This is an optimization exercise on Yosys and OpenROAD, whose aim is small area and a short achievable clock period, not a production implementation.
Where RTL was checked, it was by simulation tests only, not by an equivalence proof against the original.
Not every run is shown, and edits may drop behaviour that the tests do not exercise.
No functional check of the RTL was part of runs 6 to 9.

$ cat flow/config.mk
export PLATFORM = sky130hd
export DESIGN_NAME = fir
export DESIGN_NICKNAME = fir
export VERILOG_FILES = /design/flow/design.v
export SDC_FILE = /design/flow/constraint.sdc
export NUM_CORES = 4
export LEC_CHECK = 0
export ABC_AREA = 1
export CAP_MARGIN = 20
export CORE_MARGIN = 2
export CORE_UTILIZATION = 40
export CTS_BUF_LIST = sky130_fd_sc_hd__clkbuf_8 sky130_fd_sc_hd__clkbuf_16
export CTS_CLUSTER_DIAMETER = 60
export CTS_CLUSTER_SIZE = 40
export SLEW_MARGIN = 20
$ cat flow/flow/run.sh
#!/bin/bash
# The standard layout (standard.sh), with the ports buffered by buf_1 cells.
bash standard.sh BUFFER_PORTS_ARGS="-buffer_cell sky130_fd_sc_hd__buf_1" finish > standard.log 2>&1
$ cat flow/design.v
module fixed(
input [15:0] data,
output [15:0] fixed
);
wire sign = data[15];
wire expo_sign = data[14];
wire [3:0] e = data[13:10];
wire [11:0] w = {1'b1, data[9:0], 1'b0};
wire [26:0] wl = {15'b0, w} << e;
wire [11:0] wr = w >> e;
wire left = expo_sign & (e != 4'd0);
wire zero = (data == 16'b0);
wire [14:0] fv = zero ? 15'b0 : (left ? wl[16:2] : {3'b0, wr});
wire [14:0] mag = sign ? (~fv + 15'd1) : fv;
assign fixed = {sign, mag};
endmodule
module fir (
input [15:0] signal,
input clk,
output [15:0] out,
output [15:0] f1,
output [31:0] f2,f3,f4,
output [15:0] fo1
);
wire sign = signal[15];
wire expo_sign = signal[14];
wire [3:0] e = signal[13:10];
wire [11:0] w = {1'b1, signal[9:0], 1'b0};
wire [26:0] wl = {15'b0, w} << e;
wire [11:0] wr = w >> e;
wire left = expo_sign & (e != 4'd0);
wire zero = (signal == 16'b0);
wire [14:0] fv = zero ? 15'b0 : (left ? wl[16:2] : {3'b0, wr});
wire fz = (fv == 15'b0);
wire [15:0] mg = {sign & fz, fv};
wire [19:0] sx = {20{~sign}};
wire signed [15:0] xq_a = {1'b0, fv ^ {15{sign}}};
wire signed [15:0] xq_b = 16'sd0;
wire signed [15:0] xq;
add_sk_16 i_xq (.a(xq_a), .b(xq_b), .ci(sign), .s(xq));
wire signed [15:0] xin = {sign, xq[14:0]};
wire signed [19:0] nc_x = {1'b0, mg, 3'b0} ^ sx;
wire signed [19:0] nc_y = {4'b0, mg} ^ sx;
wire signed [19:0] nc_z = {18'b0, ~sign, 1'b0};
wire signed [19:0] nc_s = nc_x ^ nc_y ^ nc_z;
wire [19:0] nc_m = (nc_x & nc_y) | (nc_x & nc_z) | (nc_y & nc_z);
wire signed [19:0] nin_a = nc_s;
wire signed [19:0] nin_b = {nc_m[18:0], 1'b0};
wire signed [19:0] nin;
add_sk_20 i_nin (.a(nin_a), .b(nin_b), .ci(1'b0), .s(nin));
reg signed [15:0] x;
reg signed [19:0] n;           
always @(posedge clk) begin
  x <= xin;
  n <= nin;
end
wire signed [18:0] m5_a = n;
wire signed [18:0] m5_b = x <<< 2;
wire signed [18:0] m5;
add_sk_19 i_m5 (.a(m5_a), .b(m5_b), .ci(1'b0), .s(m5));
wire signed [19:0] m11_a = n;
wire signed [19:0] m11_b = ~(x <<< 1);
wire signed [19:0] m11;
add_sk_20 i_m11 (.a(m11_a), .b(m11_b), .ci(1'b1), .s(m11));
wire signed [21:0] m45_a = n <<< 2;
wire signed [21:0] m45_b = n;
wire signed [21:0] m45;
add_sk_22 i_m45 (.a(m45_a), .b(m45_b), .ci(1'b0), .s(m45));
reg signed [9:0] ndh;          
reg nz;                        
reg signed [18:0] m5d;         
reg signed [21:0] m45d;        
reg signed [19:0] m11d;        
reg signed [19:0] r4;          
always @(posedge clk) begin
  ndh <= n[19:10];
  nz <= ~|n[9:0];
  m5d <= m5;
  m45d <= m45;
  m11d <= m11;
  r4 <= {m5d, 1'b0};
end
wire signed [23:0] p205_a = m45d;
wire signed [23:0] p205_b = m5d <<< 5;
wire signed [23:0] p205;
add_bk_24 i_p205 (.a(p205_a), .b(p205_b), .ci(1'b0), .s(p205));
wire signed [24:0] c407_x = m11d <<< 5;
wire signed [24:0] c407_y = m45d;
wire signed [24:0] c407_z = m5d <<< 1;
wire signed [24:0] c407_s = c407_x ^ c407_y ^ c407_z;
wire [24:0] c407_m = (c407_x & c407_y) | (c407_x & c407_z) | (c407_y & c407_z);
wire signed [24:0] p407_a = c407_s;
wire signed [24:0] p407_b = {c407_m[23:0], 1'b0};
wire signed [24:0] p407;
add_bk_25 i_p407 (.a(p407_a), .b(p407_b), .ci(1'b0), .s(p407));
wire signed [24:0] c327_x = m11d <<< 5;
wire signed [24:0] c327_y = ~(m5d <<< 2);
wire signed [24:0] c327_z = ~m5d;
wire signed [24:0] c327_s = c327_x ^ c327_y ^ c327_z;
wire [24:0] c327_m = (c327_x & c327_y) | (c327_x & c327_z) | (c327_y & c327_z);
wire signed [24:0] p327_a = c327_s;
wire signed [24:0] p327_b = {c327_m[23:0], 1'b1};
wire signed [24:0] p327;
add_bk_25 i_p327 (.a(p327_a), .b(p327_b), .ci(1'b1), .s(p327));
wire signed [8:0]  t9   = ndh[9:1];
wire signed [8:0]  t11  = m11d[19:11];
wire signed [8:0]  t10  = m5d[18:10];
wire signed [9:0]  c18  = ~ndh;           wire z18  = nz;
wire signed [11:0] c90  = ~m45d[21:10];   wire z90  = ~|m45d[9:0];
wire signed [12:0] c205 = ~p205[23:11];   wire z205 = ~|p205[10:0];
wire signed [13:0] c327 = ~p327[24:11];   wire z327 = ~|p327[10:0];
wire signed [13:0] c407 = ~p407[24:11];   wire z407 = ~|p407[10:0];
reg signed [8:0] v15;
reg signed [9:0] v14;
reg signed [9:0] v13;
reg signed [10:0] v12;
reg signed [12:0] v11;
reg signed [13:0] v10;
reg signed [14:0] v9;
reg signed [15:0] v8;
reg signed [15:0] v7;
reg signed [15:0] v6;
reg signed [15:0] v5;
reg signed [15:0] v4;
reg signed [15:0] v3;
wire signed [9:0] v14_n_a = t11;
wire signed [9:0] v14_n_b = v15;
wire signed [9:0] v14_n;
add_rip_10 i_v14_n (.a(v14_n_a), .b(v14_n_b), .ci(1'b0), .s(v14_n));
wire signed [9:0] v13_n_a = t10;
wire signed [9:0] v13_n_b = v14;
wire signed [9:0] v13_n;
add_rip_10 i_v13_n (.a(v13_n_a), .b(v13_n_b), .ci(1'b0), .s(v13_n));
wire signed [10:0] v12_n_a = c18;
wire signed [10:0] v12_n_b = v13;
wire signed [10:0] v12_n;
add_rip_11 i_v12_n (.a(v12_n_a), .b(v12_n_b), .ci(z18), .s(v12_n));
wire signed [12:0] v11_n_a = c90;
wire signed [12:0] v11_n_b = v12;
wire signed [12:0] v11_n;
add_rip_13 i_v11_n (.a(v11_n_a), .b(v11_n_b), .ci(z90), .s(v11_n));
wire signed [13:0] v10_n_a = c205;
wire signed [13:0] v10_n_b = v11;
wire signed [13:0] v10_n;
add_rip_14 i_v10_n (.a(v10_n_a), .b(v10_n_b), .ci(z205), .s(v10_n));
wire signed [14:0] v9_n_a = c327;
wire signed [14:0] v9_n_b = v10;
wire signed [14:0] v9_n;
add_rip_15 i_v9_n (.a(v9_n_a), .b(v9_n_b), .ci(z327), .s(v9_n));
wire signed [15:0] v8_n_a = c407;
wire signed [15:0] v8_n_b = v9;
wire signed [15:0] v8_n;
add_rip_16 i_v8_n (.a(v8_n_a), .b(v8_n_b), .ci(z407), .s(v8_n));
wire signed [15:0] v7_n_a = c407;
wire signed [15:0] v7_n_b = v8;
wire signed [15:0] v7_n;
add_rip_16 i_v7_n (.a(v7_n_a), .b(v7_n_b), .ci(z407), .s(v7_n));
wire signed [15:0] v6_n_a = c327;
wire signed [15:0] v6_n_b = v7;
wire signed [15:0] v6_n;
add_rip_16 i_v6_n (.a(v6_n_a), .b(v6_n_b), .ci(z327), .s(v6_n));
wire signed [15:0] v5_n_a = c205;
wire signed [15:0] v5_n_b = v6;
wire signed [15:0] v5_n;
add_rip_16 i_v5_n (.a(v5_n_a), .b(v5_n_b), .ci(z205), .s(v5_n));
wire signed [15:0] v4_n_a = c90;
wire signed [15:0] v4_n_b = v5;
wire signed [15:0] v4_n;
add_rip_16 i_v4_n (.a(v4_n_a), .b(v4_n_b), .ci(z90), .s(v4_n));
wire signed [15:0] v3_n_a = c18;
wire signed [15:0] v3_n_b = v4;
wire signed [15:0] v3_n;
add_rip_16 i_v3_n (.a(v3_n_a), .b(v3_n_b), .ci(z18), .s(v3_n));
wire signed [8:0] t11x = m11[19:11];
wire signed [9:0] u_n_a = t11x;
wire signed [9:0] u_n_b = t10;
wire signed [9:0] u_n;
add_rip_10 i_u_n (.a(u_n_a), .b(u_n_b), .ci(1'b0), .s(u_n));
wire signed [15:0] cs1_x = t11x;
wire signed [15:0] cs1_y = t10;
wire signed [15:0] cs1_z = v3;
wire signed [15:0] cs1_s = cs1_x ^ cs1_y ^ cs1_z;
wire [15:0] cs1_m = (cs1_x & cs1_y) | (cs1_x & cs1_z) | (cs1_y & cs1_z);
wire signed [15:0] s1_n_a = cs1_s;
wire signed [15:0] s1_n_b = {cs1_m[14:0], 1'b0};
wire signed [15:0] s1_n;
add_rip_16 i_s1_n (.a(s1_n_a), .b(s1_n_b), .ci(1'b0), .s(s1_n));
reg signed [15:0] s1;
reg signed [9:0] u;
always @(posedge clk) begin
  v15 <= t9;
  v14 <= v14_n;
  v13 <= v13_n;
  v12 <= v12_n;
  v11 <= v11_n;
  v10 <= v10_n;
  v9 <= v9_n;
  v8 <= v8_n;
  v7 <= v7_n;
  v6 <= v6_n;
  v5 <= v5_n;
  v4 <= v4_n;
  v3 <= v3_n;
  u <= u_n;
  s1 <= s1_n;
end
wire signed [8:0] t0 = n[19:11];
wire signed [15:0] out_n_a = s1;
wire signed [15:0] out_n_b = t0;
wire signed [15:0] out_n;
add_sk_16 i_out_n (.a(out_n_a), .b(out_n_b), .ci(1'b0), .s(out_n));
wire signed [15:0] fo1_n_a = u;
wire signed [15:0] fo1_n_b = t0;
wire signed [15:0] fo1_n;
add_sk_16 i_fo1_n (.a(fo1_n_a), .b(fo1_n_b), .ci(1'b0), .s(fo1_n));
assign out = out_n;
assign fo1 = fo1_n;
assign f1 = x;
assign f2 = {{12{n[19]}}, n};
assign f3 = {{12{m11d[19]}}, m11d};
assign f4 = {{12{r4[19]}}, r4};
endmodule
module add_sk_16(input [15:0] a, input [15:0] b, input ci, output [15:0] s);
wire [15:0] p = a ^ b;
wire [15:0] g0 = a & b;
wire [15:0] g = {g0[15:1], g0[0] | (p[0] & ci)};
wire G1 = g[1] | (p[1] & g[0]);
wire P1 = p[1] & p[0];
wire G2 = g[3] | (p[3] & g[2]);
wire P2 = p[3] & p[2];
wire G3 = g[5] | (p[5] & g[4]);
wire P3 = p[5] & p[4];
wire G4 = g[7] | (p[7] & g[6]);
wire P4 = p[7] & p[6];
wire G5 = g[9] | (p[9] & g[8]);
wire P5 = p[9] & p[8];
wire G6 = g[11] | (p[11] & g[10]);
wire P6 = p[11] & p[10];
wire G7 = g[13] | (p[13] & g[12]);
wire P7 = p[13] & p[12];
wire G8 = g[15] | (p[15] & g[14]);
wire P8 = p[15] & p[14];
wire G9 = g[2] | (p[2] & G1);
wire P9 = p[2] & P1;
wire G10 = G2 | (P2 & G1);
wire P10 = P2 & P1;
wire G11 = g[6] | (p[6] & G3);
wire P11 = p[6] & P3;
wire G12 = G4 | (P4 & G3);
wire P12 = P4 & P3;
wire G13 = g[10] | (p[10] & G5);
wire P13 = p[10] & P5;
wire G14 = G6 | (P6 & G5);
wire P14 = P6 & P5;
wire G15 = g[14] | (p[14] & G7);
wire P15 = p[14] & P7;
wire G16 = G8 | (P8 & G7);
wire P16 = P8 & P7;
wire G17 = g[4] | (p[4] & G10);
wire P17 = p[4] & P10;
wire G18 = G3 | (P3 & G10);
wire P18 = P3 & P10;
wire G19 = G11 | (P11 & G10);
wire P19 = P11 & P10;
wire G20 = G12 | (P12 & G10);
wire P20 = P12 & P10;
wire G21 = g[12] | (p[12] & G14);
wire P21 = p[12] & P14;
wire G22 = G7 | (P7 & G14);
wire P22 = P7 & P14;
wire G23 = G15 | (P15 & G14);
wire P23 = P15 & P14;
wire G24 = G16 | (P16 & G14);
wire P24 = P16 & P14;
wire G25 = g[8] | (p[8] & G20);
wire P25 = p[8] & P20;
wire G26 = G5 | (P5 & G20);
wire P26 = P5 & P20;
wire G27 = G13 | (P13 & G20);
wire P27 = P13 & P20;
wire G28 = G14 | (P14 & G20);
wire P28 = P14 & P20;
wire G29 = G21 | (P21 & G20);
wire P29 = P21 & P20;
wire G30 = G22 | (P22 & G20);
wire P30 = P22 & P20;
wire G31 = G23 | (P23 & G20);
wire P31 = P23 & P20;
wire G32 = G24 | (P24 & G20);
wire P32 = P24 & P20;
wire [16:0] c = {G32, G31, G30, G29, G28, G27, G26, G25, G20, G19, G18, G17, G10, G9, G1, g[0], ci};
assign s = p ^ c[15:0];
endmodule
module add_sk_20(input [19:0] a, input [19:0] b, input ci, output [19:0] s);
wire [19:0] p = a ^ b;
wire [19:0] g0 = a & b;
wire [19:0] g = {g0[19:1], g0[0] | (p[0] & ci)};
wire G1 = g[1] | (p[1] & g[0]);
wire P1 = p[1] & p[0];
wire G2 = g[3] | (p[3] & g[2]);
wire P2 = p[3] & p[2];
wire G3 = g[5] | (p[5] & g[4]);
wire P3 = p[5] & p[4];
wire G4 = g[7] | (p[7] & g[6]);
wire P4 = p[7] & p[6];
wire G5 = g[9] | (p[9] & g[8]);
wire P5 = p[9] & p[8];
wire G6 = g[11] | (p[11] & g[10]);
wire P6 = p[11] & p[10];
wire G7 = g[13] | (p[13] & g[12]);
wire P7 = p[13] & p[12];
wire G8 = g[15] | (p[15] & g[14]);
wire P8 = p[15] & p[14];
wire G9 = g[17] | (p[17] & g[16]);
wire P9 = p[17] & p[16];
wire G10 = g[19] | (p[19] & g[18]);
wire P10 = p[19] & p[18];
wire G11 = g[2] | (p[2] & G1);
wire P11 = p[2] & P1;
wire G12 = G2 | (P2 & G1);
wire P12 = P2 & P1;
wire G13 = g[6] | (p[6] & G3);
wire P13 = p[6] & P3;
wire G14 = G4 | (P4 & G3);
wire P14 = P4 & P3;
wire G15 = g[10] | (p[10] & G5);
wire P15 = p[10] & P5;
wire G16 = G6 | (P6 & G5);
wire P16 = P6 & P5;
wire G17 = g[14] | (p[14] & G7);
wire P17 = p[14] & P7;
wire G18 = G8 | (P8 & G7);
wire P18 = P8 & P7;
wire G19 = g[18] | (p[18] & G9);
wire P19 = p[18] & P9;
wire G20 = G10 | (P10 & G9);
wire P20 = P10 & P9;
wire G21 = g[4] | (p[4] & G12);
wire P21 = p[4] & P12;
wire G22 = G3 | (P3 & G12);
wire P22 = P3 & P12;
wire G23 = G13 | (P13 & G12);
wire P23 = P13 & P12;
wire G24 = G14 | (P14 & G12);
wire P24 = P14 & P12;
wire G25 = g[12] | (p[12] & G16);
wire P25 = p[12] & P16;
wire G26 = G7 | (P7 & G16);
wire P26 = P7 & P16;
wire G27 = G17 | (P17 & G16);
wire P27 = P17 & P16;
wire G28 = G18 | (P18 & G16);
wire P28 = P18 & P16;
wire G29 = g[8] | (p[8] & G24);
wire P29 = p[8] & P24;
wire G30 = G5 | (P5 & G24);
wire P30 = P5 & P24;
wire G31 = G15 | (P15 & G24);
wire P31 = P15 & P24;
wire G32 = G16 | (P16 & G24);
wire P32 = P16 & P24;
wire G33 = G25 | (P25 & G24);
wire P33 = P25 & P24;
wire G34 = G26 | (P26 & G24);
wire P34 = P26 & P24;
wire G35 = G27 | (P27 & G24);
wire P35 = P27 & P24;
wire G36 = G28 | (P28 & G24);
wire P36 = P28 & P24;
wire G37 = g[16] | (p[16] & G36);
wire P37 = p[16] & P36;
wire G38 = G9 | (P9 & G36);
wire P38 = P9 & P36;
wire G39 = G19 | (P19 & G36);
wire P39 = P19 & P36;
wire G40 = G20 | (P20 & G36);
wire P40 = P20 & P36;
wire [20:0] c = {G40, G39, G38, G37, G36, G35, G34, G33, G32, G31, G30, G29, G24, G23, G22, G21, G12, G11, G1, g[0], ci};
assign s = p ^ c[19:0];
endmodule
module add_sk_19(input [18:0] a, input [18:0] b, input ci, output [18:0] s);
wire [18:0] p = a ^ b;
wire [18:0] g0 = a & b;
wire [18:0] g = {g0[18:1], g0[0] | (p[0] & ci)};
wire G1 = g[1] | (p[1] & g[0]);
wire P1 = p[1] & p[0];
wire G2 = g[3] | (p[3] & g[2]);
wire P2 = p[3] & p[2];
wire G3 = g[5] | (p[5] & g[4]);
wire P3 = p[5] & p[4];
wire G4 = g[7] | (p[7] & g[6]);
wire P4 = p[7] & p[6];
wire G5 = g[9] | (p[9] & g[8]);
wire P5 = p[9] & p[8];
wire G6 = g[11] | (p[11] & g[10]);
wire P6 = p[11] & p[10];
wire G7 = g[13] | (p[13] & g[12]);
wire P7 = p[13] & p[12];
wire G8 = g[15] | (p[15] & g[14]);
wire P8 = p[15] & p[14];
wire G9 = g[17] | (p[17] & g[16]);
wire P9 = p[17] & p[16];
wire G10 = g[2] | (p[2] & G1);
wire P10 = p[2] & P1;
wire G11 = G2 | (P2 & G1);
wire P11 = P2 & P1;
wire G12 = g[6] | (p[6] & G3);
wire P12 = p[6] & P3;
wire G13 = G4 | (P4 & G3);
wire P13 = P4 & P3;
wire G14 = g[10] | (p[10] & G5);
wire P14 = p[10] & P5;
wire G15 = G6 | (P6 & G5);
wire P15 = P6 & P5;
wire G16 = g[14] | (p[14] & G7);
wire P16 = p[14] & P7;
wire G17 = G8 | (P8 & G7);
wire P17 = P8 & P7;
wire G18 = g[18] | (p[18] & G9);
wire P18 = p[18] & P9;
wire G19 = g[4] | (p[4] & G11);
wire P19 = p[4] & P11;
wire G20 = G3 | (P3 & G11);
wire P20 = P3 & P11;
wire G21 = G12 | (P12 & G11);
wire P21 = P12 & P11;
wire G22 = G13 | (P13 & G11);
wire P22 = P13 & P11;
wire G23 = g[12] | (p[12] & G15);
wire P23 = p[12] & P15;
wire G24 = G7 | (P7 & G15);
wire P24 = P7 & P15;
wire G25 = G16 | (P16 & G15);
wire P25 = P16 & P15;
wire G26 = G17 | (P17 & G15);
wire P26 = P17 & P15;
wire G27 = g[8] | (p[8] & G22);
wire P27 = p[8] & P22;
wire G28 = G5 | (P5 & G22);
wire P28 = P5 & P22;
wire G29 = G14 | (P14 & G22);
wire P29 = P14 & P22;
wire G30 = G15 | (P15 & G22);
wire P30 = P15 & P22;
wire G31 = G23 | (P23 & G22);
wire P31 = P23 & P22;
wire G32 = G24 | (P24 & G22);
wire P32 = P24 & P22;
wire G33 = G25 | (P25 & G22);
wire P33 = P25 & P22;
wire G34 = G26 | (P26 & G22);
wire P34 = P26 & P22;
wire G35 = g[16] | (p[16] & G34);
wire P35 = p[16] & P34;
wire G36 = G9 | (P9 & G34);
wire P36 = P9 & P34;
wire G37 = G18 | (P18 & G34);
wire P37 = P18 & P34;
wire [19:0] c = {G37, G36, G35, G34, G33, G32, G31, G30, G29, G28, G27, G22, G21, G20, G19, G11, G10, G1, g[0], ci};
assign s = p ^ c[18:0];
endmodule
module add_sk_22(input [21:0] a, input [21:0] b, input ci, output [21:0] s);
wire [21:0] p = a ^ b;
wire [21:0] g0 = a & b;
wire [21:0] g = {g0[21:1], g0[0] | (p[0] & ci)};
wire G1 = g[1] | (p[1] & g[0]);
wire P1 = p[1] & p[0];
wire G2 = g[3] | (p[3] & g[2]);
wire P2 = p[3] & p[2];
wire G3 = g[5] | (p[5] & g[4]);
wire P3 = p[5] & p[4];
wire G4 = g[7] | (p[7] & g[6]);
wire P4 = p[7] & p[6];
wire G5 = g[9] | (p[9] & g[8]);
wire P5 = p[9] & p[8];
wire G6 = g[11] | (p[11] & g[10]);
wire P6 = p[11] & p[10];
wire G7 = g[13] | (p[13] & g[12]);
wire P7 = p[13] & p[12];
wire G8 = g[15] | (p[15] & g[14]);
wire P8 = p[15] & p[14];
wire G9 = g[17] | (p[17] & g[16]);
wire P9 = p[17] & p[16];
wire G10 = g[19] | (p[19] & g[18]);
wire P10 = p[19] & p[18];
wire G11 = g[21] | (p[21] & g[20]);
wire P11 = p[21] & p[20];
wire G12 = g[2] | (p[2] & G1);
wire P12 = p[2] & P1;
wire G13 = G2 | (P2 & G1);
wire P13 = P2 & P1;
wire G14 = g[6] | (p[6] & G3);
wire P14 = p[6] & P3;
wire G15 = G4 | (P4 & G3);
wire P15 = P4 & P3;
wire G16 = g[10] | (p[10] & G5);
wire P16 = p[10] & P5;
wire G17 = G6 | (P6 & G5);
wire P17 = P6 & P5;
wire G18 = g[14] | (p[14] & G7);
wire P18 = p[14] & P7;
wire G19 = G8 | (P8 & G7);
wire P19 = P8 & P7;
wire G20 = g[18] | (p[18] & G9);
wire P20 = p[18] & P9;
wire G21 = G10 | (P10 & G9);
wire P21 = P10 & P9;
wire G22 = g[4] | (p[4] & G13);
wire P22 = p[4] & P13;
wire G23 = G3 | (P3 & G13);
wire P23 = P3 & P13;
wire G24 = G14 | (P14 & G13);
wire P24 = P14 & P13;
wire G25 = G15 | (P15 & G13);
wire P25 = P15 & P13;
wire G26 = g[12] | (p[12] & G17);
wire P26 = p[12] & P17;
wire G27 = G7 | (P7 & G17);
wire P27 = P7 & P17;
wire G28 = G18 | (P18 & G17);
wire P28 = P18 & P17;
wire G29 = G19 | (P19 & G17);
wire P29 = P19 & P17;
wire G30 = g[20] | (p[20] & G21);
wire P30 = p[20] & P21;
wire G31 = G11 | (P11 & G21);
wire P31 = P11 & P21;
wire G32 = g[8] | (p[8] & G25);
wire P32 = p[8] & P25;
wire G33 = G5 | (P5 & G25);
wire P33 = P5 & P25;
wire G34 = G16 | (P16 & G25);
wire P34 = P16 & P25;
wire G35 = G17 | (P17 & G25);
wire P35 = P17 & P25;
wire G36 = G26 | (P26 & G25);
wire P36 = P26 & P25;
wire G37 = G27 | (P27 & G25);
wire P37 = P27 & P25;
wire G38 = G28 | (P28 & G25);
wire P38 = P28 & P25;
wire G39 = G29 | (P29 & G25);
wire P39 = P29 & P25;
wire G40 = g[16] | (p[16] & G39);
wire P40 = p[16] & P39;
wire G41 = G9 | (P9 & G39);
wire P41 = P9 & P39;
wire G42 = G20 | (P20 & G39);
wire P42 = P20 & P39;
wire G43 = G21 | (P21 & G39);
wire P43 = P21 & P39;
wire G44 = G30 | (P30 & G39);
wire P44 = P30 & P39;
wire G45 = G31 | (P31 & G39);
wire P45 = P31 & P39;
wire [22:0] c = {G45, G44, G43, G42, G41, G40, G39, G38, G37, G36, G35, G34, G33, G32, G25, G24, G23, G22, G13, G12, G1, g[0], ci};
assign s = p ^ c[21:0];
endmodule
module add_bk_24(input [23:0] a, input [23:0] b, input ci, output [23:0] s);
wire [23:0] p = a ^ b;
wire [23:0] g0 = a & b;
wire [23:0] g = {g0[23:1], g0[0] | (p[0] & ci)};
wire G1 = g[1] | (p[1] & g[0]);
wire P1 = p[1] & p[0];
wire G2 = g[3] | (p[3] & g[2]);
wire P2 = p[3] & p[2];
wire G3 = g[5] | (p[5] & g[4]);
wire P3 = p[5] & p[4];
wire G4 = g[7] | (p[7] & g[6]);
wire P4 = p[7] & p[6];
wire G5 = g[9] | (p[9] & g[8]);
wire P5 = p[9] & p[8];
wire G6 = g[11] | (p[11] & g[10]);
wire P6 = p[11] & p[10];
wire G7 = g[13] | (p[13] & g[12]);
wire P7 = p[13] & p[12];
wire G8 = g[15] | (p[15] & g[14]);
wire P8 = p[15] & p[14];
wire G9 = g[17] | (p[17] & g[16]);
wire P9 = p[17] & p[16];
wire G10 = g[19] | (p[19] & g[18]);
wire P10 = p[19] & p[18];
wire G11 = g[21] | (p[21] & g[20]);
wire P11 = p[21] & p[20];
wire G12 = g[23] | (p[23] & g[22]);
wire P12 = p[23] & p[22];
wire G13 = G2 | (P2 & G1);
wire P13 = P2 & P1;
wire G14 = G4 | (P4 & G3);
wire P14 = P4 & P3;
wire G15 = G6 | (P6 & G5);
wire P15 = P6 & P5;
wire G16 = G8 | (P8 & G7);
wire P16 = P8 & P7;
wire G17 = G10 | (P10 & G9);
wire P17 = P10 & P9;
wire G18 = G12 | (P12 & G11);
wire P18 = P12 & P11;
wire G19 = G14 | (P14 & G13);
wire P19 = P14 & P13;
wire G20 = G16 | (P16 & G15);
wire P20 = P16 & P15;
wire G21 = G18 | (P18 & G17);
wire P21 = P18 & P17;
wire G22 = G20 | (P20 & G19);
wire P22 = P20 & P19;
wire G23 = G21 | (P21 & G22);
wire P23 = P21 & P22;
wire G24 = G15 | (P15 & G19);
wire P24 = P15 & P19;
wire G25 = G17 | (P17 & G22);
wire P25 = P17 & P22;
wire G26 = G3 | (P3 & G13);
wire P26 = P3 & P13;
wire G27 = G5 | (P5 & G19);
wire P27 = P5 & P19;
wire G28 = G7 | (P7 & G24);
wire P28 = P7 & P24;
wire G29 = G9 | (P9 & G22);
wire P29 = P9 & P22;
wire G30 = G11 | (P11 & G25);
wire P30 = P11 & P25;
wire G31 = g[2] | (p[2] & G1);
wire P31 = p[2] & P1;
wire G32 = g[4] | (p[4] & G13);
wire P32 = p[4] & P13;
wire G33 = g[6] | (p[6] & G26);
wire P33 = p[6] & P26;
wire G34 = g[8] | (p[8] & G19);
wire P34 = p[8] & P19;
wire G35 = g[10] | (p[10] & G27);
wire P35 = p[10] & P27;
wire G36 = g[12] | (p[12] & G24);
wire P36 = p[12] & P24;
wire G37 = g[14] | (p[14] & G28);
wire P37 = p[14] & P28;
wire G38 = g[16] | (p[16] & G22);
wire P38 = p[16] & P22;
wire G39 = g[18] | (p[18] & G29);
wire P39 = p[18] & P29;
wire G40 = g[20] | (p[20] & G25);
wire P40 = p[20] & P25;
wire G41 = g[22] | (p[22] & G30);
wire P41 = p[22] & P30;
wire [24:0] c = {G23, G41, G30, G40, G25, G39, G29, G38, G22, G37, G28, G36, G24, G35, G27, G34, G19, G33, G26, G32, G13, G31, G1, g[0], ci};
assign s = p ^ c[23:0];
endmodule
module add_bk_25(input [24:0] a, input [24:0] b, input ci, output [24:0] s);
wire [24:0] p = a ^ b;
wire [24:0] g0 = a & b;
wire [24:0] g = {g0[24:1], g0[0] | (p[0] & ci)};
wire G1 = g[1] | (p[1] & g[0]);
wire P1 = p[1] & p[0];
wire G2 = g[3] | (p[3] & g[2]);
wire P2 = p[3] & p[2];
wire G3 = g[5] | (p[5] & g[4]);
wire P3 = p[5] & p[4];
wire G4 = g[7] | (p[7] & g[6]);
wire P4 = p[7] & p[6];
wire G5 = g[9] | (p[9] & g[8]);
wire P5 = p[9] & p[8];
wire G6 = g[11] | (p[11] & g[10]);
wire P6 = p[11] & p[10];
wire G7 = g[13] | (p[13] & g[12]);
wire P7 = p[13] & p[12];
wire G8 = g[15] | (p[15] & g[14]);
wire P8 = p[15] & p[14];
wire G9 = g[17] | (p[17] & g[16]);
wire P9 = p[17] & p[16];
wire G10 = g[19] | (p[19] & g[18]);
wire P10 = p[19] & p[18];
wire G11 = g[21] | (p[21] & g[20]);
wire P11 = p[21] & p[20];
wire G12 = g[23] | (p[23] & g[22]);
wire P12 = p[23] & p[22];
wire G13 = G2 | (P2 & G1);
wire P13 = P2 & P1;
wire G14 = G4 | (P4 & G3);
wire P14 = P4 & P3;
wire G15 = G6 | (P6 & G5);
wire P15 = P6 & P5;
wire G16 = G8 | (P8 & G7);
wire P16 = P8 & P7;
wire G17 = G10 | (P10 & G9);
wire P17 = P10 & P9;
wire G18 = G12 | (P12 & G11);
wire P18 = P12 & P11;
wire G19 = G14 | (P14 & G13);
wire P19 = P14 & P13;
wire G20 = G16 | (P16 & G15);
wire P20 = P16 & P15;
wire G21 = G18 | (P18 & G17);
wire P21 = P18 & P17;
wire G22 = G20 | (P20 & G19);
wire P22 = P20 & P19;
wire G23 = G21 | (P21 & G22);
wire P23 = P21 & P22;
wire G24 = G15 | (P15 & G19);
wire P24 = P15 & P19;
wire G25 = G17 | (P17 & G22);
wire P25 = P17 & P22;
wire G26 = G3 | (P3 & G13);
wire P26 = P3 & P13;
wire G27 = G5 | (P5 & G19);
wire P27 = P5 & P19;
wire G28 = G7 | (P7 & G24);
wire P28 = P7 & P24;
wire G29 = G9 | (P9 & G22);
wire P29 = P9 & P22;
wire G30 = G11 | (P11 & G25);
wire P30 = P11 & P25;
wire G31 = g[2] | (p[2] & G1);
wire P31 = p[2] & P1;
wire G32 = g[4] | (p[4] & G13);
wire P32 = p[4] & P13;
wire G33 = g[6] | (p[6] & G26);
wire P33 = p[6] & P26;
wire G34 = g[8] | (p[8] & G19);
wire P34 = p[8] & P19;
wire G35 = g[10] | (p[10] & G27);
wire P35 = p[10] & P27;
wire G36 = g[12] | (p[12] & G24);
wire P36 = p[12] & P24;
wire G37 = g[14] | (p[14] & G28);
wire P37 = p[14] & P28;
wire G38 = g[16] | (p[16] & G22);
wire P38 = p[16] & P22;
wire G39 = g[18] | (p[18] & G29);
wire P39 = p[18] & P29;
wire G40 = g[20] | (p[20] & G25);
wire P40 = p[20] & P25;
wire G41 = g[22] | (p[22] & G30);
wire P41 = p[22] & P30;
wire G42 = g[24] | (p[24] & G23);
wire P42 = p[24] & P23;
wire [25:0] c = {G42, G23, G41, G30, G40, G25, G39, G29, G38, G22, G37, G28, G36, G24, G35, G27, G34, G19, G33, G26, G32, G13, G31, G1, g[0], ci};
assign s = p ^ c[24:0];
endmodule
module add_rip_10(input [9:0] a, input [9:0] b, input ci, output [9:0] s);
wire [10:0] c;
assign c[0] = ci;
genvar i;
generate for (i = 0; i < 10; i = i + 1) begin : r
  assign s[i] = a[i] ^ b[i] ^ c[i];
  assign c[i+1] = (a[i] & b[i]) | (a[i] & c[i]) | (b[i] & c[i]);
end endgenerate
endmodule
module add_rip_11(input [10:0] a, input [10:0] b, input ci, output [10:0] s);
wire [11:0] c;
assign c[0] = ci;
genvar i;
generate for (i = 0; i < 11; i = i + 1) begin : r
  assign s[i] = a[i] ^ b[i] ^ c[i];
  assign c[i+1] = (a[i] & b[i]) | (a[i] & c[i]) | (b[i] & c[i]);
end endgenerate
endmodule
module add_rip_13(input [12:0] a, input [12:0] b, input ci, output [12:0] s);
wire [13:0] c;
assign c[0] = ci;
genvar i;
generate for (i = 0; i < 13; i = i + 1) begin : r
  assign s[i] = a[i] ^ b[i] ^ c[i];
  assign c[i+1] = (a[i] & b[i]) | (a[i] & c[i]) | (b[i] & c[i]);
end endgenerate
endmodule
module add_rip_14(input [13:0] a, input [13:0] b, input ci, output [13:0] s);
wire [14:0] c;
assign c[0] = ci;
genvar i;
generate for (i = 0; i < 14; i = i + 1) begin : r
  assign s[i] = a[i] ^ b[i] ^ c[i];
  assign c[i+1] = (a[i] & b[i]) | (a[i] & c[i]) | (b[i] & c[i]);
end endgenerate
endmodule
module add_rip_15(input [14:0] a, input [14:0] b, input ci, output [14:0] s);
wire [15:0] c;
assign c[0] = ci;
genvar i;
generate for (i = 0; i < 15; i = i + 1) begin : r
  assign s[i] = a[i] ^ b[i] ^ c[i];
  assign c[i+1] = (a[i] & b[i]) | (a[i] & c[i]) | (b[i] & c[i]);
end endgenerate
endmodule
module add_rip_16(input [15:0] a, input [15:0] b, input ci, output [15:0] s);
wire [16:0] c;
assign c[0] = ci;
genvar i;
generate for (i = 0; i < 16; i = i + 1) begin : r
  assign s[i] = a[i] ^ b[i] ^ c[i];
  assign c[i+1] = (a[i] & b[i]) | (a[i] & c[i]) | (b[i] & c[i]);
end endgenerate
endmodule
$ cat flow/constraint.sdc
create_clock -name core_clock -period 30.0 [get_ports {clk}]
set_input_delay 6.0000 -clock core_clock [delete_from_list [all_inputs] [get_ports {clk}]]
set_output_delay 6.0000 -clock core_clock [all_outputs]
set_load 0.01 [all_outputs]
$ cat flow/standard.sh
#!/bin/bash
# synth_recipe.tcl (not shown) runs the flow's synth.tcl, then flattens the netlist and writes it again
# the make line also repeats each setting of config.mk as NAME=value (left out here)
make -C /OpenROAD-flow-scripts/flow DESIGN_CONFIG=/design/flow/config.mk WORK_HOME=/design/flow/orfs CLKGATE_MAP_FILE= SYNTH_SCRIPT=/design/flow/synth_recipe.tcl "${@:-finish}"
Fig. 1: run 1, M1 wires
Bar = 50 µm. Supply wires on this layer in grey.
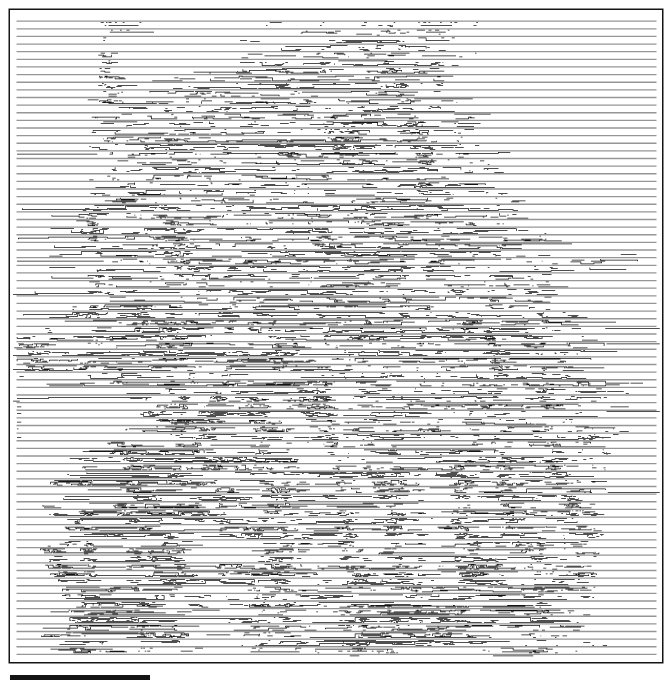
The wires run mostly horizontal. The longest straight run is 98.0 µm. 2513 nets have wire on it.
met1 usage: 0.251
routed wire length: 47900 µm
Via Count: 13500

Fig. 2: run 1, met2 routing
Bar = 50 µm.
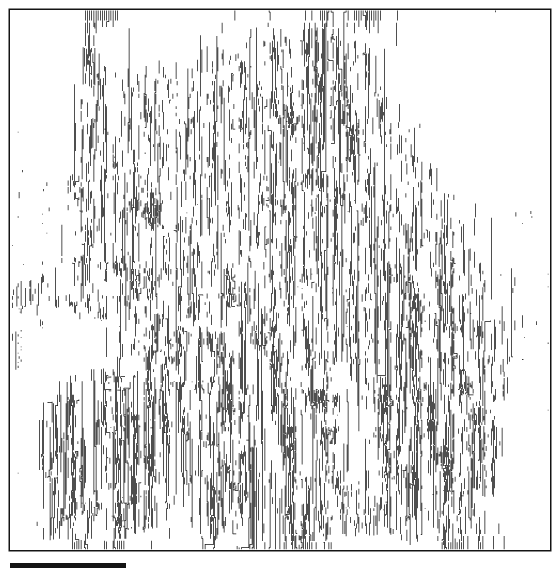
The wires run mostly vertical. 2219 nets have wire on it.
met2 GRT Util: 0.309

==> impl_metrics.csv, run 1 <==
group,metric,value,unit
finish,reg.largest.list,"m45d: 21 flops, m11d: 20 flops, n: 20 flops",
finish,clock_buffers,27,
global_route,grt_pass1_wl,78100,µm
logic_synthesis,synthFlopType,"dfxtp_1",
critical_path,cp_max_fo,17,
clocking,ctsResizeCount,0,
status,status,"finished clean",
placement,place_ws,19420,ps
finish,largest_reg_flops,21,
logic_synthesis,muxShareOfSynthArea,0,
detailed_routing,routed.top_layer,"met4",
critical_path,critPathBufInv,5,
critical_path,endpoint,"n[17]$_DFF_P_",
clocking,ctsHoldBuffers,0,
timing,clock.fmax,0.0991,GHz
clocking,cts_buffers,26,
logic_synthesis,synth_edf_count,0,
critical_path,critPathCaptureType,"register",
placement,dp.cells,2850,
clocking,cts_buffer_depth,3,
floorplanning,start_util,0.405,
critical_path,cp_slowest_cell,"buf_1",
critical_path,crit_chain,"buf_1 > nand2_1 > and2_1 > o21ai_0 > nand2_1 > o211ai_1 > nand2_1 > o21ai_0 > inv_1 > ha_1 > inv_1 > ha_1 > ha_1 > nand2_1 > inv_1 > nand2_1 > a21oi_1 > nor2_1 > o21ai_0 > inv_1 > fa_1 > xnor2_1",
finish,fin_util,0.444,
global_route,overflow,0,
logic_synthesis,synth_top_area_frac,0.314,
finish,multi_input_cells,1275,
logic_synthesis,synthArstFlopShare,0,
finish,nets,2690,
finish,multi_input_area_share,0.542,
finish,drive_gt1_frac,0.0424,
timing,period_needed,10090,ps
global_route,grt_pass1_vias,14500,
critical_path,rr_startpoint,"m45d[1]$_DFF_P_",
timing,worst_pin_slew,1030,ps
hold_path,hp-start,"ndh[4]$_DFF_P_",
critical_path,cp.depth,22,
global_route,grt.busiest_layer,"met2",
finish,inverters,400,
timing,postLayoutSetupSlackWorst,19910,ps
placement,place_area,22000,µm²
logic_synthesis,ys_warn_count,1,
finish,area_growth,9.47,%
finish,seq_area_frac,0.287,
clocking,clockRootBuffer,"clkbuf_16",
finish,top_register,"m45d",
logic_synthesis,synthXorXnorAreaFrac,0.0487,
logic_synthesis,syn-cell-area,20900,µm²
placement,portBuffers,159,
floorplanning,floorplan.rows,83,
detailed_routing,met1_length,22000,µm
timing,setup_violations,0,
finish,finalInstanceArea,22900,µm²
detailed_routing,drtPass1Iterations,7,
finish,multiInputGateArea,12400,µm²
logic_synthesis,syn_area_per_cell,10.2,µm²
critical_path,crit_arrival,10550,ps
global_route,grt_usage,0.186,
hold_path,whs_endpoint,"v15[3]$_DFF_P_",
finish,mostFrequentLayoutCell,"inv_1",
clocking,clk_pin_slew_worst_paths,80,ps
critical_path,r2r-end,"v6[15]$_DFF_P_",
placement,dp_hpwl,39500,µm
critical_path,cp_top_family,"adder cells",
timing,final.period_utilization,0.336,
timing,finalHoldViolCount,0,
logic_synthesis,yosys-top-cells-area,"dfxtp_1, fa_1, ha_1",
logic_synthesis,yosysSeqAreaShare,0.314,
logic_synthesis,synthAdderAreaFrac,0.387,
floorplanning,num_io_pins,161,
flow_run,cap_violations,0,
detailed_routing,drtAntennaViolNets,0,
global_route,grt_max_degree,31,
critical_path,rrSetupSlack,19940,ps
critical_path,worstSetupStartpoint,"signal[10]",
detailed_routing,wl_per_cell,16.5,µm
finish,seq_cell_count,328,
clocking,cts_setup_buffers,0,
finish,dominant_cells,"multi-input gates",
clocking,cts_tree,"done",
finish,final-nonclk-buf-share,0.0287,
hold_path,min_path_type,"reg -> reg",
critical_path,cp.required,30460,ps
finish,regArea,6570,µm²
detailed_routing,via_per_inst,4.65,
logic_synthesis,synth_compound_area_frac,0.0472,
critical_path,cp-start-kind,"input pin",
finish,n_antenna_cell,0,
logic_synthesis,synth.most_common_cell,"inv_1",
floorplanning,die_x,232,µm
floorplanning,die_h,232,µm
timing,hold_ws,420,ps
detailed_routing,drt-initial-drc-count,720,
logic_synthesis,synth_common_cells,"inv_1, dfxtp_1, fa_1",
finish,final_cell_mix,"inv_1, dfxtp_1, fa_1",
hold_path,whs_path_depth,0,
floorplanning,tap_cells,680,
clocking,clock-sinks,328,
logic_synthesis,synth_simple_gate_area_frac,0.110,
finish,instances_no_fill,2898,
global_route,antenna_found_initial,0,
logic_synthesis,synth_top_family_by_area,"adder cells",
timing,relSlewSlack,0.315,
logic_synthesis,ys_ff_latch,328,
critical_path,path_common_cell,"nand2_1",
critical_path,slowest_delay,740,ps
logic_synthesis,synth_cell_types,49,
floorplanning,core,51500,µm²
finish,buffers,167,
finish,fillers,4956,
detailed_routing,wl_met3,1860,µm
timing,rsz0062_at_grt,"false",
timing,clock-skew-final,17.1,ps
critical_path,worst-setup-path-type,"in -> reg",
logic_synthesis,synth_area_leader_cell,"dfxtp_1",
floorplanning,dieArea,54000,µm²
detailed_routing,drcViolationCount,0,
finish,clk_share,0.0388,
clocking,worstSkewPairLatency,570,ps
logic_synthesis,synthCells,2057,
timing,tns,0,ps
timing,drv_slew,0,
clocking,cts_htree_levels,1,
placement,gp_congestion,0.890,
detailed_routing,wl_met2,22700,µm
critical_path,r2r_cells,32,
Fig. 3: run 1, signal wires on met3
Bar = 50 µm. Cells faint in the background.
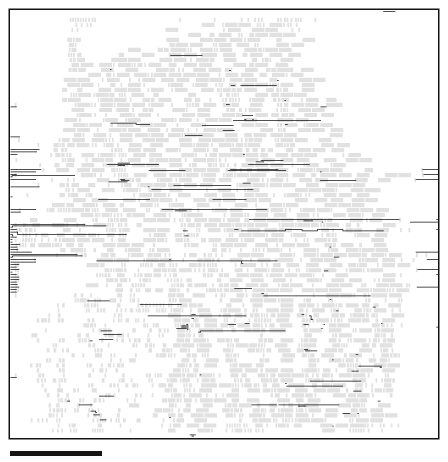
120 nets have wire on it. The layer carries 1860 µm of wire. The layer holds 3.9% of the routed length. The wires run mostly horizontal.
GR Util met3: 0.0289

Fig. 4: run 1, the metal 4 layer
Bar = 50 µm. Supply wires on this layer in grey.
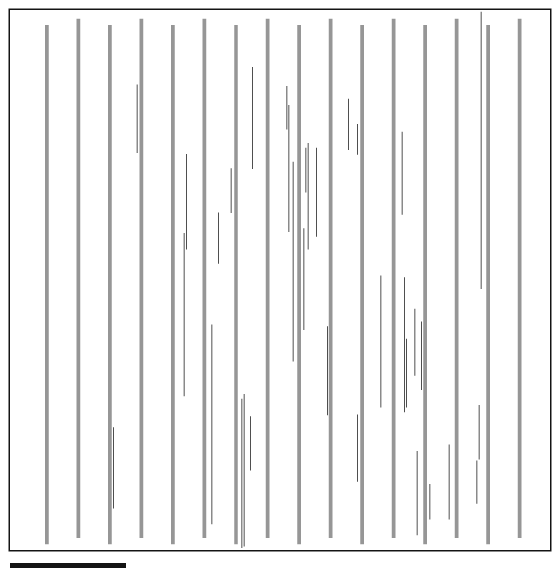
The wires run mostly vertical. 24 nets have wire on it. The layer holds 2.9% of the routed length. The layer carries 1380 µm of wire.

==> run 1 -> run 2 <==
--- a/flow/config.mk
+++ b/flow/config.mk
@@ -11,5 +11,5 @@
 export CORE_UTILIZATION = 40
-export CTS_BUF_LIST = sky130_fd_sc_hd__clkbuf_8 sky130_fd_sc_hd__clkbuf_16
-export CTS_CLUSTER_DIAMETER = 60
-export CTS_CLUSTER_SIZE = 40
+export CTS_BUF_LIST = sky130_fd_sc_hd__clkbuf_8
+export CTS_CLUSTER_DIAMETER = 40
+export CTS_CLUSTER_SIZE = 30
 export SLEW_MARGIN = 20
Fig. 5: run 2, signal wires on met3
Bar = 50 µm. Cells faint in the background.
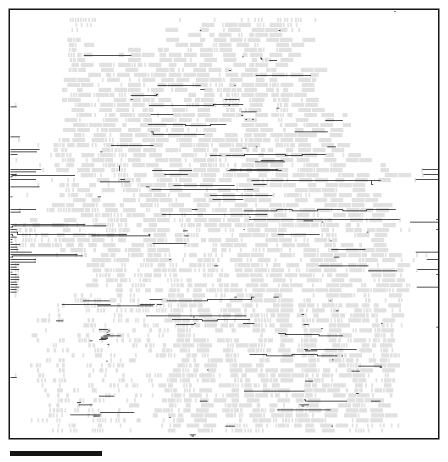
The wires run mostly horizontal. 130 nets have wire on it.

Fig. 6: run 2, met2 routing
Bar = 50 µm.
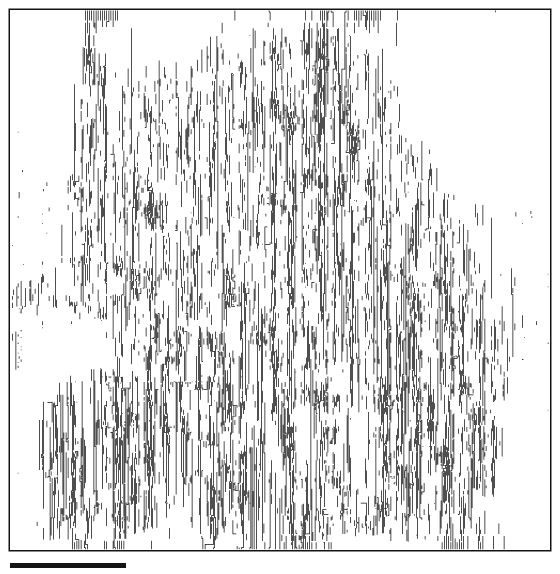
The layer carries 22.7 mm of wire. 2235 nets have wire on it. The wires run mostly vertical. The longest straight run is 100 µm.
Via Count: 13700
routed wire length: 48400 µm

==> impl_metrics.csv, run 2 <==
group,metric,value,unit
finish,largest_reg_flops,21,
hold_path,min_path_type,"reg -> reg",
logic_synthesis,synth.most_common_cell,"inv_1",
hold_path,whs_path_depth,0,
detailed_routing,drtPass1Iterations,5,
critical_path,rrSetupSlack,19930,ps
global_route,grt_usage,0.189,
critical_path,cp_top_family,"adder cells",
timing,tns,0,ps
logic_synthesis,synth_edf_count,0,
finish,top_register,"m45d",
detailed_routing,wl_met2,22700,µm
finish,n_antenna_cell,1,
critical_path,r2r-end,"v6[15]$_DFF_P_",
finish,regArea,6570,µm²
finish,final-nonclk-buf-share,0.0284,
finish,clk_share,0.0494,
flow_run,cap_violations,0,
clocking,cts_buffers,46,
critical_path,r2r_cells,32,
logic_synthesis,synth_area_leader_cell,"dfxtp_1",
global_route,antenna_found_initial,0,
logic_synthesis,synth_top_family_by_area,"adder cells",
finish,reg.largest.list,"m45d: 21 flops, m11d: 20 flops, n: 20 flops",
clocking,clockRootBuffer,"clkbuf_8",
critical_path,worstSetupStartpoint,"m45d[1]$_DFF_P_",
floorplanning,tap_cells,680,
timing,worst_pin_slew,999,ps
finish,buffers,167,
timing,hold_ws,354,ps
finish,multiInputGateArea,12400,µm²
critical_path,critPathCaptureType,"register",
finish,inverters,400,
floorplanning,core,51500,µm²
critical_path,critPathBufInv,4,
logic_synthesis,muxShareOfSynthArea,0,
logic_synthesis,synthXorXnorAreaFrac,0.0487,
detailed_routing,drcViolationCount,0,
logic_synthesis,synthCells,2057,
finish,clock_buffers,50,
timing,finalHoldViolCount,0,
finish,nets,2710,
critical_path,path_common_cell,"fa_1",
timing,relSlewSlack,0.334,
clocking,cts_setup_buffers,0,
detailed_routing,via_per_inst,4.65,
global_route,grt_pass1_wl,78900,µm
floorplanning,start_util,0.405,
timing,drv_slew,0,
global_route,overflow,0,
finish,seq_area_frac,0.284,
critical_path,cp_slowest_cell,"dfxtp_1",
placement,gp_congestion,0.890,
finish,final_cell_mix,"inv_1, dfxtp_1, fa_1",
logic_synthesis,synth_common_cells,"inv_1, dfxtp_1, fa_1",
timing,setup_violations,0,
timing,clock.fmax,0.0993,GHz
logic_synthesis,synthAdderAreaFrac,0.387,
global_route,grt.busiest_layer,"met2",
hold_path,whs_endpoint,"v15[0]$_DFF_P_",
status,status,"finished clean",
detailed_routing,wl_per_cell,16.5,µm
placement,place_ws,19420,ps
clocking,ctsHoldBuffers,0,
finish,multi_input_area_share,0.536,
finish,drive_gt1_frac,0.0576,
logic_synthesis,synthArstFlopShare,0,
clocking,clock-sinks,328,
logic_synthesis,yosysSeqAreaShare,0.314,
critical_path,cp_max_fo,8,
critical_path,cp.required,30540,ps
logic_synthesis,yosys-top-cells-area,"dfxtp_1, fa_1, ha_1",
finish,dominant_cells,"multi-input gates",
timing,period_needed,10070,ps
timing,clock-skew-final,60.5,ps
critical_path,worst-setup-path-type,"reg -> reg",
detailed_routing,met1_length,21800,µm
global_route,grt_use_met2,0.309,
timing,final.period_utilization,0.336,
finish,multi_input_cells,1275,
placement,dp.cells,2850,
global_route,grtUsageMet1,0.250,
global_route,met3_usage,0.0400,
floorplanning,floorplan.rows,83,
detailed_routing,drtAntennaViolNets,0,
global_route,grt_pass1_vias,14700,
clocking,cts_buffer_depth,3,
critical_path,cp-start-kind,"register",
finish,finalInstanceArea,23100,µm²
detailed_routing,wl_met3,2290,µm
logic_synthesis,syn_area_per_cell,10.2,µm²
logic_synthesis,ys_ff_latch,328,
placement,dp_hpwl,39500,µm
logic_synthesis,synth_compound_area_frac,0.0472,
clocking,clk_pin_slew_worst_paths,100,ps
placement,place_area,22000,µm²
logic_synthesis,synthFlopType,"dfxtp_1",
detailed_routing,routed.top_layer,"met4",
critical_path,slowest_delay,540,ps
clocking,ctsResizeCount,0,
logic_synthesis,syn-cell-area,20900,µm²
clocking,worstSkewPairLatency,660,ps
clocking,cts_tree,"done",
logic_synthesis,synth_simple_gate_area_frac,0.110,
logic_synthesis,synth_cell_types,49,
logic_synthesis,synth_top_area_frac,0.314,
critical_path,cp.depth,32,
hold_path,hp-start,"ndh[1]$_DFF_P_",
logic_synthesis,ys_warn_count,1,
clocking,cts_htree_levels,2,
timing,rsz0062_at_grt,"false",
critical_path,crit_arrival,10610,ps
finish,mostFrequentLayoutCell,"inv_1",
critical_path,endpoint,"v6[15]$_DFF_P_",
placement,portBuffers,159,
finish,fillers,4956,
finish,area_growth,10.7,%
critical_path,rr_startpoint,"m45d[1]$_DFF_P_",
timing,postLayoutSetupSlackWorst,19930,ps
detailed_routing,drt-initial-drc-count,710,
global_route,grt_max_degree,31,
finish,seq_cell_count,328,
Fig. 7: run 2, full-chip view from the flow's report step
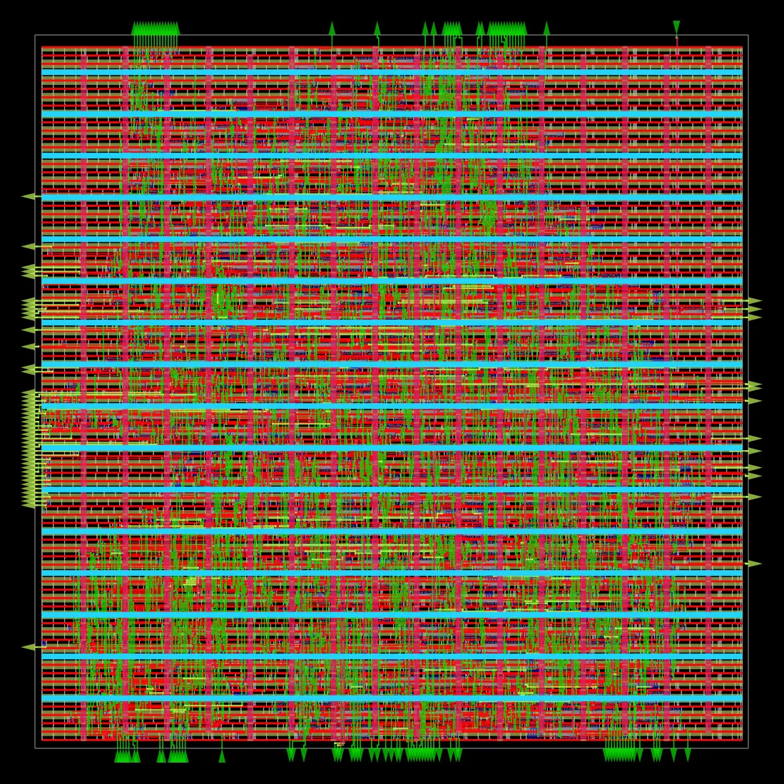
Finished Layout Cells: 2937
Die Width: 232 µm
IO Count: 161
die area: 54000 µm²
post-layout util: 0.449

==> run 2 -> run 3 <==
==> flow/flow/run.sh (replaced) <==
#!/bin/bash
# The standard layout (standard.sh); the ports are buffered by flow/ports.tcl
# just before global placement instead of by ORFS's own buffer_ports call.
bash standard.sh DONT_BUFFER_PORTS=1 PRE_GLOBAL_PLACE_TCL="$PWD/flow/ports.tcl" finish > standard.log 2>&1
==> flow/flow/ports.tcl (new file) <==
# Port buffering for the layout (replaces ORFS's single buffer_ports call):
# every input but the clock gets a buf_4, every output a buf_1.
buffer_ports -inputs -buffer_cell sky130_fd_sc_hd__buf_4
buffer_ports -outputs -buffer_cell sky130_fd_sc_hd__buf_1
--- a/flow/config.mk
+++ b/flow/config.mk
@@ -11,5 +11,4 @@
 export CORE_UTILIZATION = 40
-export CTS_BUF_LIST = sky130_fd_sc_hd__clkbuf_8
-export CTS_CLUSTER_DIAMETER = 40
-export CTS_CLUSTER_SIZE = 30
+export CTS_CLUSTER_DIAMETER = 60
+export CTS_CLUSTER_SIZE = 40
 export SLEW_MARGIN = 20
Fig. 8: run 3, signal wires on met3
Bar = 50 µm. Cells faint in the background.
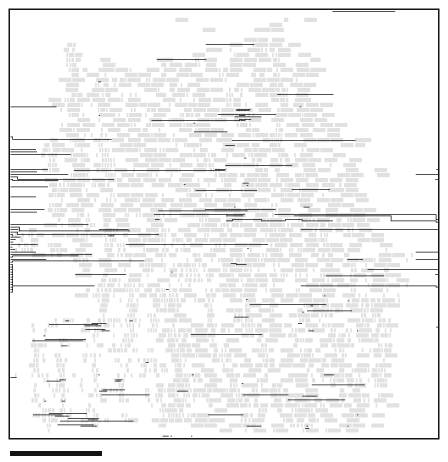
The wires run mostly horizontal. The layer holds 5.7% of the routed length. 105 nets have wire on it. The layer carries 2690 µm of wire.

Fig. 9: run 3, full-chip view from the flow's report step
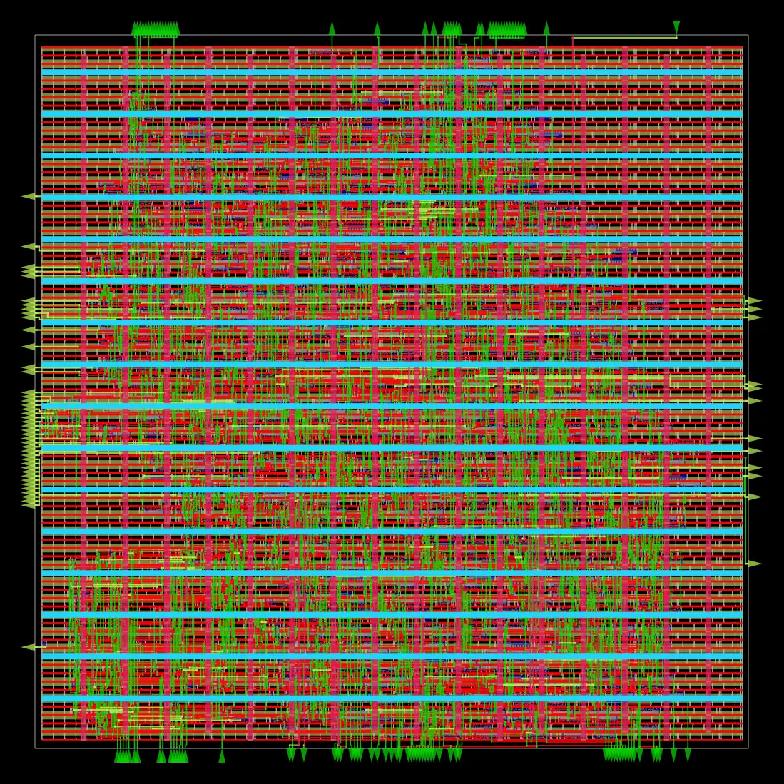
Finished Layout Cells: 2743
num rows: 83
post-layout util: 0.436
Design Area, Final: 22400 µm²
routed wire length: 47300 µm

==> impl_metrics.csv, run 3 <==
group,metric,value,unit
placement,dp.cells,2687,
finish,seq_area_frac,0.293,
logic_synthesis,synth_top_family_by_area,"adder cells",
timing,final.period_utilization,0.333,
global_route,grt.busiest_layer,"met2",
critical_path,rrSetupSlack,20020,ps
timing,period_needed,9980,ps
logic_synthesis,syn_area_per_cell,10.2,µm²
clocking,clock-sinks,328,
finish,drive_gt1_frac,0.0480,
critical_path,cp_slowest_cell,"fa_1",
finish,nets,2531,
critical_path,worst-setup-path-type,"reg -> reg",
timing,finalHoldViolCount,0,
hold_path,min_path_type,"reg -> reg",
floorplanning,start_util,0.405,
placement,place_area,21300,µm²
global_route,grt_pass1_wl,77200,µm
detailed_routing,met1_length,21400,µm
timing,relSlewSlack,0.426,
timing,postLayoutSetupSlackWorst,20020,ps
floorplanning,core,51500,µm²
detailed_routing,wl_met3,2690,µm
logic_synthesis,synth_common_cells,"inv_1, dfxtp_1, fa_1",
global_route,met3_usage,0.0397,
placement,gp_congestion,0.859,
critical_path,worstSetupStartpoint,"m11d[0]$_DFF_P_",
timing,setup_violations,0,
clocking,cts_buffers,30,
detailed_routing,drtAntennaViolNets,0,
clocking,worstSkewPairLatency,590,ps
finish,inverters,400,
detailed_routing,wl_met2,22000,µm
logic_synthesis,ys_warn_count,1,
floorplanning,num_io_pins,161,
logic_synthesis,muxShareOfSynthArea,0,
finish,clk_share,0.0490,
logic_synthesis,synthXorXnorAreaFrac,0.0487,
finish,n_antenna_cell,0,
finish,fillers,4918,
clocking,cts_tree,"done",
timing,clock.fmax,0.100,GHz
logic_synthesis,ys_ff_latch,328,
floorplanning,dieArea,54000,µm²
finish,multiInputGateArea,12400,µm²
placement,portBuffers,158,
logic_synthesis,synth_top_area_frac,0.314,
clocking,cts_buffer_depth,3,
global_route,grt_usage,0.184,
critical_path,crit_arrival,10460,ps
logic_synthesis,synth_area_leader_cell,"dfxtp_1",
timing,rsz0062_at_grt,"false",
clocking,clk_pin_slew_worst_paths,80,ps
finish,reg.largest.list,"m45d: 21 flops, m11d: 20 flops, n: 20 flops",
logic_synthesis,synth_edf_count,0,
finish,final-nonclk-buf-share,0.00134,
finish,top_register,"m45d",
logic_synthesis,synthArstFlopShare,0,
logic_synthesis,synth_cell_types,49,
clocking,ctsHoldBuffers,0,
detailed_routing,drcViolationCount,0,
critical_path,cp-start-kind,"register",
global_route,antenna_found_initial,0,
critical_path,endpoint,"v6[15]$_DFF_P_",
critical_path,critPathBufInv,4,
logic_synthesis,yosysSeqAreaShare,0.314,
placement,dp_hpwl,38800,µm
timing,clock-skew-final,22.3,ps
hold_path,hp-start,"ndh[5]$_DFF_P_",
critical_path,rr_startpoint,"m11d[0]$_DFF_P_",
detailed_routing,drt-initial-drc-count,555,
finish,seq_cell_count,328,
detailed_routing,routed.top_layer,"met4",
critical_path,cp.depth,32,
status,status,"finished clean",
floorplanning,tap_cells,680,
detailed_routing,drtPass1Iterations,5,
finish,buffers,4,
finish,largest_reg_flops,21,
critical_path,r2r_cells,32,
global_route,grt_pass1_vias,14000,
finish,regArea,6570,µm²
critical_path,cp_max_fo,6,
floorplanning,die_h,232,µm
logic_synthesis,synth_simple_gate_area_frac,0.110,
finish,area_growth,7.50,%
timing,worst_pin_slew,853,ps
hold_path,whs_endpoint,"v15[4]$_DFF_P_",
detailed_routing,via_per_inst,4.70,
logic_synthesis,synthAdderAreaFrac,0.387,
global_route,grt_max_degree,31,
timing,drv_slew,0,
clocking,ctsResizeCount,0,
critical_path,cp_top_family,"adder cells",
floorplanning,die_x,232,µm
clocking,cts_setup_buffers,0,
flow_run,cap_violations,0,
finish,multi_input_cells,1275,
logic_synthesis,synthCells,2057,
hold_path,whs_path_depth,0,
placement,place_ws,19880,ps
critical_path,slowest_delay,560,ps
timing,hold_ws,418,ps
finish,final_cell_mix,"inv_1, dfxtp_1, fa_1",
critical_path,cp.required,30480,ps
finish,clock_buffers,34,
logic_synthesis,syn-cell-area,20900,µm²
global_route,overflow,0,
clocking,cts_htree_levels,1,
finish,mostFrequentLayoutCell,"inv_1",
critical_path,path_common_cell,"fa_1",
logic_synthesis,yosys-top-cells-area,"dfxtp_1, fa_1, ha_1",
critical_path,critPathCaptureType,"register",
logic_synthesis,synth.most_common_cell,"inv_1",
critical_path,r2r-end,"v6[15]$_DFF_P_",
Fig. 10: run 3, M1 wires
Bar = 50 µm. Supply wires on this layer in grey.
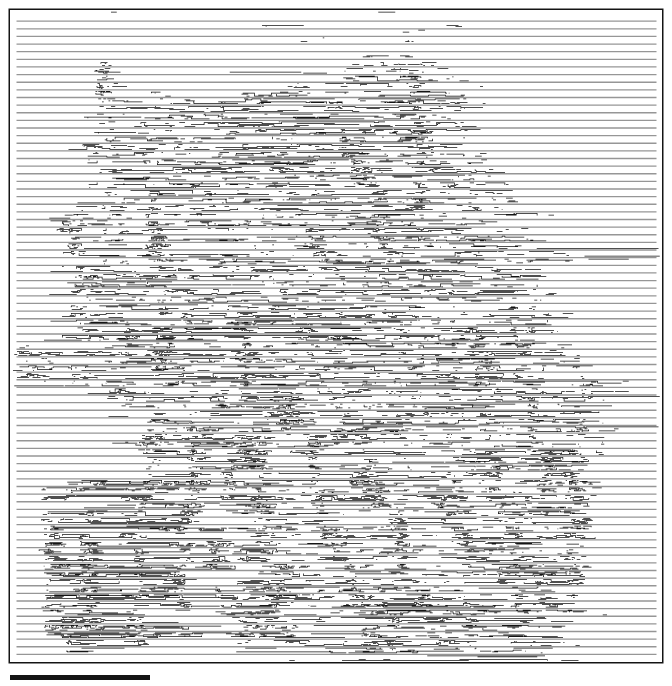
2399 nets have wire on it. The longest straight run is 76.4 µm. The wires run mostly horizontal. The layer holds 45% of the routed length. The layer carries 21.4 mm of wire.
Via Count: 12900
met1 usage: 0.244

==> run 3 -> run 4 <==
==> flow/flow/run.sh (replaced) <==
#!/bin/bash
# The standard layout (standard.sh); the ports are buffered by flow/ports.tcl
# instead of by ORFS's own buffer_ports call.
bash standard.sh DONT_BUFFER_PORTS=1 PRE_GLOBAL_PLACE_TCL="$PWD/flow/ports.tcl" finish > standard.log 2>&1
==> flow/flow/ports.tcl (replaced) <==
# Port buffering, run just before global placement in place of ORFS's own
# remove_buffers + buffer_ports: every input but the clock gets a buf_4,
# every output a buf_1. Placement then runs without ORFS's timing-driven
# mode, whose first step would remove these buffers again.
remove_buffers
buffer_ports -inputs -buffer_cell sky130_fd_sc_hd__buf_4
buffer_ports -outputs -buffer_cell sky130_fd_sc_hd__buf_1
set ::env(GPL_TIMING_DRIVEN) 0
Fig. 11: run 4, the metal 4 layer
Bar = 50 µm. Supply wires on this layer in grey.
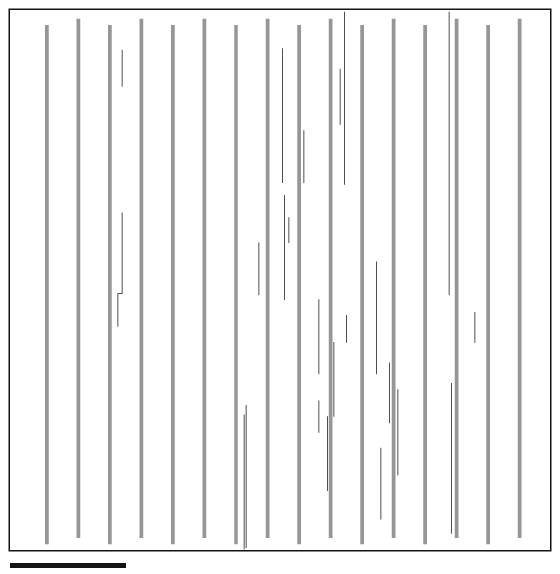
14 nets have wire on it. The wires run mostly vertical. The layer holds 1.9% of the routed length.

Fig. 12: run 4, full-chip view from the flow's report step
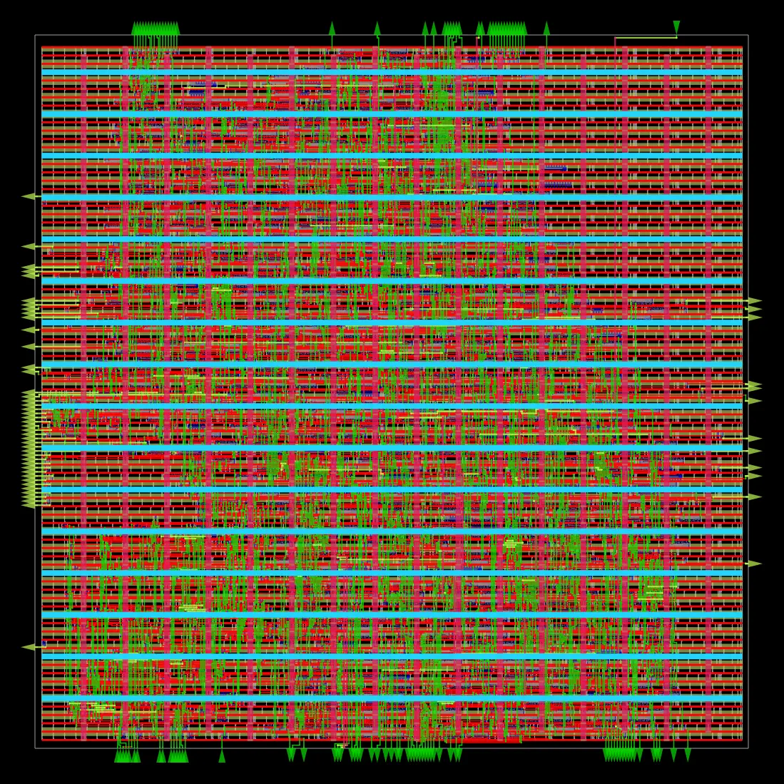
Design Area, Final: 23100 µm²
post-layout util: 0.448
DIE HEIGHT: 232 µm
Finished Layout Cells: 2894

==> impl_metrics.csv, run 4 <==
group,metric,value,unit
global_route,antenna_found_initial,0,
critical_path,cp.depth,32,
global_route,grt_max_degree,31,
detailed_routing,routed.top_layer,"met4",
detailed_routing,via_per_inst,4.68,
timing,final.period_utilization,0.340,
timing,rsz0062_at_grt,"false",
critical_path,rr_startpoint,"m11d[0]$_DFF_P_",
clocking,cts_buffers,28,
finish,top_register,"m45d",
finish,seq_cell_count,328,
finish,clock_buffers,28,
critical_path,critPathBufInv,4,
detailed_routing,drcViolationCount,0,
flow_run,cap_violations,0,
floorplanning,die_x,232,µm
clocking,clockRootBuffer,"clkbuf_16",
logic_synthesis,synth_top_family_by_area,"adder cells",
detailed_routing,wl_per_cell,16.4,µm
floorplanning,core,51500,µm²
critical_path,worst-setup-path-type,"reg -> reg",
detailed_routing,met1_length,22200,µm
critical_path,r2r-end,"v6[15]$_DFF_P_",
logic_synthesis,yosysSeqAreaShare,0.314,
critical_path,path_common_cell,"fa_1",
finish,dominant_cells,"multi-input gates",
clocking,ctsHoldBuffers,0,
logic_synthesis,ys_warn_count,1,
floorplanning,tap_cells,680,
logic_synthesis,synth_edf_count,0,
logic_synthesis,synthFlopType,"dfxtp_1",
clocking,cts_buffer_depth,3,
global_route,met3_usage,0.0202,
critical_path,cp.required,30500,ps
critical_path,endpoint,"v6[15]$_DFF_P_",
logic_synthesis,synth_cell_types,49,
logic_synthesis,synth_area_leader_cell,"dfxtp_1",
hold_path,min_path_type,"reg -> reg",
status,status,"finished clean",
logic_synthesis,synth_top_area_frac,0.314,
timing,clock.fmax,0.0979,GHz
critical_path,cp_top_family,"adder cells",
clocking,cts_setup_buffers,0,
logic_synthesis,muxShareOfSynthArea,0,
hold_path,whs_path_depth,0,
timing,hold_ws,413,ps
timing,postLayoutSetupSlackWorst,19790,ps
finish,seq_area_frac,0.285,
finish,drive_gt1_frac,0.0483,
detailed_routing,drtAntennaViolNets,0,
logic_synthesis,syn_area_per_cell,10.2,µm²
logic_synthesis,syn-cell-area,20900,µm²
critical_path,cp_max_fo,6,
floorplanning,floorplan.rows,83,
timing,clock-skew-final,46.1,ps
clocking,clock-sinks,328,
placement,portBuffers,159,
logic_synthesis,synthCells,2057,
placement,dp_hpwl,38700,µm
critical_path,cp-start-kind,"register",
placement,place_ws,19510,ps
finish,area_growth,10.5,%
timing,relSlewSlack,0.287,
finish,buffers,159,
finish,regArea,6570,µm²
detailed_routing,wl_met2,22700,µm
floorplanning,start_util,0.405,
timing,worst_pin_slew,1070,ps
placement,gp_congestion,0.837,
placement,place_area,22000,µm²
logic_synthesis,synth_common_cells,"inv_1, dfxtp_1, fa_1",
floorplanning,num_io_pins,161,
finish,final-nonclk-buf-share,0.0285,
finish,n_antenna_cell,0,
clocking,clk_pin_slew_worst_paths,90,ps
critical_path,critPathCaptureType,"register",
logic_synthesis,ys_ff_latch,328,
Fig. 13: run 4, met2 routing
Bar = 50 µm.
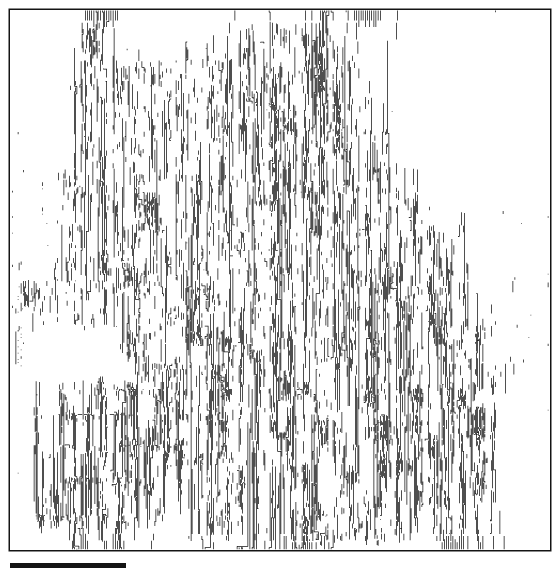
2240 nets have wire on it. The wires run mostly vertical. The longest straight run is 83.8 µm.
routed wire length: 47300 µm
Via Count: 13500
met2 GRT Util: 0.312

==> run 4 -> run 5 <==
==> flow/flow/run.sh (replaced) <==
#!/bin/bash
# The standard layout (standard.sh); the ports are buffered by flow/ports.tcl
# instead of by ORFS's own buffer_ports call.
bash standard.sh DONT_BUFFER_PORTS=1 POST_GLOBAL_PLACE_TCL="$PWD/flow/ports.tcl" finish > standard.log 2>&1
==> flow/flow/ports.tcl (replaced) <==
# Port buffering, run right after global placement in place of ORFS's own
# buffer_ports: every input but the clock gets a buf_4, every output a buf_1.
buffer_ports -inputs -buffer_cell sky130_fd_sc_hd__buf_4
buffer_ports -outputs -buffer_cell sky130_fd_sc_hd__buf_1
Fig. 14: run 5, M1 wires
Bar = 50 µm. Supply wires on this layer in grey.
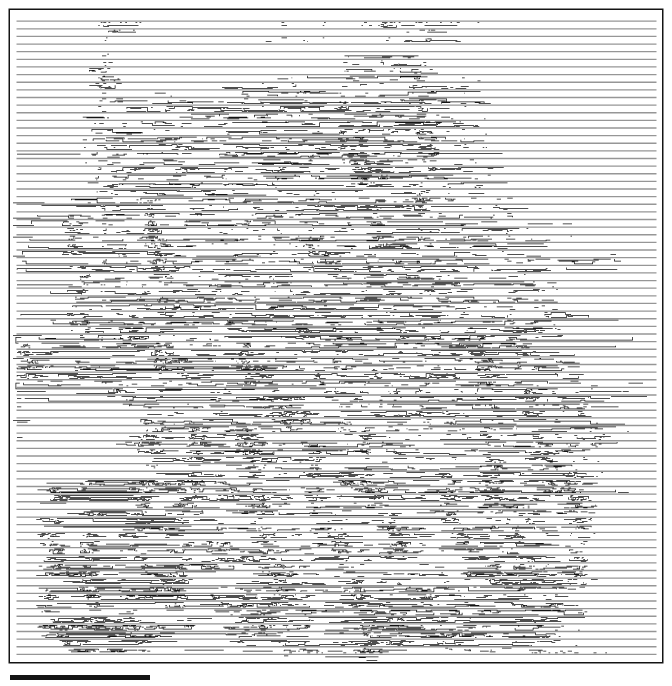
The longest straight run is 107 µm. The layer holds 47% of the routed length. The layer carries 22.5 mm of wire. The wires run mostly horizontal. 2500 nets have wire on it.
Via Count: 13500
routed wire length: 48000 µm
met1 usage: 0.252

Fig. 15: run 5, full-chip view from the flow's report step
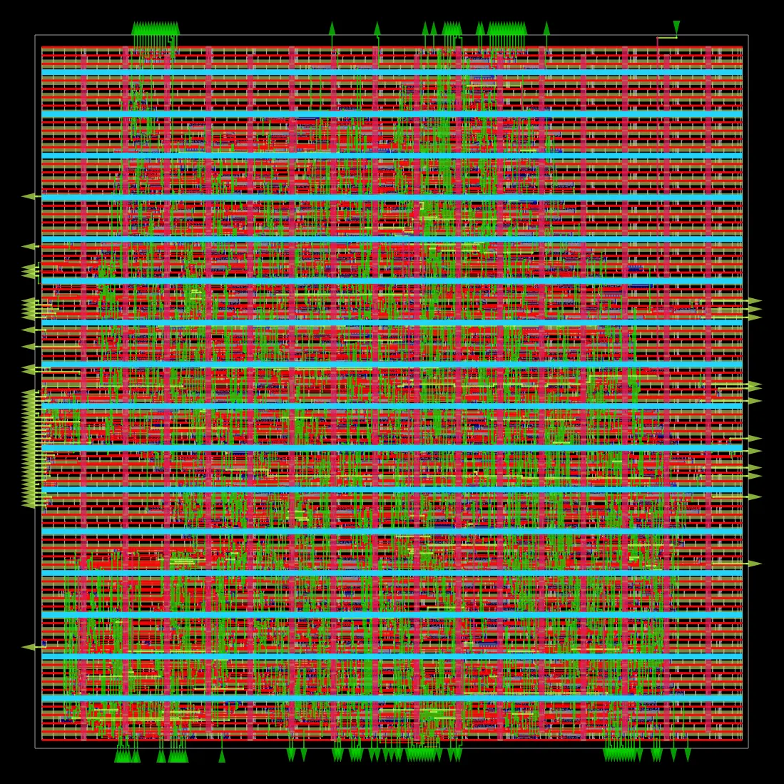
Finished Layout Cells: 2898
Design Area, Final: 23000 µm²
post-layout util: 0.447

==> impl_metrics.csv, run 5 <==
group,metric,value,unit
clocking,cts_htree_levels,1,
global_route,grt_usage,0.185,
timing,clock-skew-final,16.4,ps
timing,drv_slew,0,
logic_synthesis,yosys-top-cells-area,"dfxtp_1, fa_1, ha_1",
logic_synthesis,synth_common_cells,"inv_1, dfxtp_1, fa_1",
critical_path,worst-setup-path-type,"reg -> reg",
finish,seq_area_frac,0.286,
detailed_routing,via_per_inst,4.67,
detailed_routing,wl_met3,1680,µm
logic_synthesis,synthCells,2057,
floorplanning,tap_cells,680,
detailed_routing,met1_length,22500,µm
finish,final_cell_mix,"inv_1, dfxtp_1, fa_1",
timing,rsz0062_at_grt,"false",
finish,multiInputGateArea,12400,µm²
finish,inverters,400,
finish,n_antenna_cell,0,
detailed_routing,drcViolationCount,0,
global_route,grt_use_met2,0.316,
logic_synthesis,synth_edf_count,0,
finish,final-nonclk-buf-share,0.0299,
critical_path,worstSetupStartpoint,"m45d[1]$_DFF_P_",
floorplanning,dieArea,54000,µm²
timing,setup_violations,0,
critical_path,cp_top_family,"adder cells",
critical_path,rrSetupSlack,20080,ps
timing,period_needed,9920,ps
clocking,ctsResizeCount,0,
critical_path,endpoint,"v6[15]$_DFF_P_",
timing,worst_pin_slew,800,ps
timing,hold_ws,413,ps
detailed_routing,drtAntennaViolNets,0,
hold_path,whs_endpoint,"v15[3]$_DFF_P_",
critical_path,r2r-end,"v6[15]$_DFF_P_",
global_route,grt_max_degree,31,
placement,dp.cells,2846,
placement,place_ws,19850,ps
clocking,cts_buffers,28,
clocking,clock-sinks,328,
global_route,met3_usage,0.0222,
logic_synthesis,muxShareOfSynthArea,0,
logic_synthesis,synthArstFlopShare,0,
global_route,grt.busiest_layer,"met2",
floorplanning,start_util,0.405,
hold_path,whs_path_depth,0,
floorplanning,die_h,232,µm
timing,relSlewSlack,0.461,
timing,finalHoldViolCount,0,
logic_synthesis,synth_top_family_by_area,"adder cells",
finish,dominant_cells,"multi-input gates",
logic_synthesis,synth_cell_types,49,
finish,area_growth,10.2,%
clocking,clk_pin_slew_worst_paths,90,ps
logic_synthesis,synth.most_common_cell,"inv_1",
critical_path,critPathCaptureType,"register",
status,status,"finished clean",
critical_path,slowest_delay,510,ps
critical_path,cp_max_fo,8,
logic_synthesis,synth_simple_gate_area_frac,0.110,
logic_synthesis,synth_top_area_frac,0.314,
flow_run,cap_violations,0,
logic_synthesis,synthXorXnorAreaFrac,0.0487,
global_route,grt_pass1_vias,14400,
logic_synthesis,synth_compound_area_frac,0.0472,
global_route,overflow,0,
finish,buffers,163,
critical_path,crit_arrival,10390,ps
hold_path,hp-start,"ndh[4]$_DFF_P_",
clocking,ctsHoldBuffers,0,
finish,drive_gt1_frac,0.0505,
clocking,cts_buffer_depth,3,
finish,nets,2688,
logic_synthesis,syn_area_per_cell,10.2,µm²
critical_path,r2r_cells,32,
logic_synthesis,ys_warn_count,1,
hold_path,min_path_type,"reg -> reg",
timing,postLayoutSetupSlackWorst,20080,ps
finish,top_register,"m45d",
clocking,cts_setup_buffers,0,
floorplanning,floorplan.rows,83,
finish,regArea,6570,µm²
detailed_routing,routed.top_layer,"met4",
critical_path,rr_startpoint,"m45d[1]$_DFF_P_",
logic_synthesis,syn-cell-area,20900,µm²
finish,fillers,4929,
timing,clock.fmax,0.101,GHz
clocking,cts_tree,"done",
placement,portBuffers,159,
finish,mostFrequentLayoutCell,"inv_1",
clocking,worstSkewPairLatency,580,ps
placement,dp_hpwl,39500,µm
clocking,clockRootBuffer,"clkbuf_16",
detailed_routing,wl_met2,23100,µm
finish,multi_input_area_share,0.539,
finish,multi_input_cells,1275,
floorplanning,core,51500,µm²
finish,largest_reg_flops,21,
timing,final.period_utilization,0.331,
detailed_routing,drt-initial-drc-count,680,
placement,place_area,22000,µm²
timing,tns,0,ps
finish,clock_buffers,28,
detailed_routing,wl_per_cell,16.5,µm
global_route,grt_pass1_wl,77400,µm
global_route,antenna_found_initial,0,
floorplanning,num_io_pins,161,
finish,reg.largest.list,"m45d: 21 flops, m11d: 20 flops, n: 20 flops",
logic_synthesis,synth_area_leader_cell,"dfxtp_1",
finish,clk_share,0.0435,
critical_path,critPathBufInv,4,
critical_path,cp.depth,32,
critical_path,cp.required,30480,ps
logic_synthesis,ys_ff_latch,328,
logic_synthesis,synthAdderAreaFrac,0.387,
floorplanning,die_x,232,µm
finish,seq_cell_count,328,
logic_synthesis,synthFlopType,"dfxtp_1",
critical_path,cp_slowest_cell,"dfxtp_1",
logic_synthesis,yosysSeqAreaShare,0.314,
critical_path,path_common_cell,"fa_1",
detailed_routing,drtPass1Iterations,6,
critical_path,cp-start-kind,"register",
Fig. 16: run 5, met2 routing
Bar = 50 µm.
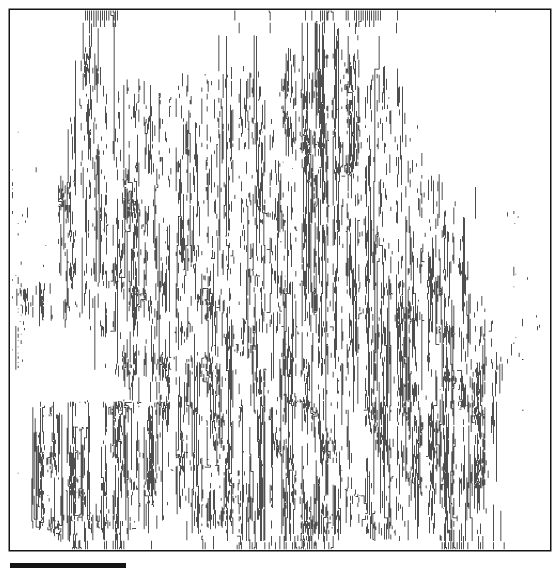
The longest straight run is 86.0 µm. 2205 nets have wire on it. The layer carries 23.1 mm of wire. The layer holds 48% of the routed length. The wires run mostly vertical.

## Run 6: large edit since run 5, in outline
flow/design.v: 792 -> 746 lines; modules unchanged: 11
  fir: edited, 206 -> 281 lines
  add_bk_16: new, 59 lines
  removed: add_bk_24, add_bk_25
==> module add_bk_16 as of run 6 <==
module add_bk_16(input [15:0] a, input [15:0] b, input ci, output [15:0] s);
wire [15:0] p = a ^ b;
wire [15:0] g0 = a & b;
wire [15:0] g = {g0[15:1], g0[0] | (p[0] & ci)};
wire G1 = g[1] | (p[1] & g[0]);
wire P1 = p[1] & p[0];
wire G2 = g[3] | (p[3] & g[2]);
wire P2 = p[3] & p[2];
wire G3 = g[5] | (p[5] & g[4]);
wire P3 = p[5] & p[4];
wire G4 = g[7] | (p[7] & g[6]);
wire P4 = p[7] & p[6];
wire G5 = g[9] | (p[9] & g[8]);
wire P5 = p[9] & p[8];
wire G6 = g[11] | (p[11] & g[10]);
wire P6 = p[11] & p[10];
wire G7 = g[13] | (p[13] & g[12]);
wire P7 = p[13] & p[12];
wire G8 = g[15] | (p[15] & g[14]);
wire P8 = p[15] & p[14];
wire G9 = G2 | (P2 & G1);
wire P9 = P2 & P1;
wire G10 = G4 | (P4 & G3);
wire P10 = P4 & P3;
wire G11 = G6 | (P6 & G5);
wire P11 = P6 & P5;
wire G12 = G8 | (P8 & G7);
wire P12 = P8 & P7;
wire G13 = G10 | (P10 & G9);
wire P13 = P10 & P9;
wire G14 = G12 | (P12 & G11);
wire P14 = P12 & P11;
wire G15 = G14 | (P14 & G13);
wire P15 = P14 & P13;
wire G16 = G11 | (P11 & G13);
wire P16 = P11 & P13;
wire G17 = G3 | (P3 & G9);
wire P17 = P3 & P9;
wire G18 = G5 | (P5 & G13);
wire P18 = P5 & P13;
wire G19 = G7 | (P7 & G16);
wire P19 = P7 & P16;
wire G20 = g[2] | (p[2] & G1);
wire P20 = p[2] & P1;
wire G21 = g[4] | (p[4] & G9);
wire P21 = p[4] & P9;
wire G22 = g[6] | (p[6] & G17);
wire P22 = p[6] & P17;
wire G23 = g[8] | (p[8] & G13);
wire P23 = p[8] & P13;
wire G24 = g[10] | (p[10] & G18);
wire P24 = p[10] & P18;
wire G25 = g[12] | (p[12] & G16);
wire P25 = p[12] & P16;
wire G26 = g[14] | (p[14] & G19);
wire P26 = p[14] & P19;
wire [16:0] c = {G15, G26, G19, G25, G16, G24, G18, G23, G13, G22, G17, G21, G9, G20, G1, g[0], ci};
assign s = p ^ c[15:0];
endmodule
==> flow/flow/run.sh (replaced) <==
#!/bin/bash
# The standard layout (standard.sh), with the ports buffered by buf_1 cells.
bash standard.sh BUFFER_PORTS_ARGS="-buffer_cell sky130_fd_sc_hd__buf_1" finish > standard.log 2>&1
removed: flow/flow/ports.tcl
Fig. 17: run 6, full-chip view from the flow's report step
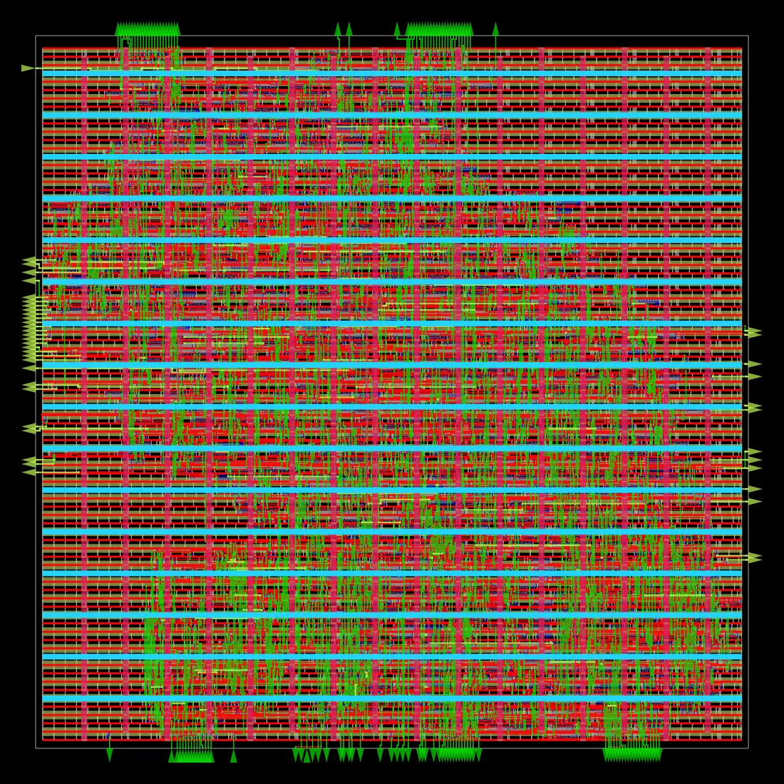
Finished Layout Cells: 3067
Design Area, Final: 23000 µm²
DIE HEIGHT: 233 µm
Die Width: 233 µm
routed wire length: 45500 µm

Fig. 18: run 6, the metal 4 layer
Bar = 50 µm. Supply wires on this layer in grey.
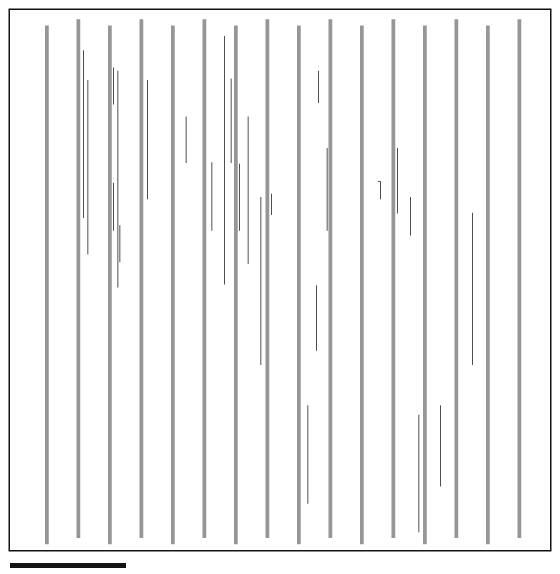
The wires run mostly vertical. The layer carries 1030 µm of wire. The longest straight run is 107 µm. The layer holds 2.3% of the routed length. 16 nets have wire on it.
Via Count: 13700

==> impl_metrics.csv, run 6 <==
group,metric,value,unit
logic_synthesis,synth_cell_types,51,
critical_path,cp.required,30530,ps
hold_path,whs_endpoint,"v15[3]$_DFF_P_",
hold_path,whs_path_depth,0,
finish,multiInputGateArea,12100,µm²
global_route,grt_max_degree,31,
floorplanning,start_util,0.406,
placement,dp.cells,3015,
finish,nets,2809,
finish,dominant_cells,"multi-input gates",
clocking,ctsHoldBuffers,0,
clocking,cts_htree_levels,1,
logic_synthesis,synth.most_common_cell,"inv_1",
detailed_routing,routed.top_layer,"met4",
timing,drv_slew,0,
clocking,clockRootBuffer,"clkbuf_16",
clocking,cts_setup_buffers,0,
timing,worst_pin_slew,962,ps
timing,final.period_utilization,0.356,
finish,seq_area_frac,0.285,
logic_synthesis,syn_area_per_cell,9.41,µm²
detailed_routing,via_per_inst,4.48,
logic_synthesis,yosys-top-cells-area,"dfxtp_1, fa_1, ha_1",
detailed_routing,wl_per_cell,14.9,µm
finish,largest_reg_flops,21,
placement,dp_hpwl,37600,µm
placement,place_ws,18770,ps
logic_synthesis,yosysSeqAreaShare,0.314,
timing,postLayoutSetupSlackWorst,19320,ps
logic_synthesis,synthCells,2223,
finish,area_growth,10.2,%
timing,clock-skew-final,17.6,ps
status,status,"finished clean",
critical_path,path_common_cell,"inv_1",
timing,clock.fmax,0.0936,GHz
critical_path,cp_slowest_cell,"buf_1",
clocking,cts_tree,"done",
logic_synthesis,synth_simple_gate_area_frac,0.103,
finish,regArea,6570,µm²
logic_synthesis,synth_compound_area_frac,0.0597,
finish,multi_input_cells,1335,
timing,tns,0,ps
finish,final-nonclk-buf-share,0.0278,
floorplanning,floorplan.rows,83,
placement,portBuffers,159,
global_route,grt.busiest_layer,"met2",
placement,gp_congestion,0.855,
detailed_routing,drtAntennaViolNets,0,
logic_synthesis,synthFlopType,"dfxtp_1",
critical_path,cp-start-kind,"input pin",
detailed_routing,drtPass1Iterations,5,
critical_path,rr_startpoint,"m5d[9]$_DFF_P_",
critical_path,critPathBufInv,6,
detailed_routing,drt-initial-drc-count,513,
timing,rsz0062_at_grt,"false",
clocking,clock-sinks,328,
global_route,grt_usage,0.176,
critical_path,rrSetupSlack,20770,ps
finish,clock_buffers,29,
critical_path,cp_top_family,"compound AO/OA/AOI/OAI gates",
logic_synthesis,ys_warn_count,1,
detailed_routing,drcViolationCount,0,
logic_synthesis,synth_common_cells,"inv_1, dfxtp_1, nand2_1",
floorplanning,num_io_pins,161,
logic_synthesis,synth_top_area_frac,0.314,
global_route,grt_pass1_vias,14400,
clocking,worstSkewPairLatency,580,ps
critical_path,cp.depth,24,
critical_path,r2r-end,"v7[15]$_DFF_P_",
placement,place_area,22000,µm²
logic_synthesis,synth_edf_count,0,
global_route,overflow,0,
finish,final_cell_mix,"inv_1, dfxtp_1, nand2_1",
critical_path,worstSetupStartpoint,"signal[10]",
detailed_routing,met1_length,21200,µm
detailed_routing,wl_met3,1650,µm
logic_synthesis,ys_ff_latch,328,
flow_run,cap_violations,0,
finish,mostFrequentLayoutCell,"inv_1",
finish,reg.largest.list,"m45d: 21 flops, m11d: 20 flops, n: 20 flops",
critical_path,critPathCaptureType,"register",
floorplanning,dieArea,54100,µm²
timing,setup_violations,0,
finish,buffers,165,
critical_path,r2r_cells,29,
finish,fin_util,0.447,
timing,period_needed,10680,ps
Fig. 19: run 6, signal wires on met3
Bar = 50 µm. Cells faint in the background.
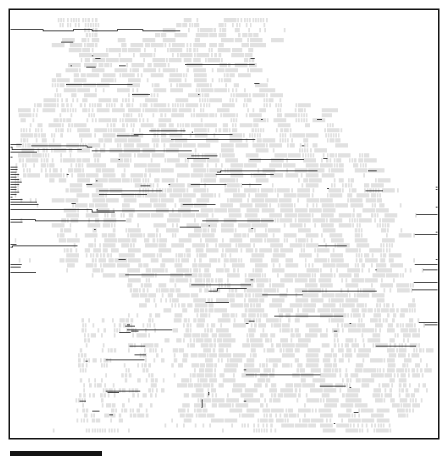
The layer carries 1650 µm of wire. 86 nets have wire on it.

## Run 7: large edit since run 6, in outline
flow/design.v: 746 -> 1076 lines; modules unchanged: 8
  fir: edited, 281 -> 204 lines
  add_sk_24: new, 111 lines
  add_sk_25: new, 115 lines
  add_bk_10: new, 35 lines
  add_bk_11: new, 37 lines
  add_bk_13: new, 45 lines
  add_bk_14: new, 49 lines
  add_bk_15: new, 51 lines
  removed: add_rip_13, add_rip_14, add_rip_11, add_rip_15
==> module add_bk_14 as of run 7 <==
module add_bk_14(input [13:0] a, input [13:0] b, input ci, output [13:0] s);
wire [13:0] p = a ^ b;
wire [13:0] g0 = a & b;
wire [13:0] g = {g0[13:1], g0[0] | (p[0] & ci)};
wire G1 = g[1] | (p[1] & g[0]);
wire P1 = p[1] & p[0];
wire G2 = g[3] | (p[3] & g[2]);
wire P2 = p[3] & p[2];
wire G3 = g[5] | (p[5] & g[4]);
wire P3 = p[5] & p[4];
wire G4 = g[7] | (p[7] & g[6]);
wire P4 = p[7] & p[6];
wire G5 = g[9] | (p[9] & g[8]);
wire P5 = p[9] & p[8];
wire G6 = g[11] | (p[11] & g[10]);
wire P6 = p[11] & p[10];
wire G7 = g[13] | (p[13] & g[12]);
wire P7 = p[13] & p[12];
wire G8 = G2 | (P2 & G1);
wire P8 = P2 & P1;
wire G9 = G4 | (P4 & G3);
wire P9 = P4 & P3;
wire G10 = G6 | (P6 & G5);
wire P10 = P6 & P5;
wire G11 = G9 | (P9 & G8);
wire P11 = P9 & P8;
wire G12 = G10 | (P10 & G11);
wire P12 = P10 & P11;
wire G13 = G3 | (P3 & G8);
wire P13 = P3 & P8;
wire G14 = G5 | (P5 & G11);
wire P14 = P5 & P11;
wire G15 = G7 | (P7 & G12);
wire P15 = P7 & P12;
wire G16 = g[2] | (p[2] & G1);
wire P16 = p[2] & P1;
wire G17 = g[4] | (p[4] & G8);
wire P17 = p[4] & P8;
wire G18 = g[6] | (p[6] & G13);
wire P18 = p[6] & P13;
wire G19 = g[8] | (p[8] & G11);
wire P19 = p[8] & P11;
wire G20 = g[10] | (p[10] & G14);
wire P20 = p[10] & P14;
wire G21 = g[12] | (p[12] & G12);
wire P21 = p[12] & P12;
wire [14:0] c = {G15, G21, G12, G20, G14, G19, G11, G18, G13, G17, G8, G16, G1, g[0], ci};
assign s = p ^ c[13:0];
endmodule
==> module add_bk_13 as of run 7 <==
module add_bk_13(input [12:0] a, input [12:0] b, input ci, output [12:0] s);
wire [12:0] p = a ^ b;
wire [12:0] g0 = a & b;
wire [12:0] g = {g0[12:1], g0[0] | (p[0] & ci)};
wire G1 = g[1] | (p[1] & g[0]);
wire P1 = p[1] & p[0];
wire G2 = g[3] | (p[3] & g[2]);
wire P2 = p[3] & p[2];
wire G3 = g[5] | (p[5] & g[4]);
wire P3 = p[5] & p[4];
wire G4 = g[7] | (p[7] & g[6]);
wire P4 = p[7] & p[6];
wire G5 = g[9] | (p[9] & g[8]);
wire P5 = p[9] & p[8];
wire G6 = g[11] | (p[11] & g[10]);
wire P6 = p[11] & p[10];
wire G7 = G2 | (P2 & G1);
wire P7 = P2 & P1;
wire G8 = G4 | (P4 & G3);
wire P8 = P4 & P3;
wire G9 = G6 | (P6 & G5);
wire P9 = P6 & P5;
wire G10 = G8 | (P8 & G7);
wire P10 = P8 & P7;
wire G11 = G9 | (P9 & G10);
wire P11 = P9 & P10;
wire G12 = G3 | (P3 & G7);
wire P12 = P3 & P7;
wire G13 = G5 | (P5 & G10);
wire P13 = P5 & P10;
wire G14 = g[2] | (p[2] & G1);
wire P14 = p[2] & P1;
wire G15 = g[4] | (p[4] & G7);
wire P15 = p[4] & P7;
wire G16 = g[6] | (p[6] & G12);
wire P16 = p[6] & P12;
wire G17 = g[8] | (p[8] & G10);
wire P17 = p[8] & P10;
wire G18 = g[10] | (p[10] & G13);
wire P18 = p[10] & P13;
wire G19 = g[12] | (p[12] & G11);
wire P19 = p[12] & P11;
wire [13:0] c = {G19, G11, G18, G13, G17, G10, G16, G12, G15, G7, G14, G1, g[0], ci};
assign s = p ^ c[12:0];
endmodule
==> module add_bk_11 as of run 7 <==
module add_bk_11(input [10:0] a, input [10:0] b, input ci, output [10:0] s);
wire [10:0] p = a ^ b;
wire [10:0] g0 = a & b;
wire [10:0] g = {g0[10:1], g0[0] | (p[0] & ci)};
wire G1 = g[1] | (p[1] & g[0]);
wire P1 = p[1] & p[0];
wire G2 = g[3] | (p[3] & g[2]);
wire P2 = p[3] & p[2];
wire G3 = g[5] | (p[5] & g[4]);
wire P3 = p[5] & p[4];
wire G4 = g[7] | (p[7] & g[6]);
wire P4 = p[7] & p[6];
wire G5 = g[9] | (p[9] & g[8]);
wire P5 = p[9] & p[8];
wire G6 = G2 | (P2 & G1);
wire P6 = P2 & P1;
wire G7 = G4 | (P4 & G3);
wire P7 = P4 & P3;
wire G8 = G7 | (P7 & G6);
wire P8 = P7 & P6;
wire G9 = G3 | (P3 & G6);
wire P9 = P3 & P6;
wire G10 = G5 | (P5 & G8);
wire P10 = P5 & P8;
wire G11 = g[2] | (p[2] & G1);
wire P11 = p[2] & P1;
wire G12 = g[4] | (p[4] & G6);
wire P12 = p[4] & P6;
wire G13 = g[6] | (p[6] & G9);
wire P13 = p[6] & P9;
wire G14 = g[8] | (p[8] & G8);
wire P14 = p[8] & P8;
wire G15 = g[10] | (p[10] & G10);
wire P15 = p[10] & P10;
wire [11:0] c = {G15, G10, G14, G8, G13, G9, G12, G6, G11, G1, g[0], ci};
assign s = p ^ c[10:0];
endmodule
==> module add_sk_25 as of run 7 <==
module add_sk_25(input [24:0] a, input [24:0] b, input ci, output [24:0] s);
wire [24:0] p = a ^ b;
wire [24:0] g0 = a & b;
wire [24:0] g = {g0[24:1], g0[0] | (p[0] & ci)};
wire G1 = g[1] | (p[1] & g[0]);
wire P1 = p[1] & p[0];
wire G2 = g[3] | (p[3] & g[2]);
wire P2 = p[3] & p[2];
wire G3 = g[5] | (p[5] & g[4]);
wire P3 = p[5] & p[4];
wire G4 = g[7] | (p[7] & g[6]);
wire P4 = p[7] & p[6];
wire G5 = g[9] | (p[9] & g[8]);
wire P5 = p[9] & p[8];
wire G6 = g[11] | (p[11] & g[10]);
wire P6 = p[11] & p[10];
wire G7 = g[13] | (p[13] & g[12]);
wire P7 = p[13] & p[12];
wire G8 = g[15] | (p[15] & g[14]);
wire P8 = p[15] & p[14];
wire G9 = g[17] | (p[17] & g[16]);
wire P9 = p[17] & p[16];
wire G10 = g[19] | (p[19] & g[18]);
wire P10 = p[19] & p[18];
wire G11 = g[21] | (p[21] & g[20]);
wire P11 = p[21] & p[20];
wire G12 = g[23] | (p[23] & g[22]);
wire P12 = p[23] & p[22];
wire G13 = g[2] | (p[2] & G1);
wire P13 = p[2] & P1;
wire G14 = G2 | (P2 & G1);
wire P14 = P2 & P1;
wire G15 = g[6] | (p[6] & G3);
wire P15 = p[6] & P3;
wire G16 = G4 | (P4 & G3);
wire P16 = P4 & P3;
wire G17 = g[10] | (p[10] & G5);
wire P17 = p[10] & P5;
wire G18 = G6 | (P6 & G5);
wire P18 = P6 & P5;
wire G19 = g[14] | (p[14] & G7);
wire P19 = p[14] & P7;
wire G20 = G8 | (P8 & G7);
wire P20 = P8 & P7;
wire G21 = g[18] | (p[18] & G9);
wire P21 = p[18] & P9;
wire G22 = G10 | (P10 & G9);
wire P22 = P10 & P9;
wire G23 = g[22] | (p[22] & G11);
wire P23 = p[22] & P11;
wire G24 = G12 | (P12 & G11);
wire P24 = P12 & P11;
wire G25 = g[4] | (p[4] & G14);
wire P25 = p[4] & P14;
wire G26 = G3 | (P3 & G14);
wire P26 = P3 & P14;
wire G27 = G15 | (P15 & G14);
wire P27 = P15 & P14;
wire G28 = G16 | (P16 & G14);
wire P28 = P16 & P14;
wire G29 = g[12] | (p[12] & G18);
wire P29 = p[12] & P18;
wire G30 = G7 | (P7 & G18);
wire P30 = P7 & P18;
wire G31 = G19 | (P19 & G18);
wire P31 = P19 & P18;
wire G32 = G20 | (P20 & G18);
wire P32 = P20 & P18;
wire G33 = g[20] | (p[20] & G22);
wire P33 = p[20] & P22;
wire G34 = G11 | (P11 & G22);
wire P34 = P11 & P22;
wire G35 = G23 | (P23 & G22);
wire P35 = P23 & P22;
wire G36 = G24 | (P24 & G22);
wire P36 = P24 & P22;
wire G37 = g[8] | (p[8] & G28);
wire P37 = p[8] & P28;
wire G38 = G5 | (P5 & G28);
wire P38 = P5 & P28;
wire G39 = G17 | (P17 & G28);
wire P39 = P17 & P28;
wire G40 = G18 | (P18 & G28);
wire P40 = P18 & P28;
wire G41 = G29 | (P29 & G28);
wire P41 = P29 & P28;
wire G42 = G30 | (P30 & G28);
wire P42 = P30 & P28;
wire G43 = G31 | (P31 & G28);
wire P43 = P31 & P28;
wire G44 = G32 | (P32 & G28);
wire P44 = P32 & P28;
wire G45 = g[24] | (p[24] & G36);
wire P45 = p[24] & P36;
wire G46 = g[16] | (p[16] & G44);
wire P46 = p[16] & P44;
wire G47 = G9 | (P9 & G44);
wire P47 = P9 & P44;
wire G48 = G21 | (P21 & G44);
wire P48 = P21 & P44;
wire G49 = G22 | (P22 & G44);
wire P49 = P22 & P44;
wire G50 = G33 | (P33 & G44);
wire P50 = P33 & P44;
wire G51 = G34 | (P34 & G44);
wire P51 = P34 & P44;
wire G52 = G35 | (P35 & G44);
wire P52 = P35 & P44;
wire G53 = G36 | (P36 & G44);
wire P53 = P36 & P44;
wire G54 = G45 | (P45 & G44);
wire P54 = P45 & P44;
wire [25:0] c = {G54, G53, G52, G51, G50, G49, G48, G47, G46, G44, G43, G42, G41, G40, G39, G38, G37, G28, G27, G26, G25, G14, G13, G1, g[0], ci};
assign s = p ^ c[24:0];
endmodule
==> flow/run.sh (new file) <==
#!/bin/bash
# synth_recipe.tcl (not shown) runs the flow's synth.tcl, then flattens the netlist and writes it again
# the make line also repeats each setting of config.mk as NAME=value (left out here)
make -C /OpenROAD-flow-scripts/flow DESIGN_CONFIG=/design/flow/config.mk WORK_HOME=/design/flow/orfs CLKGATE_MAP_FILE= SYNTH_SCRIPT=/design/flow/synth_recipe.tcl finish
--- a/flow/config.mk
+++ b/flow/config.mk
@@ -6,9 +6,6 @@
 export NUM_CORES = 4
 export LEC_CHECK = 0
-export ABC_AREA = 1
 export CAP_MARGIN = 20
 export CORE_MARGIN = 2
 export CORE_UTILIZATION = 40
-export CTS_CLUSTER_DIAMETER = 60
-export CTS_CLUSTER_SIZE = 40
 export SLEW_MARGIN = 20
removed: flow/flow/run.sh
removed: flow/standard.sh
Fig. 20: run 7, full-chip view from the flow's report step
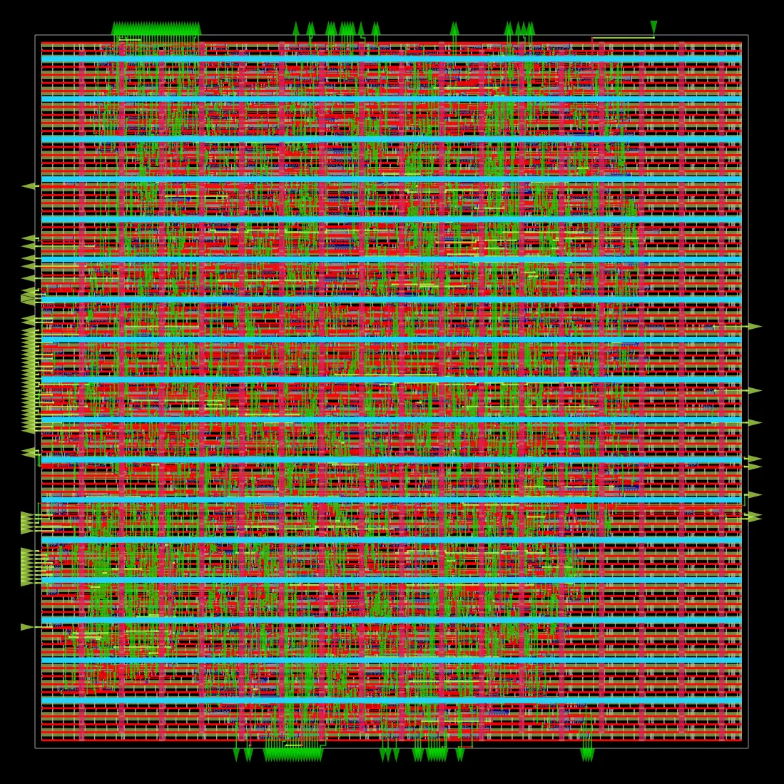
Finished Layout Cells: 3055
routed wire length: 51800 µm

Fig. 21: run 7, signal wires on met3
Bar = 50 µm. Cells faint in the background.
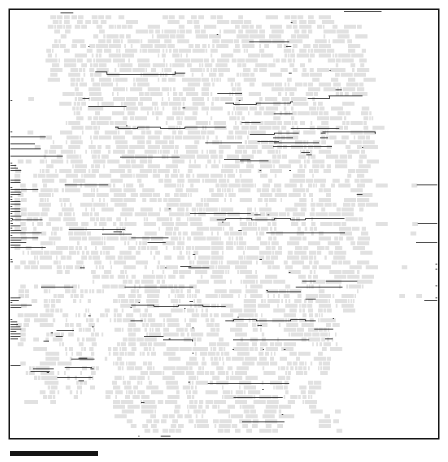
The layer holds 3.5% of the routed length. The longest straight run is 45.8 µm. The layer carries 1800 µm of wire. 124 nets have wire on it.
GR Util met3: 0.0277
Via Count: 14800

==> impl_metrics.csv, run 7 <==
group,metric,value,unit
logic_synthesis,synth_top_area_frac,0.296,
detailed_routing,wl_per_cell,17.0,µm
finish,seq_cell_count,335,
floorplanning,die_x,242,µm
finish,regArea,6710,µm²
critical_path,endpoint,"n[17]$_DFF_P_",
clocking,cts_htree_levels,2,
logic_synthesis,synth_common_cells,"dfxtp_1, ha_1, inv_1",
timing,finalHoldViolCount,0,
timing,postLayoutSetupSlackWorst,18930,ps
detailed_routing,drcViolationCount,0,
logic_synthesis,syn_area_per_cell,10.7,µm²
detailed_routing,drtPass1Iterations,4,
finish,clock_buffers,47,
clocking,clockRootBuffer,"clkbuf_16",
finish,nets,2806,
floorplanning,core,56200,µm²
timing,rsz0062_at_grt,"false",
hold_path,min_path_type,"reg -> reg",
finish,multiInputGateArea,14400,µm²
critical_path,r2r-end,"s1[15]$_DFF_P_",
finish,finalInstanceArea,26100,µm²
placement,place_area,24900,µm²
finish,multi_input_cells,1436,
timing,final.period_utilization,0.369,
global_route,grtUsageMet1,0.241,
logic_synthesis,synth_cell_types,80,
detailed_routing,routed.top_layer,"met4",
finish,mostFrequentLayoutCell,"dfxtp_1",
floorplanning,tap_cells,756,
critical_path,cp-start-kind,"input pin",
floorplanning,start_util,0.404,
logic_synthesis,ys_warn_count,1,
floorplanning,floorplan.rows,87,
hold_path,hp-start,"nd[17]$_DFF_P_",
finish,inverters,292,
global_route,grt_usage,0.182,
critical_path,cp_slowest_cell,"clkdlybuf4s50_1",
logic_synthesis,synth_edf_count,0,
clocking,cts_setup_buffers,0,
critical_path,slowest_delay,720,ps
status,status,"finished clean",
finish,fin_util,0.464,
floorplanning,die_h,242,µm
critical_path,r2r_cells,24,
global_route,grt_pass1_vias,16200,
critical_path,worst-setup-path-type,"in -> reg",
logic_synthesis,muxShareOfSynthArea,0.0217,
finish,dominant_cells,"multi-input gates",
critical_path,critPathCaptureType,"register",
timing,clock.fmax,0.0903,GHz
logic_synthesis,synthAdderAreaFrac,0.353,
critical_path,rrSetupSlack,20470,ps
timing,period_needed,11070,ps
logic_synthesis,synth_simple_gate_area_frac,0.0720,
clocking,cts_tree,"done",
global_route,grt.busiest_layer,"met2",
logic_synthesis,synth_top_family_by_area,"adder cells",
logic_synthesis,synth_area_leader_cell,"dfxtp_1",
clocking,ctsHoldBuffers,0,
placement,dp_hpwl,41800,µm
detailed_routing,drtAntennaViolNets,0,
global_route,grt_pass1_wl,85400,µm
critical_path,crit_arrival,11520,ps
logic_synthesis,synthFlopType,"dfxtp_1",
floorplanning,dieArea,58600,µm²
logic_synthesis,synth_compound_area_frac,0.110,
global_route,grt_use_met2,0.307,
placement,portBuffers,159,
finish,reg.largest.list,"m45d: 21 flops, m11d: 20 flops, n: 20 flops",
critical_path,worstSetupStartpoint,"signal[14]",
timing,drv_slew,0,
timing,relSlewSlack,0.350,
critical_path,critPathBufInv,2,
detailed_routing,via_per_inst,4.86,
timing,clock-skew-final,18.0,ps
finish,drive_gt1_frac,0.0487,
logic_synthesis,ys_ff_latch,335,
finish,clk_share,0.0463,
finish,multi_input_area_share,0.554,
detailed_routing,met1_length,24500,µm
detailed_routing,wl_met3,1800,µm
critical_path,cp_top_family,"compound AO/OA/AOI/OAI gates",
finish,n_antenna_cell,0,
critical_path,crit_chain,"clkdlybuf4s50_1 > nor4_1 > a41oi_2 > nand2_1 > a211o_1 > a21oi_1 > a41oi_1 > ha_1 > inv_1 > ha_1 > ha_1 > o21a_1 > o21ai_0 > a211oi_1 > o2111ai_1 > a21boi_0 > o21a_1 > nor2_1 > fa_1 > xnor2_1",
placement,dp.cells,2988,
floorplanning,num_io_pins,161,
critical_path,cp.required,30450,ps
clocking,cts_buffer_depth,3,
detailed_routing,drt-initial-drc-count,606,
finish,buffers,169,
logic_synthesis,yosys-top-cells-area,"dfxtp_1, fa_1, ha_1",
finish,area_growth,15.0,%
timing,tns,0,ps
critical_path,cp_max_fo,15,
logic_synthesis,synthArstFlopShare,0,
finish,fillers,5250,
finish,top_register,"m45d",
logic_synthesis,syn-cell-area,22700,µm²
finish,largest_reg_flops,21,
detailed_routing,wl_met2,24200,µm
Fig. 22: run 7, the metal 4 layer
Bar = 50 µm. Supply wires on this layer in grey.
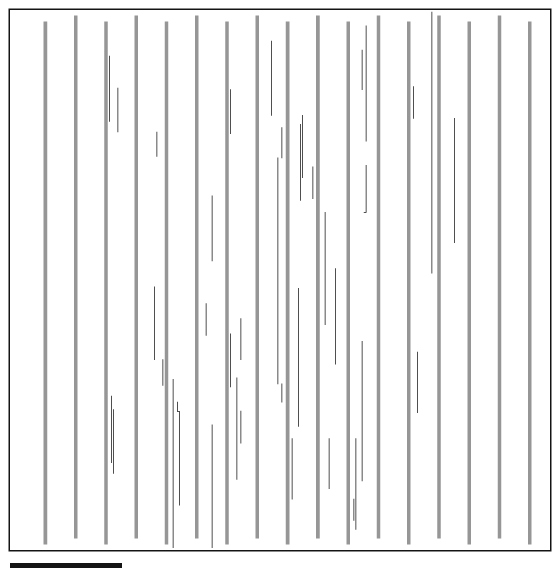
The wires run mostly vertical. The layer holds 2.6% of the routed length.

==> run 8: too many edits to list; what changed since run 7 <==
flow/design.v: 1076 -> 931 lines; modules unchanged: 3
  fir: edited, 204 -> 739 lines
  add_rip_13: new, 9 lines
  add_rip_14: new, 9 lines
  removed: add_sk_19, add_sk_22, add_sk_24, add_sk_25, add_bk_10, add_bk_11, add_bk_13, add_bk_14, add_bk_15, add_bk_16, add_rip_10, add_rip_16
==> module add_rip_14 as of run 8 <==
module add_rip_14(input [13:0] a, input [13:0] b, input ci, output [13:0] s);
wire [14:0] c;
assign c[0] = ci;
genvar i;
generate for (i = 0; i < 14; i = i + 1) begin : r
  assign s[i] = a[i] ^ b[i] ^ c[i];
  assign c[i+1] = (a[i] & b[i]) | (a[i] & c[i]) | (b[i] & c[i]);
end endgenerate
endmodule
==> module add_rip_13 as of run 8 <==
module add_rip_13(input [12:0] a, input [12:0] b, input ci, output [12:0] s);
wire [13:0] c;
assign c[0] = ci;
genvar i;
generate for (i = 0; i < 13; i = i + 1) begin : r
  assign s[i] = a[i] ^ b[i] ^ c[i];
  assign c[i+1] = (a[i] & b[i]) | (a[i] & c[i]) | (b[i] & c[i]);
end endgenerate
endmodule
==> flow/flow/run.sh (new file) <==
#!/bin/bash
# The standard layout (standard.sh), with the ports buffered by buf_1 cells.
bash standard.sh BUFFER_PORTS_ARGS="-buffer_cell sky130_fd_sc_hd__buf_1" finish > standard.log 2>&1
==> flow/standard.sh (new file) <==
#!/bin/bash
# synth_recipe.tcl (not shown) runs the flow's synth.tcl, then flattens the netlist and writes it again
# the make line also repeats each setting of config.mk as NAME=value (left out here)
make -C /OpenROAD-flow-scripts/flow DESIGN_CONFIG=/design/flow/config.mk WORK_HOME=/design/flow/orfs CLKGATE_MAP_FILE= SYNTH_SCRIPT=/design/flow/synth_recipe.tcl "${@:-finish}"
--- a/flow/config.mk
+++ b/flow/config.mk
@@ -6,6 +6,10 @@
 export NUM_CORES = 4
 export LEC_CHECK = 0
+export ABC_AREA = 1
 export CAP_MARGIN = 20
 export CORE_MARGIN = 2
 export CORE_UTILIZATION = 40
+export CTS_CLUSTER_DIAMETER = 60
+export CTS_CLUSTER_SIZE = 40
 export SLEW_MARGIN = 20
+export SYNTH_HIERARCHICAL = 1
removed: flow/run.sh
Fig. 23: run 8, met2 routing
Bar = 50 µm.
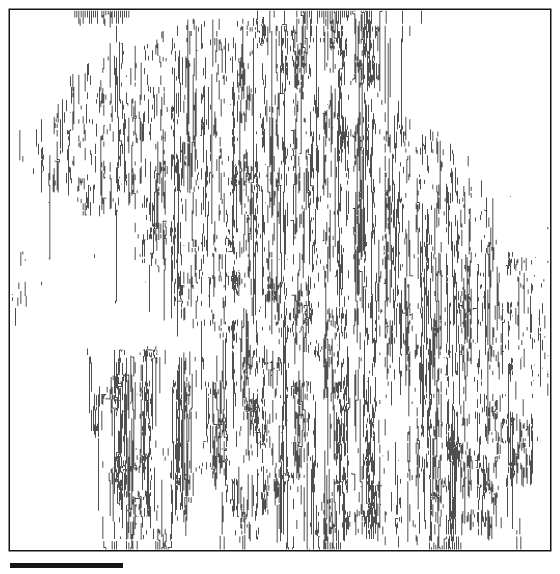
The wires run mostly vertical. The longest straight run is 82.6 µm.

Fig. 24: run 8, signal wires on met3
Bar = 50 µm. Cells faint in the background.
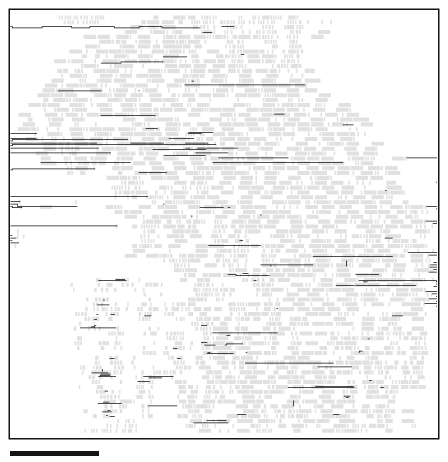
The wires run mostly horizontal. 96 nets have wire on it. The layer holds 4.2% of the routed length. The layer carries 2040 µm of wire.

==> impl_metrics.csv, run 8 <==
group,metric,value,unit
placement,place_area,23300,µm²
clocking,clk_pin_slew_worst_paths,90,ps
logic_synthesis,synthCells,2354,
timing,drv_slew,0,
timing,finalHoldViolCount,0,
global_route,grt_pass1_wl,79400,µm
floorplanning,dieArea,57300,µm²
hold_path,whs_endpoint,"r4[5]$_DFF_P_",
logic_synthesis,synth_top_family_by_area,"adder cells",
critical_path,cp.required,30470,ps
placement,dp.cells,3213,
hold_path,min_path_type,"reg -> reg",
timing,final.period_utilization,0.319,
floorplanning,core,55000,µm²
logic_synthesis,synth_edf_count,0,
finish,largest_reg_flops,21,
finish,clock_buffers,32,
global_route,overflow,0,
timing,clock.fmax,0.104,GHz
finish,seq_cell_count,328,
finish,fin_util,0.444,
finish,nets,2998,
clocking,clock-sinks,328,
finish,n_antenna_cell,0,
clocking,cts_setup_buffers,0,
critical_path,critPathCaptureType,"register",
placement,place_ws,19830,ps
floorplanning,floorplan.rows,86,
finish,regArea,6570,µm²
critical_path,cp_slowest_cell,"buf_1",
clocking,cts_tree,"done",
detailed_routing,num_vias,14600,
critical_path,slowest_delay,700,ps
finish,multiInputGateArea,12800,µm²
hold_path,whs_path_depth,0,
floorplanning,start_util,0.403,
critical_path,worstSetupStartpoint,"signal[10]",
finish,inverters,626,
finish,reg.largest.list,"m45d: 21 flops, m11d: 20 flops, n: 20 flops",
finish,final_cell_mix,"inv_1, dfxtp_1, nand2_1",
floorplanning,num_io_pins,161,
finish,drive_gt1_frac,0.0595,
logic_synthesis,muxShareOfSynthArea,0,
timing,relSlewSlack,0.356,
detailed_routing,wl_met2,23600,µm
critical_path,worst-setup-path-type,"in -> reg",
detailed_routing,wl_met3,2040,µm
clocking,cts_buffer_depth,3,
detailed_routing,drtPass1Iterations,5,
logic_synthesis,synthFlopType,"dfxtp_1",
finish,dominant_cells,"multi-input gates",
critical_path,cp_max_fo,18,
global_route,grt_pass1_vias,15100,
status,status,"finished clean",
logic_synthesis,synthAdderAreaFrac,0.371,
global_route,grt.busiest_layer,"met2",
logic_synthesis,yosysSeqAreaShare,0.296,
finish,mostFrequentLayoutCell,"inv_1",
placement,gp_congestion,0.846,
detailed_routing,routed.top_layer,"met4",
clocking,cts_buffers,29,
timing,worst_pin_slew,966,ps
logic_synthesis,syn_area_per_cell,9.42,µm²
critical_path,cp-start-kind,"input pin",
detailed_routing,met1_length,22200,µm
timing,postLayoutSetupSlackWorst,20420,ps
finish,clk_share,0.0448,
finish,top_register,"m45d",
critical_path,rrSetupSlack,20500,ps
logic_synthesis,ys_ff_latch,328,
timing,rsz0062_at_grt,"false",
finish,multi_input_area_share,0.525,
clocking,worstSkewPairLatency,590,ps
detailed_routing,via_per_inst,4.46,
global_route,grt_max_degree,36,
floorplanning,die_h,239,µm
timing,setup_violations,0,
critical_path,cp_top_family,"adder cells",
critical_path,endpoint,"n[17]$_DFF_P_",
flow_run,cap_violations,0,
timing,period_needed,9580,ps
placement,portBuffers,159,
logic_synthesis,synthXorXnorAreaFrac,0.0387,
timing,hold_ws,420,ps
clocking,ctsResizeCount,0,
global_route,met3_usage,0.0275,
logic_synthesis,synth_simple_gate_area_frac,0.132,
finish,finalInstanceArea,24400,µm²
logic_synthesis,synth_cell_types,47,
finish,multi_input_cells,1345,
timing,clock-skew-final,18.5,ps
critical_path,r2r_cells,30,
critical_path,cp.depth,21,
logic_synthesis,synth_common_cells,"inv_1, dfxtp_1, nand2_1",
detailed_routing,drcViolationCount,0,
Fig. 25: run 8, M1 wires
Bar = 50 µm. Supply wires on this layer in grey.
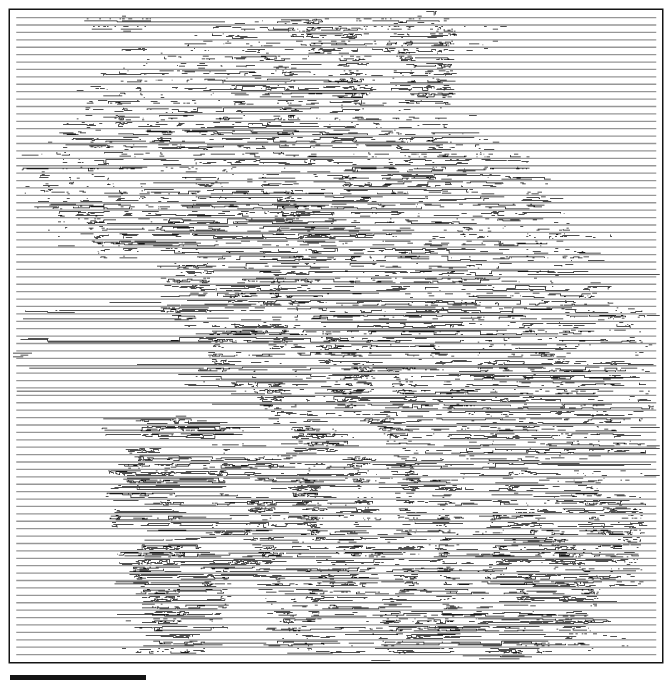
The wires run mostly horizontal. The layer carries 22.2 mm of wire. The layer holds 45% of the routed length. 2800 nets have wire on it.

==> run 8 -> run 9 <==
--- a/flow/design.v
+++ b/flow/design.v
@@ -740,10 +740,7 @@
 wire signed [8:0] t0 = n[19:11];
-wire signed [15:0] out_n_a = s1;
-wire signed [15:0] out_n_b = t0;
-wire signed [15:0] out_n;
-add_sk_16 i_out_n (.a(out_n_a), .b(out_n_b), .ci(1'b0), .s(out_n));
-wire signed [15:0] fo1_n_a = u;
-wire signed [15:0] fo1_n_b = t0;
-wire signed [15:0] fo1_n;
-add_sk_16 i_fo1_n (.a(fo1_n_a), .b(fo1_n_b), .ci(1'b0), .s(fo1_n));
+wire [15:0] out_n;
+add_o16 i_out (.a(s1), .bn(t0), .ci(1'b0), .s(out_n));
+wire [10:0] fo1_s;
+add_f11 i_fo1 (.a({u[9], u}), .bn(t0), .ci(1'b0), .s(fo1_s));
+wire [15:0] fo1_n = {{5{fo1_s[10]}}, fo1_s};
 assign out = out_n;
@@ -860,3 +857,4 @@
 endmodule
-module add_sk_16(input [15:0] a, input [15:0] b, input ci, output [15:0] s);
+module add_o16(input [15:0] a, input [8:0] bn, input ci, output [15:0] s);
+wire [15:0] b = {{7{bn[8]}}, bn};
 wire [15:0] p = a ^ b;
@@ -931 +929,43 @@
 endmodule
+module add_f11(input [10:0] a, input [8:0] bn, input ci, output [10:0] s);
+wire [10:0] b = {{2{bn[8]}}, bn};
+wire [10:0] p = a ^ b;
+wire [10:0] g0 = a & b;
+wire [10:0] g = {g0[10:1], g0[0] | (p[0] & ci)};
+wire G1 = g[1] | (p[1] & g[0]);
+wire P1 = p[1] & p[0];
+wire G2 = g[3] | (p[3] & g[2]);
+wire P2 = p[3] & p[2];
+wire G3 = g[5] | (p[5] & g[4]);
+wire P3 = p[5] & p[4];
+wire G4 = g[7] | (p[7] & g[6]);
+wire P4 = p[7] & p[6];
+wire G5 = g[9] | (p[9] & g[8]);
+wire P5 = p[9] & p[8];
+wire G6 = g[2] | (p[2] & G1);
+wire P6 = p[2] & P1;
+wire G7 = G2 | (P2 & G1);
+wire P7 = P2 & P1;
+wire G8 = g[6] | (p[6] & G3);
+wire P8 = p[6] & P3;
+wire G9 = G4 | (P4 & G3);
+wire P9 = P4 & P3;
+wire G10 = g[10] | (p[10] & G5);
+wire P10 = p[10] & P5;
+wire G11 = g[4] | (p[4] & G7);
+wire P11 = p[4] & P7;
+wire G12 = G3 | (P3 & G7);
+wire P12 = P3 & P7;
+wire G13 = G8 | (P8 & G7);
+wire P13 = P8 & P7;
+wire G14 = G9 | (P9 & G7);
+wire P14 = P9 & P7;
+wire G15 = g[8] | (p[8] & G14);
+wire P15 = p[8] & P14;
+wire G16 = G5 | (P5 & G14);
+wire P16 = P5 & P14;
+wire G17 = G10 | (P10 & G14);
+wire P17 = P10 & P14;
+wire [11:0] c = {G17, G16, G15, G14, G13, G12, G11, G7, G6, G1, g[0], ci};
+assign s = p ^ c[10:0];
+endmodule
==> flow/flow/run.sh (replaced) <==
#!/bin/bash
# The standard layout (standard.sh); the ports are buffered by flow/ports.tcl
# instead of by ORFS's own buffer_ports call.
bash standard.sh DONT_BUFFER_PORTS=1 POST_GLOBAL_PLACE_TCL="$PWD/flow/ports.tcl" finish > standard.log 2>&1
==> flow/flow/ports.tcl (new file) <==
# Port buffering, run right after global placement in place of ORFS's own
# buffer_ports: every input but the clock gets a buf_4, every output a buf_1.
buffer_ports -inputs -buffer_cell sky130_fd_sc_hd__buf_4
buffer_ports -outputs -buffer_cell sky130_fd_sc_hd__buf_1
Fig. 26: run 9, M1 wires
Bar = 50 µm. Supply wires on this layer in grey.
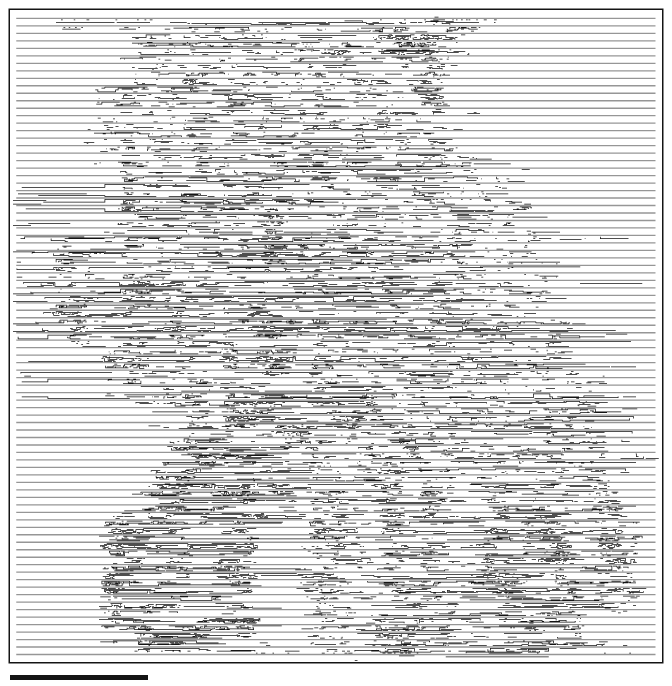
The wires run mostly horizontal. The layer carries 22.3 mm of wire. The layer holds 47% of the routed length. 2714 nets have wire on it.

Fig. 27: run 9, the metal 4 layer
Bar = 50 µm. Supply wires on this layer in grey.
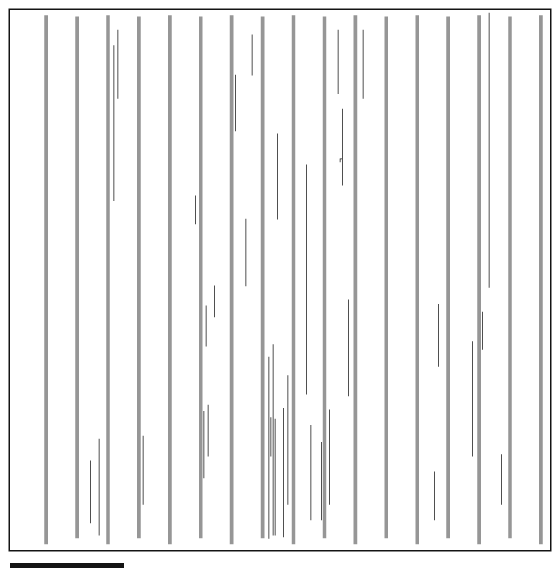
23 nets have wire on it. The layer carries 1360 µm of wire. The longest straight run is 120 µm. The wires run mostly vertical.

==> impl_metrics.csv, run 9 <==
group,metric,value,unit
finish,largest_reg_flops,21,
critical_path,cp.required,24000,ps
logic_synthesis,synthFlopType,"dfxtp_1",
finish,fillers,5107,
critical_path,rrSetupSlack,20900,ps
global_route,grt_pass1_vias,15000,
logic_synthesis,synthCells,2270,
clocking,worstSkewPairLatency,630,ps
timing,tns,0,ps
critical_path,worst-setup-path-type,"reg -> out",
logic_synthesis,ys_ff_latch,328,
detailed_routing,num_vias,14100,
detailed_routing,drtAntennaViolNets,0,
clocking,cts_tree,"done",
clocking,cts_setup_buffers,0,
logic_synthesis,synth_compound_area_frac,0.0366,
status,status,"finished clean",
global_route,grt_usage,0.178,
critical_path,endpoint,"out[9]",
finish,buffers,163,
critical_path,cp-start-kind,"register",
detailed_routing,routed.top_layer,"met4",
logic_synthesis,synth.most_common_cell,"inv_1",
logic_synthesis,synth_area_leader_cell,"dfxtp_1",
timing,rsz0062_at_grt,"false",
global_route,overflow,0,
flow_run,cap_violations,0,
detailed_routing,wl_per_cell,15.3,µm
finish,mostFrequentLayoutCell,"inv_1",
critical_path,cp_top_family,"adder cells",
global_route,antenna_found_initial,0,
clocking,ctsResizeCount,0,
critical_path,rr_startpoint,"m11d[0]$_DFF_P_",
detailed_routing,wl_met2,22800,µm
critical_path,worstSetupStartpoint,"n[11]$_DFF_P_",
logic_synthesis,muxShareOfSynthArea,0,
hold_path,whs_endpoint,"v15[2]$_DFF_P_",
floorplanning,dieArea,56200,µm²
placement,dp.cells,3072,
clocking,cts_buffers,31,
critical_path,cp_slowest_cell,"dfxtp_1",
finish,multi_input_cells,1263,
global_route,grt_max_degree,31,
timing,period_needed,9390,ps
finish,regArea,6570,µm²
logic_synthesis,syn-cell-area,21700,µm²
critical_path,crit_chain,"inv_1 > fa_1 > inv_1 > fa_1 > nand3_1 > nand3_2 > nand2_1 > nand2_4 > inv_1 > fa_1 > xnor2_1 > buf_1",
detailed_routing,via_per_inst,4.50,
floorplanning,tap_cells,696,
global_route,grtUsageMet1,0.239,
critical_path,crit_arrival,3390,ps
detailed_routing,drcViolationCount,0,
finish,final_cell_mix,"inv_1, dfxtp_1, fa_1",
timing,setup_violations,0,
finish,area_growth,10.7,%
timing,finalHoldViolCount,0,
global_route,grt_pass1_wl,78800,µm
clocking,clk_pin_slew_worst_paths,80,ps
floorplanning,floorplan.rows,85,
hold_path,whs_path_depth,0,
timing,postLayoutSetupSlackWorst,20610,ps
clocking,clockRootBuffer,"clkbuf_16",
global_route,grt.busiest_layer,"met2",
placement,portBuffers,159,
logic_synthesis,synthArstFlopShare,0,
logic_synthesis,ys_warn_count,7,
clocking,ctsHoldBuffers,0,
finish,fin_util,0.448,
finish,seq_area_frac,0.273,
floorplanning,num_io_pins,161,
finish,n_antenna_cell,0,
detailed_routing,drtPass1Iterations,5,
logic_synthesis,synth_cell_types,50,
global_route,met3_usage,0.0187,
clocking,clock-sinks,328,
finish,drive_gt1_frac,0.0649,
logic_synthesis,synth_top_family_by_area,"adder cells",
timing,clock.fmax,0.107,GHz
critical_path,r2r_cells,30,
logic_synthesis,yosys-top-cells-area,"dfxtp_1, fa_1, ha_1",
detailed_routing,met1_length,22300,µm
critical_path,cp_max_fo,8,
detailed_routing,drt-initial-drc-count,574,
timing,hold_ws,394,ps
detailed_routing,wl_met3,1420,µm
finish,instances_no_fill,3130,
finish,reg.largest.list,"m45d: 21 flops, m11d: 20 flops, n: 20 flops",
logic_synthesis,synth_edf_count,0,
finish,top_register,"m45d",
placement,place_area,22900,µm²
placement,dp_hpwl,39800,µm
finish,final-nonclk-buf-share,0.0286,
hold_path,hp-start,"ndh[3]$_DFF_P_",
timing,relSlewSlack,0.391,
Fig. 28: run 9, full-chip view from the flow's report step
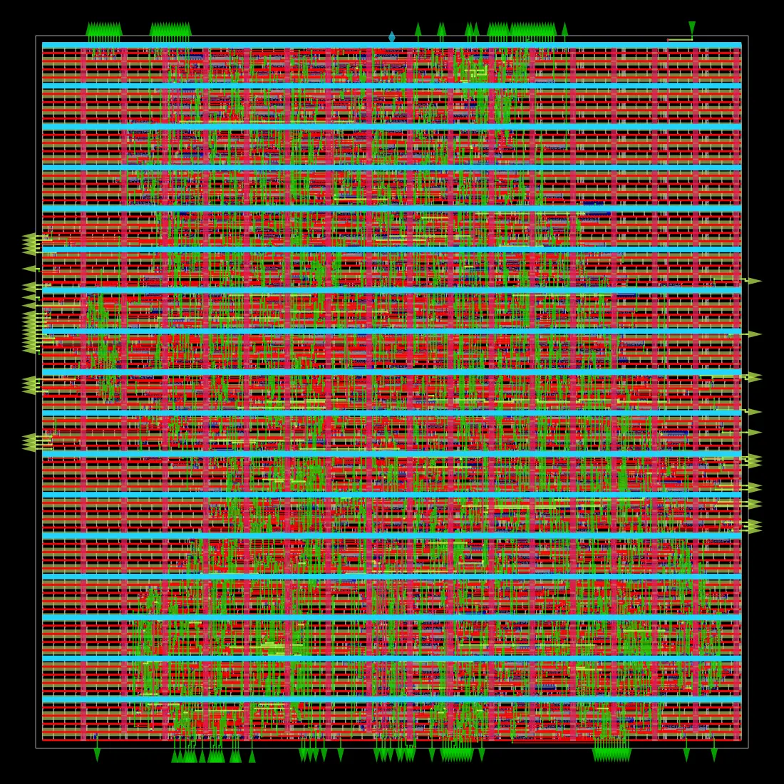
routed wire length: 47900 µm
Design Area, Final: 24000 µm²
Die Width: 237 µm

## port drivers added, routing unchanged
How much do the figures lean on ideal ports? The routed layouts below were timed once more, with nothing changed but the port constraints.
Step 1, drivers: a clkbuf_16 drives clk and a buf_2 each remaining input, both assumed.
Step 2 moves the port delays by t, midway between the first and last clock arrival at a register: inputs arrive t later, outputs are due t later. That takes back most of the time a late clock gives input paths.
Three values: ideal ports, drivers, drivers and shift; two values: the first two.
run | t (ns) | setup WS [ns] | worst setup path after step 2 | worst register clock-pin slew, ns | worst slew at a driven data input, ns
run 1 | 0.616 | 19.907 / 19.929 / 19.313 | input to register | 0.09 / 0.09 | 0.03
run 2 | 0.678 | 19.934 / 19.934 / 19.326 | input to register | 0.11 / 0.11 | 0.03
run 3 | 0.635 | 20.020 / 20.020 / 19.730 | input to register | 0.08 / 0.08 | 0.46
run 4 | 0.644 | 19.786 / 19.786 / 19.552 | input to register | 0.10 / 0.10 | 0.04
run 5 | 0.627 | 20.081 / 20.081 / 19.852 | input to register | 0.09 / 0.09 | 0.03
run 6 | 0.630 | 19.317 / 19.349 / 18.719 | input to register | 0.10 / 0.10 | 0.04
run 7 | 0.612 | 18.926 / 18.960 / 18.348 | input to register | 0.07 / 0.07 | 0.03
run 8 | 0.637 | 20.421 / 20.449 / 19.813 | input to register | 0.09 / 0.09 | 0.03
run 9 | 0.659 | 20.614 / 20.559 / 20.404 | input to register | 0.09 / 0.09 | 0.03
After both steps setup and hold are still met in every run listed.
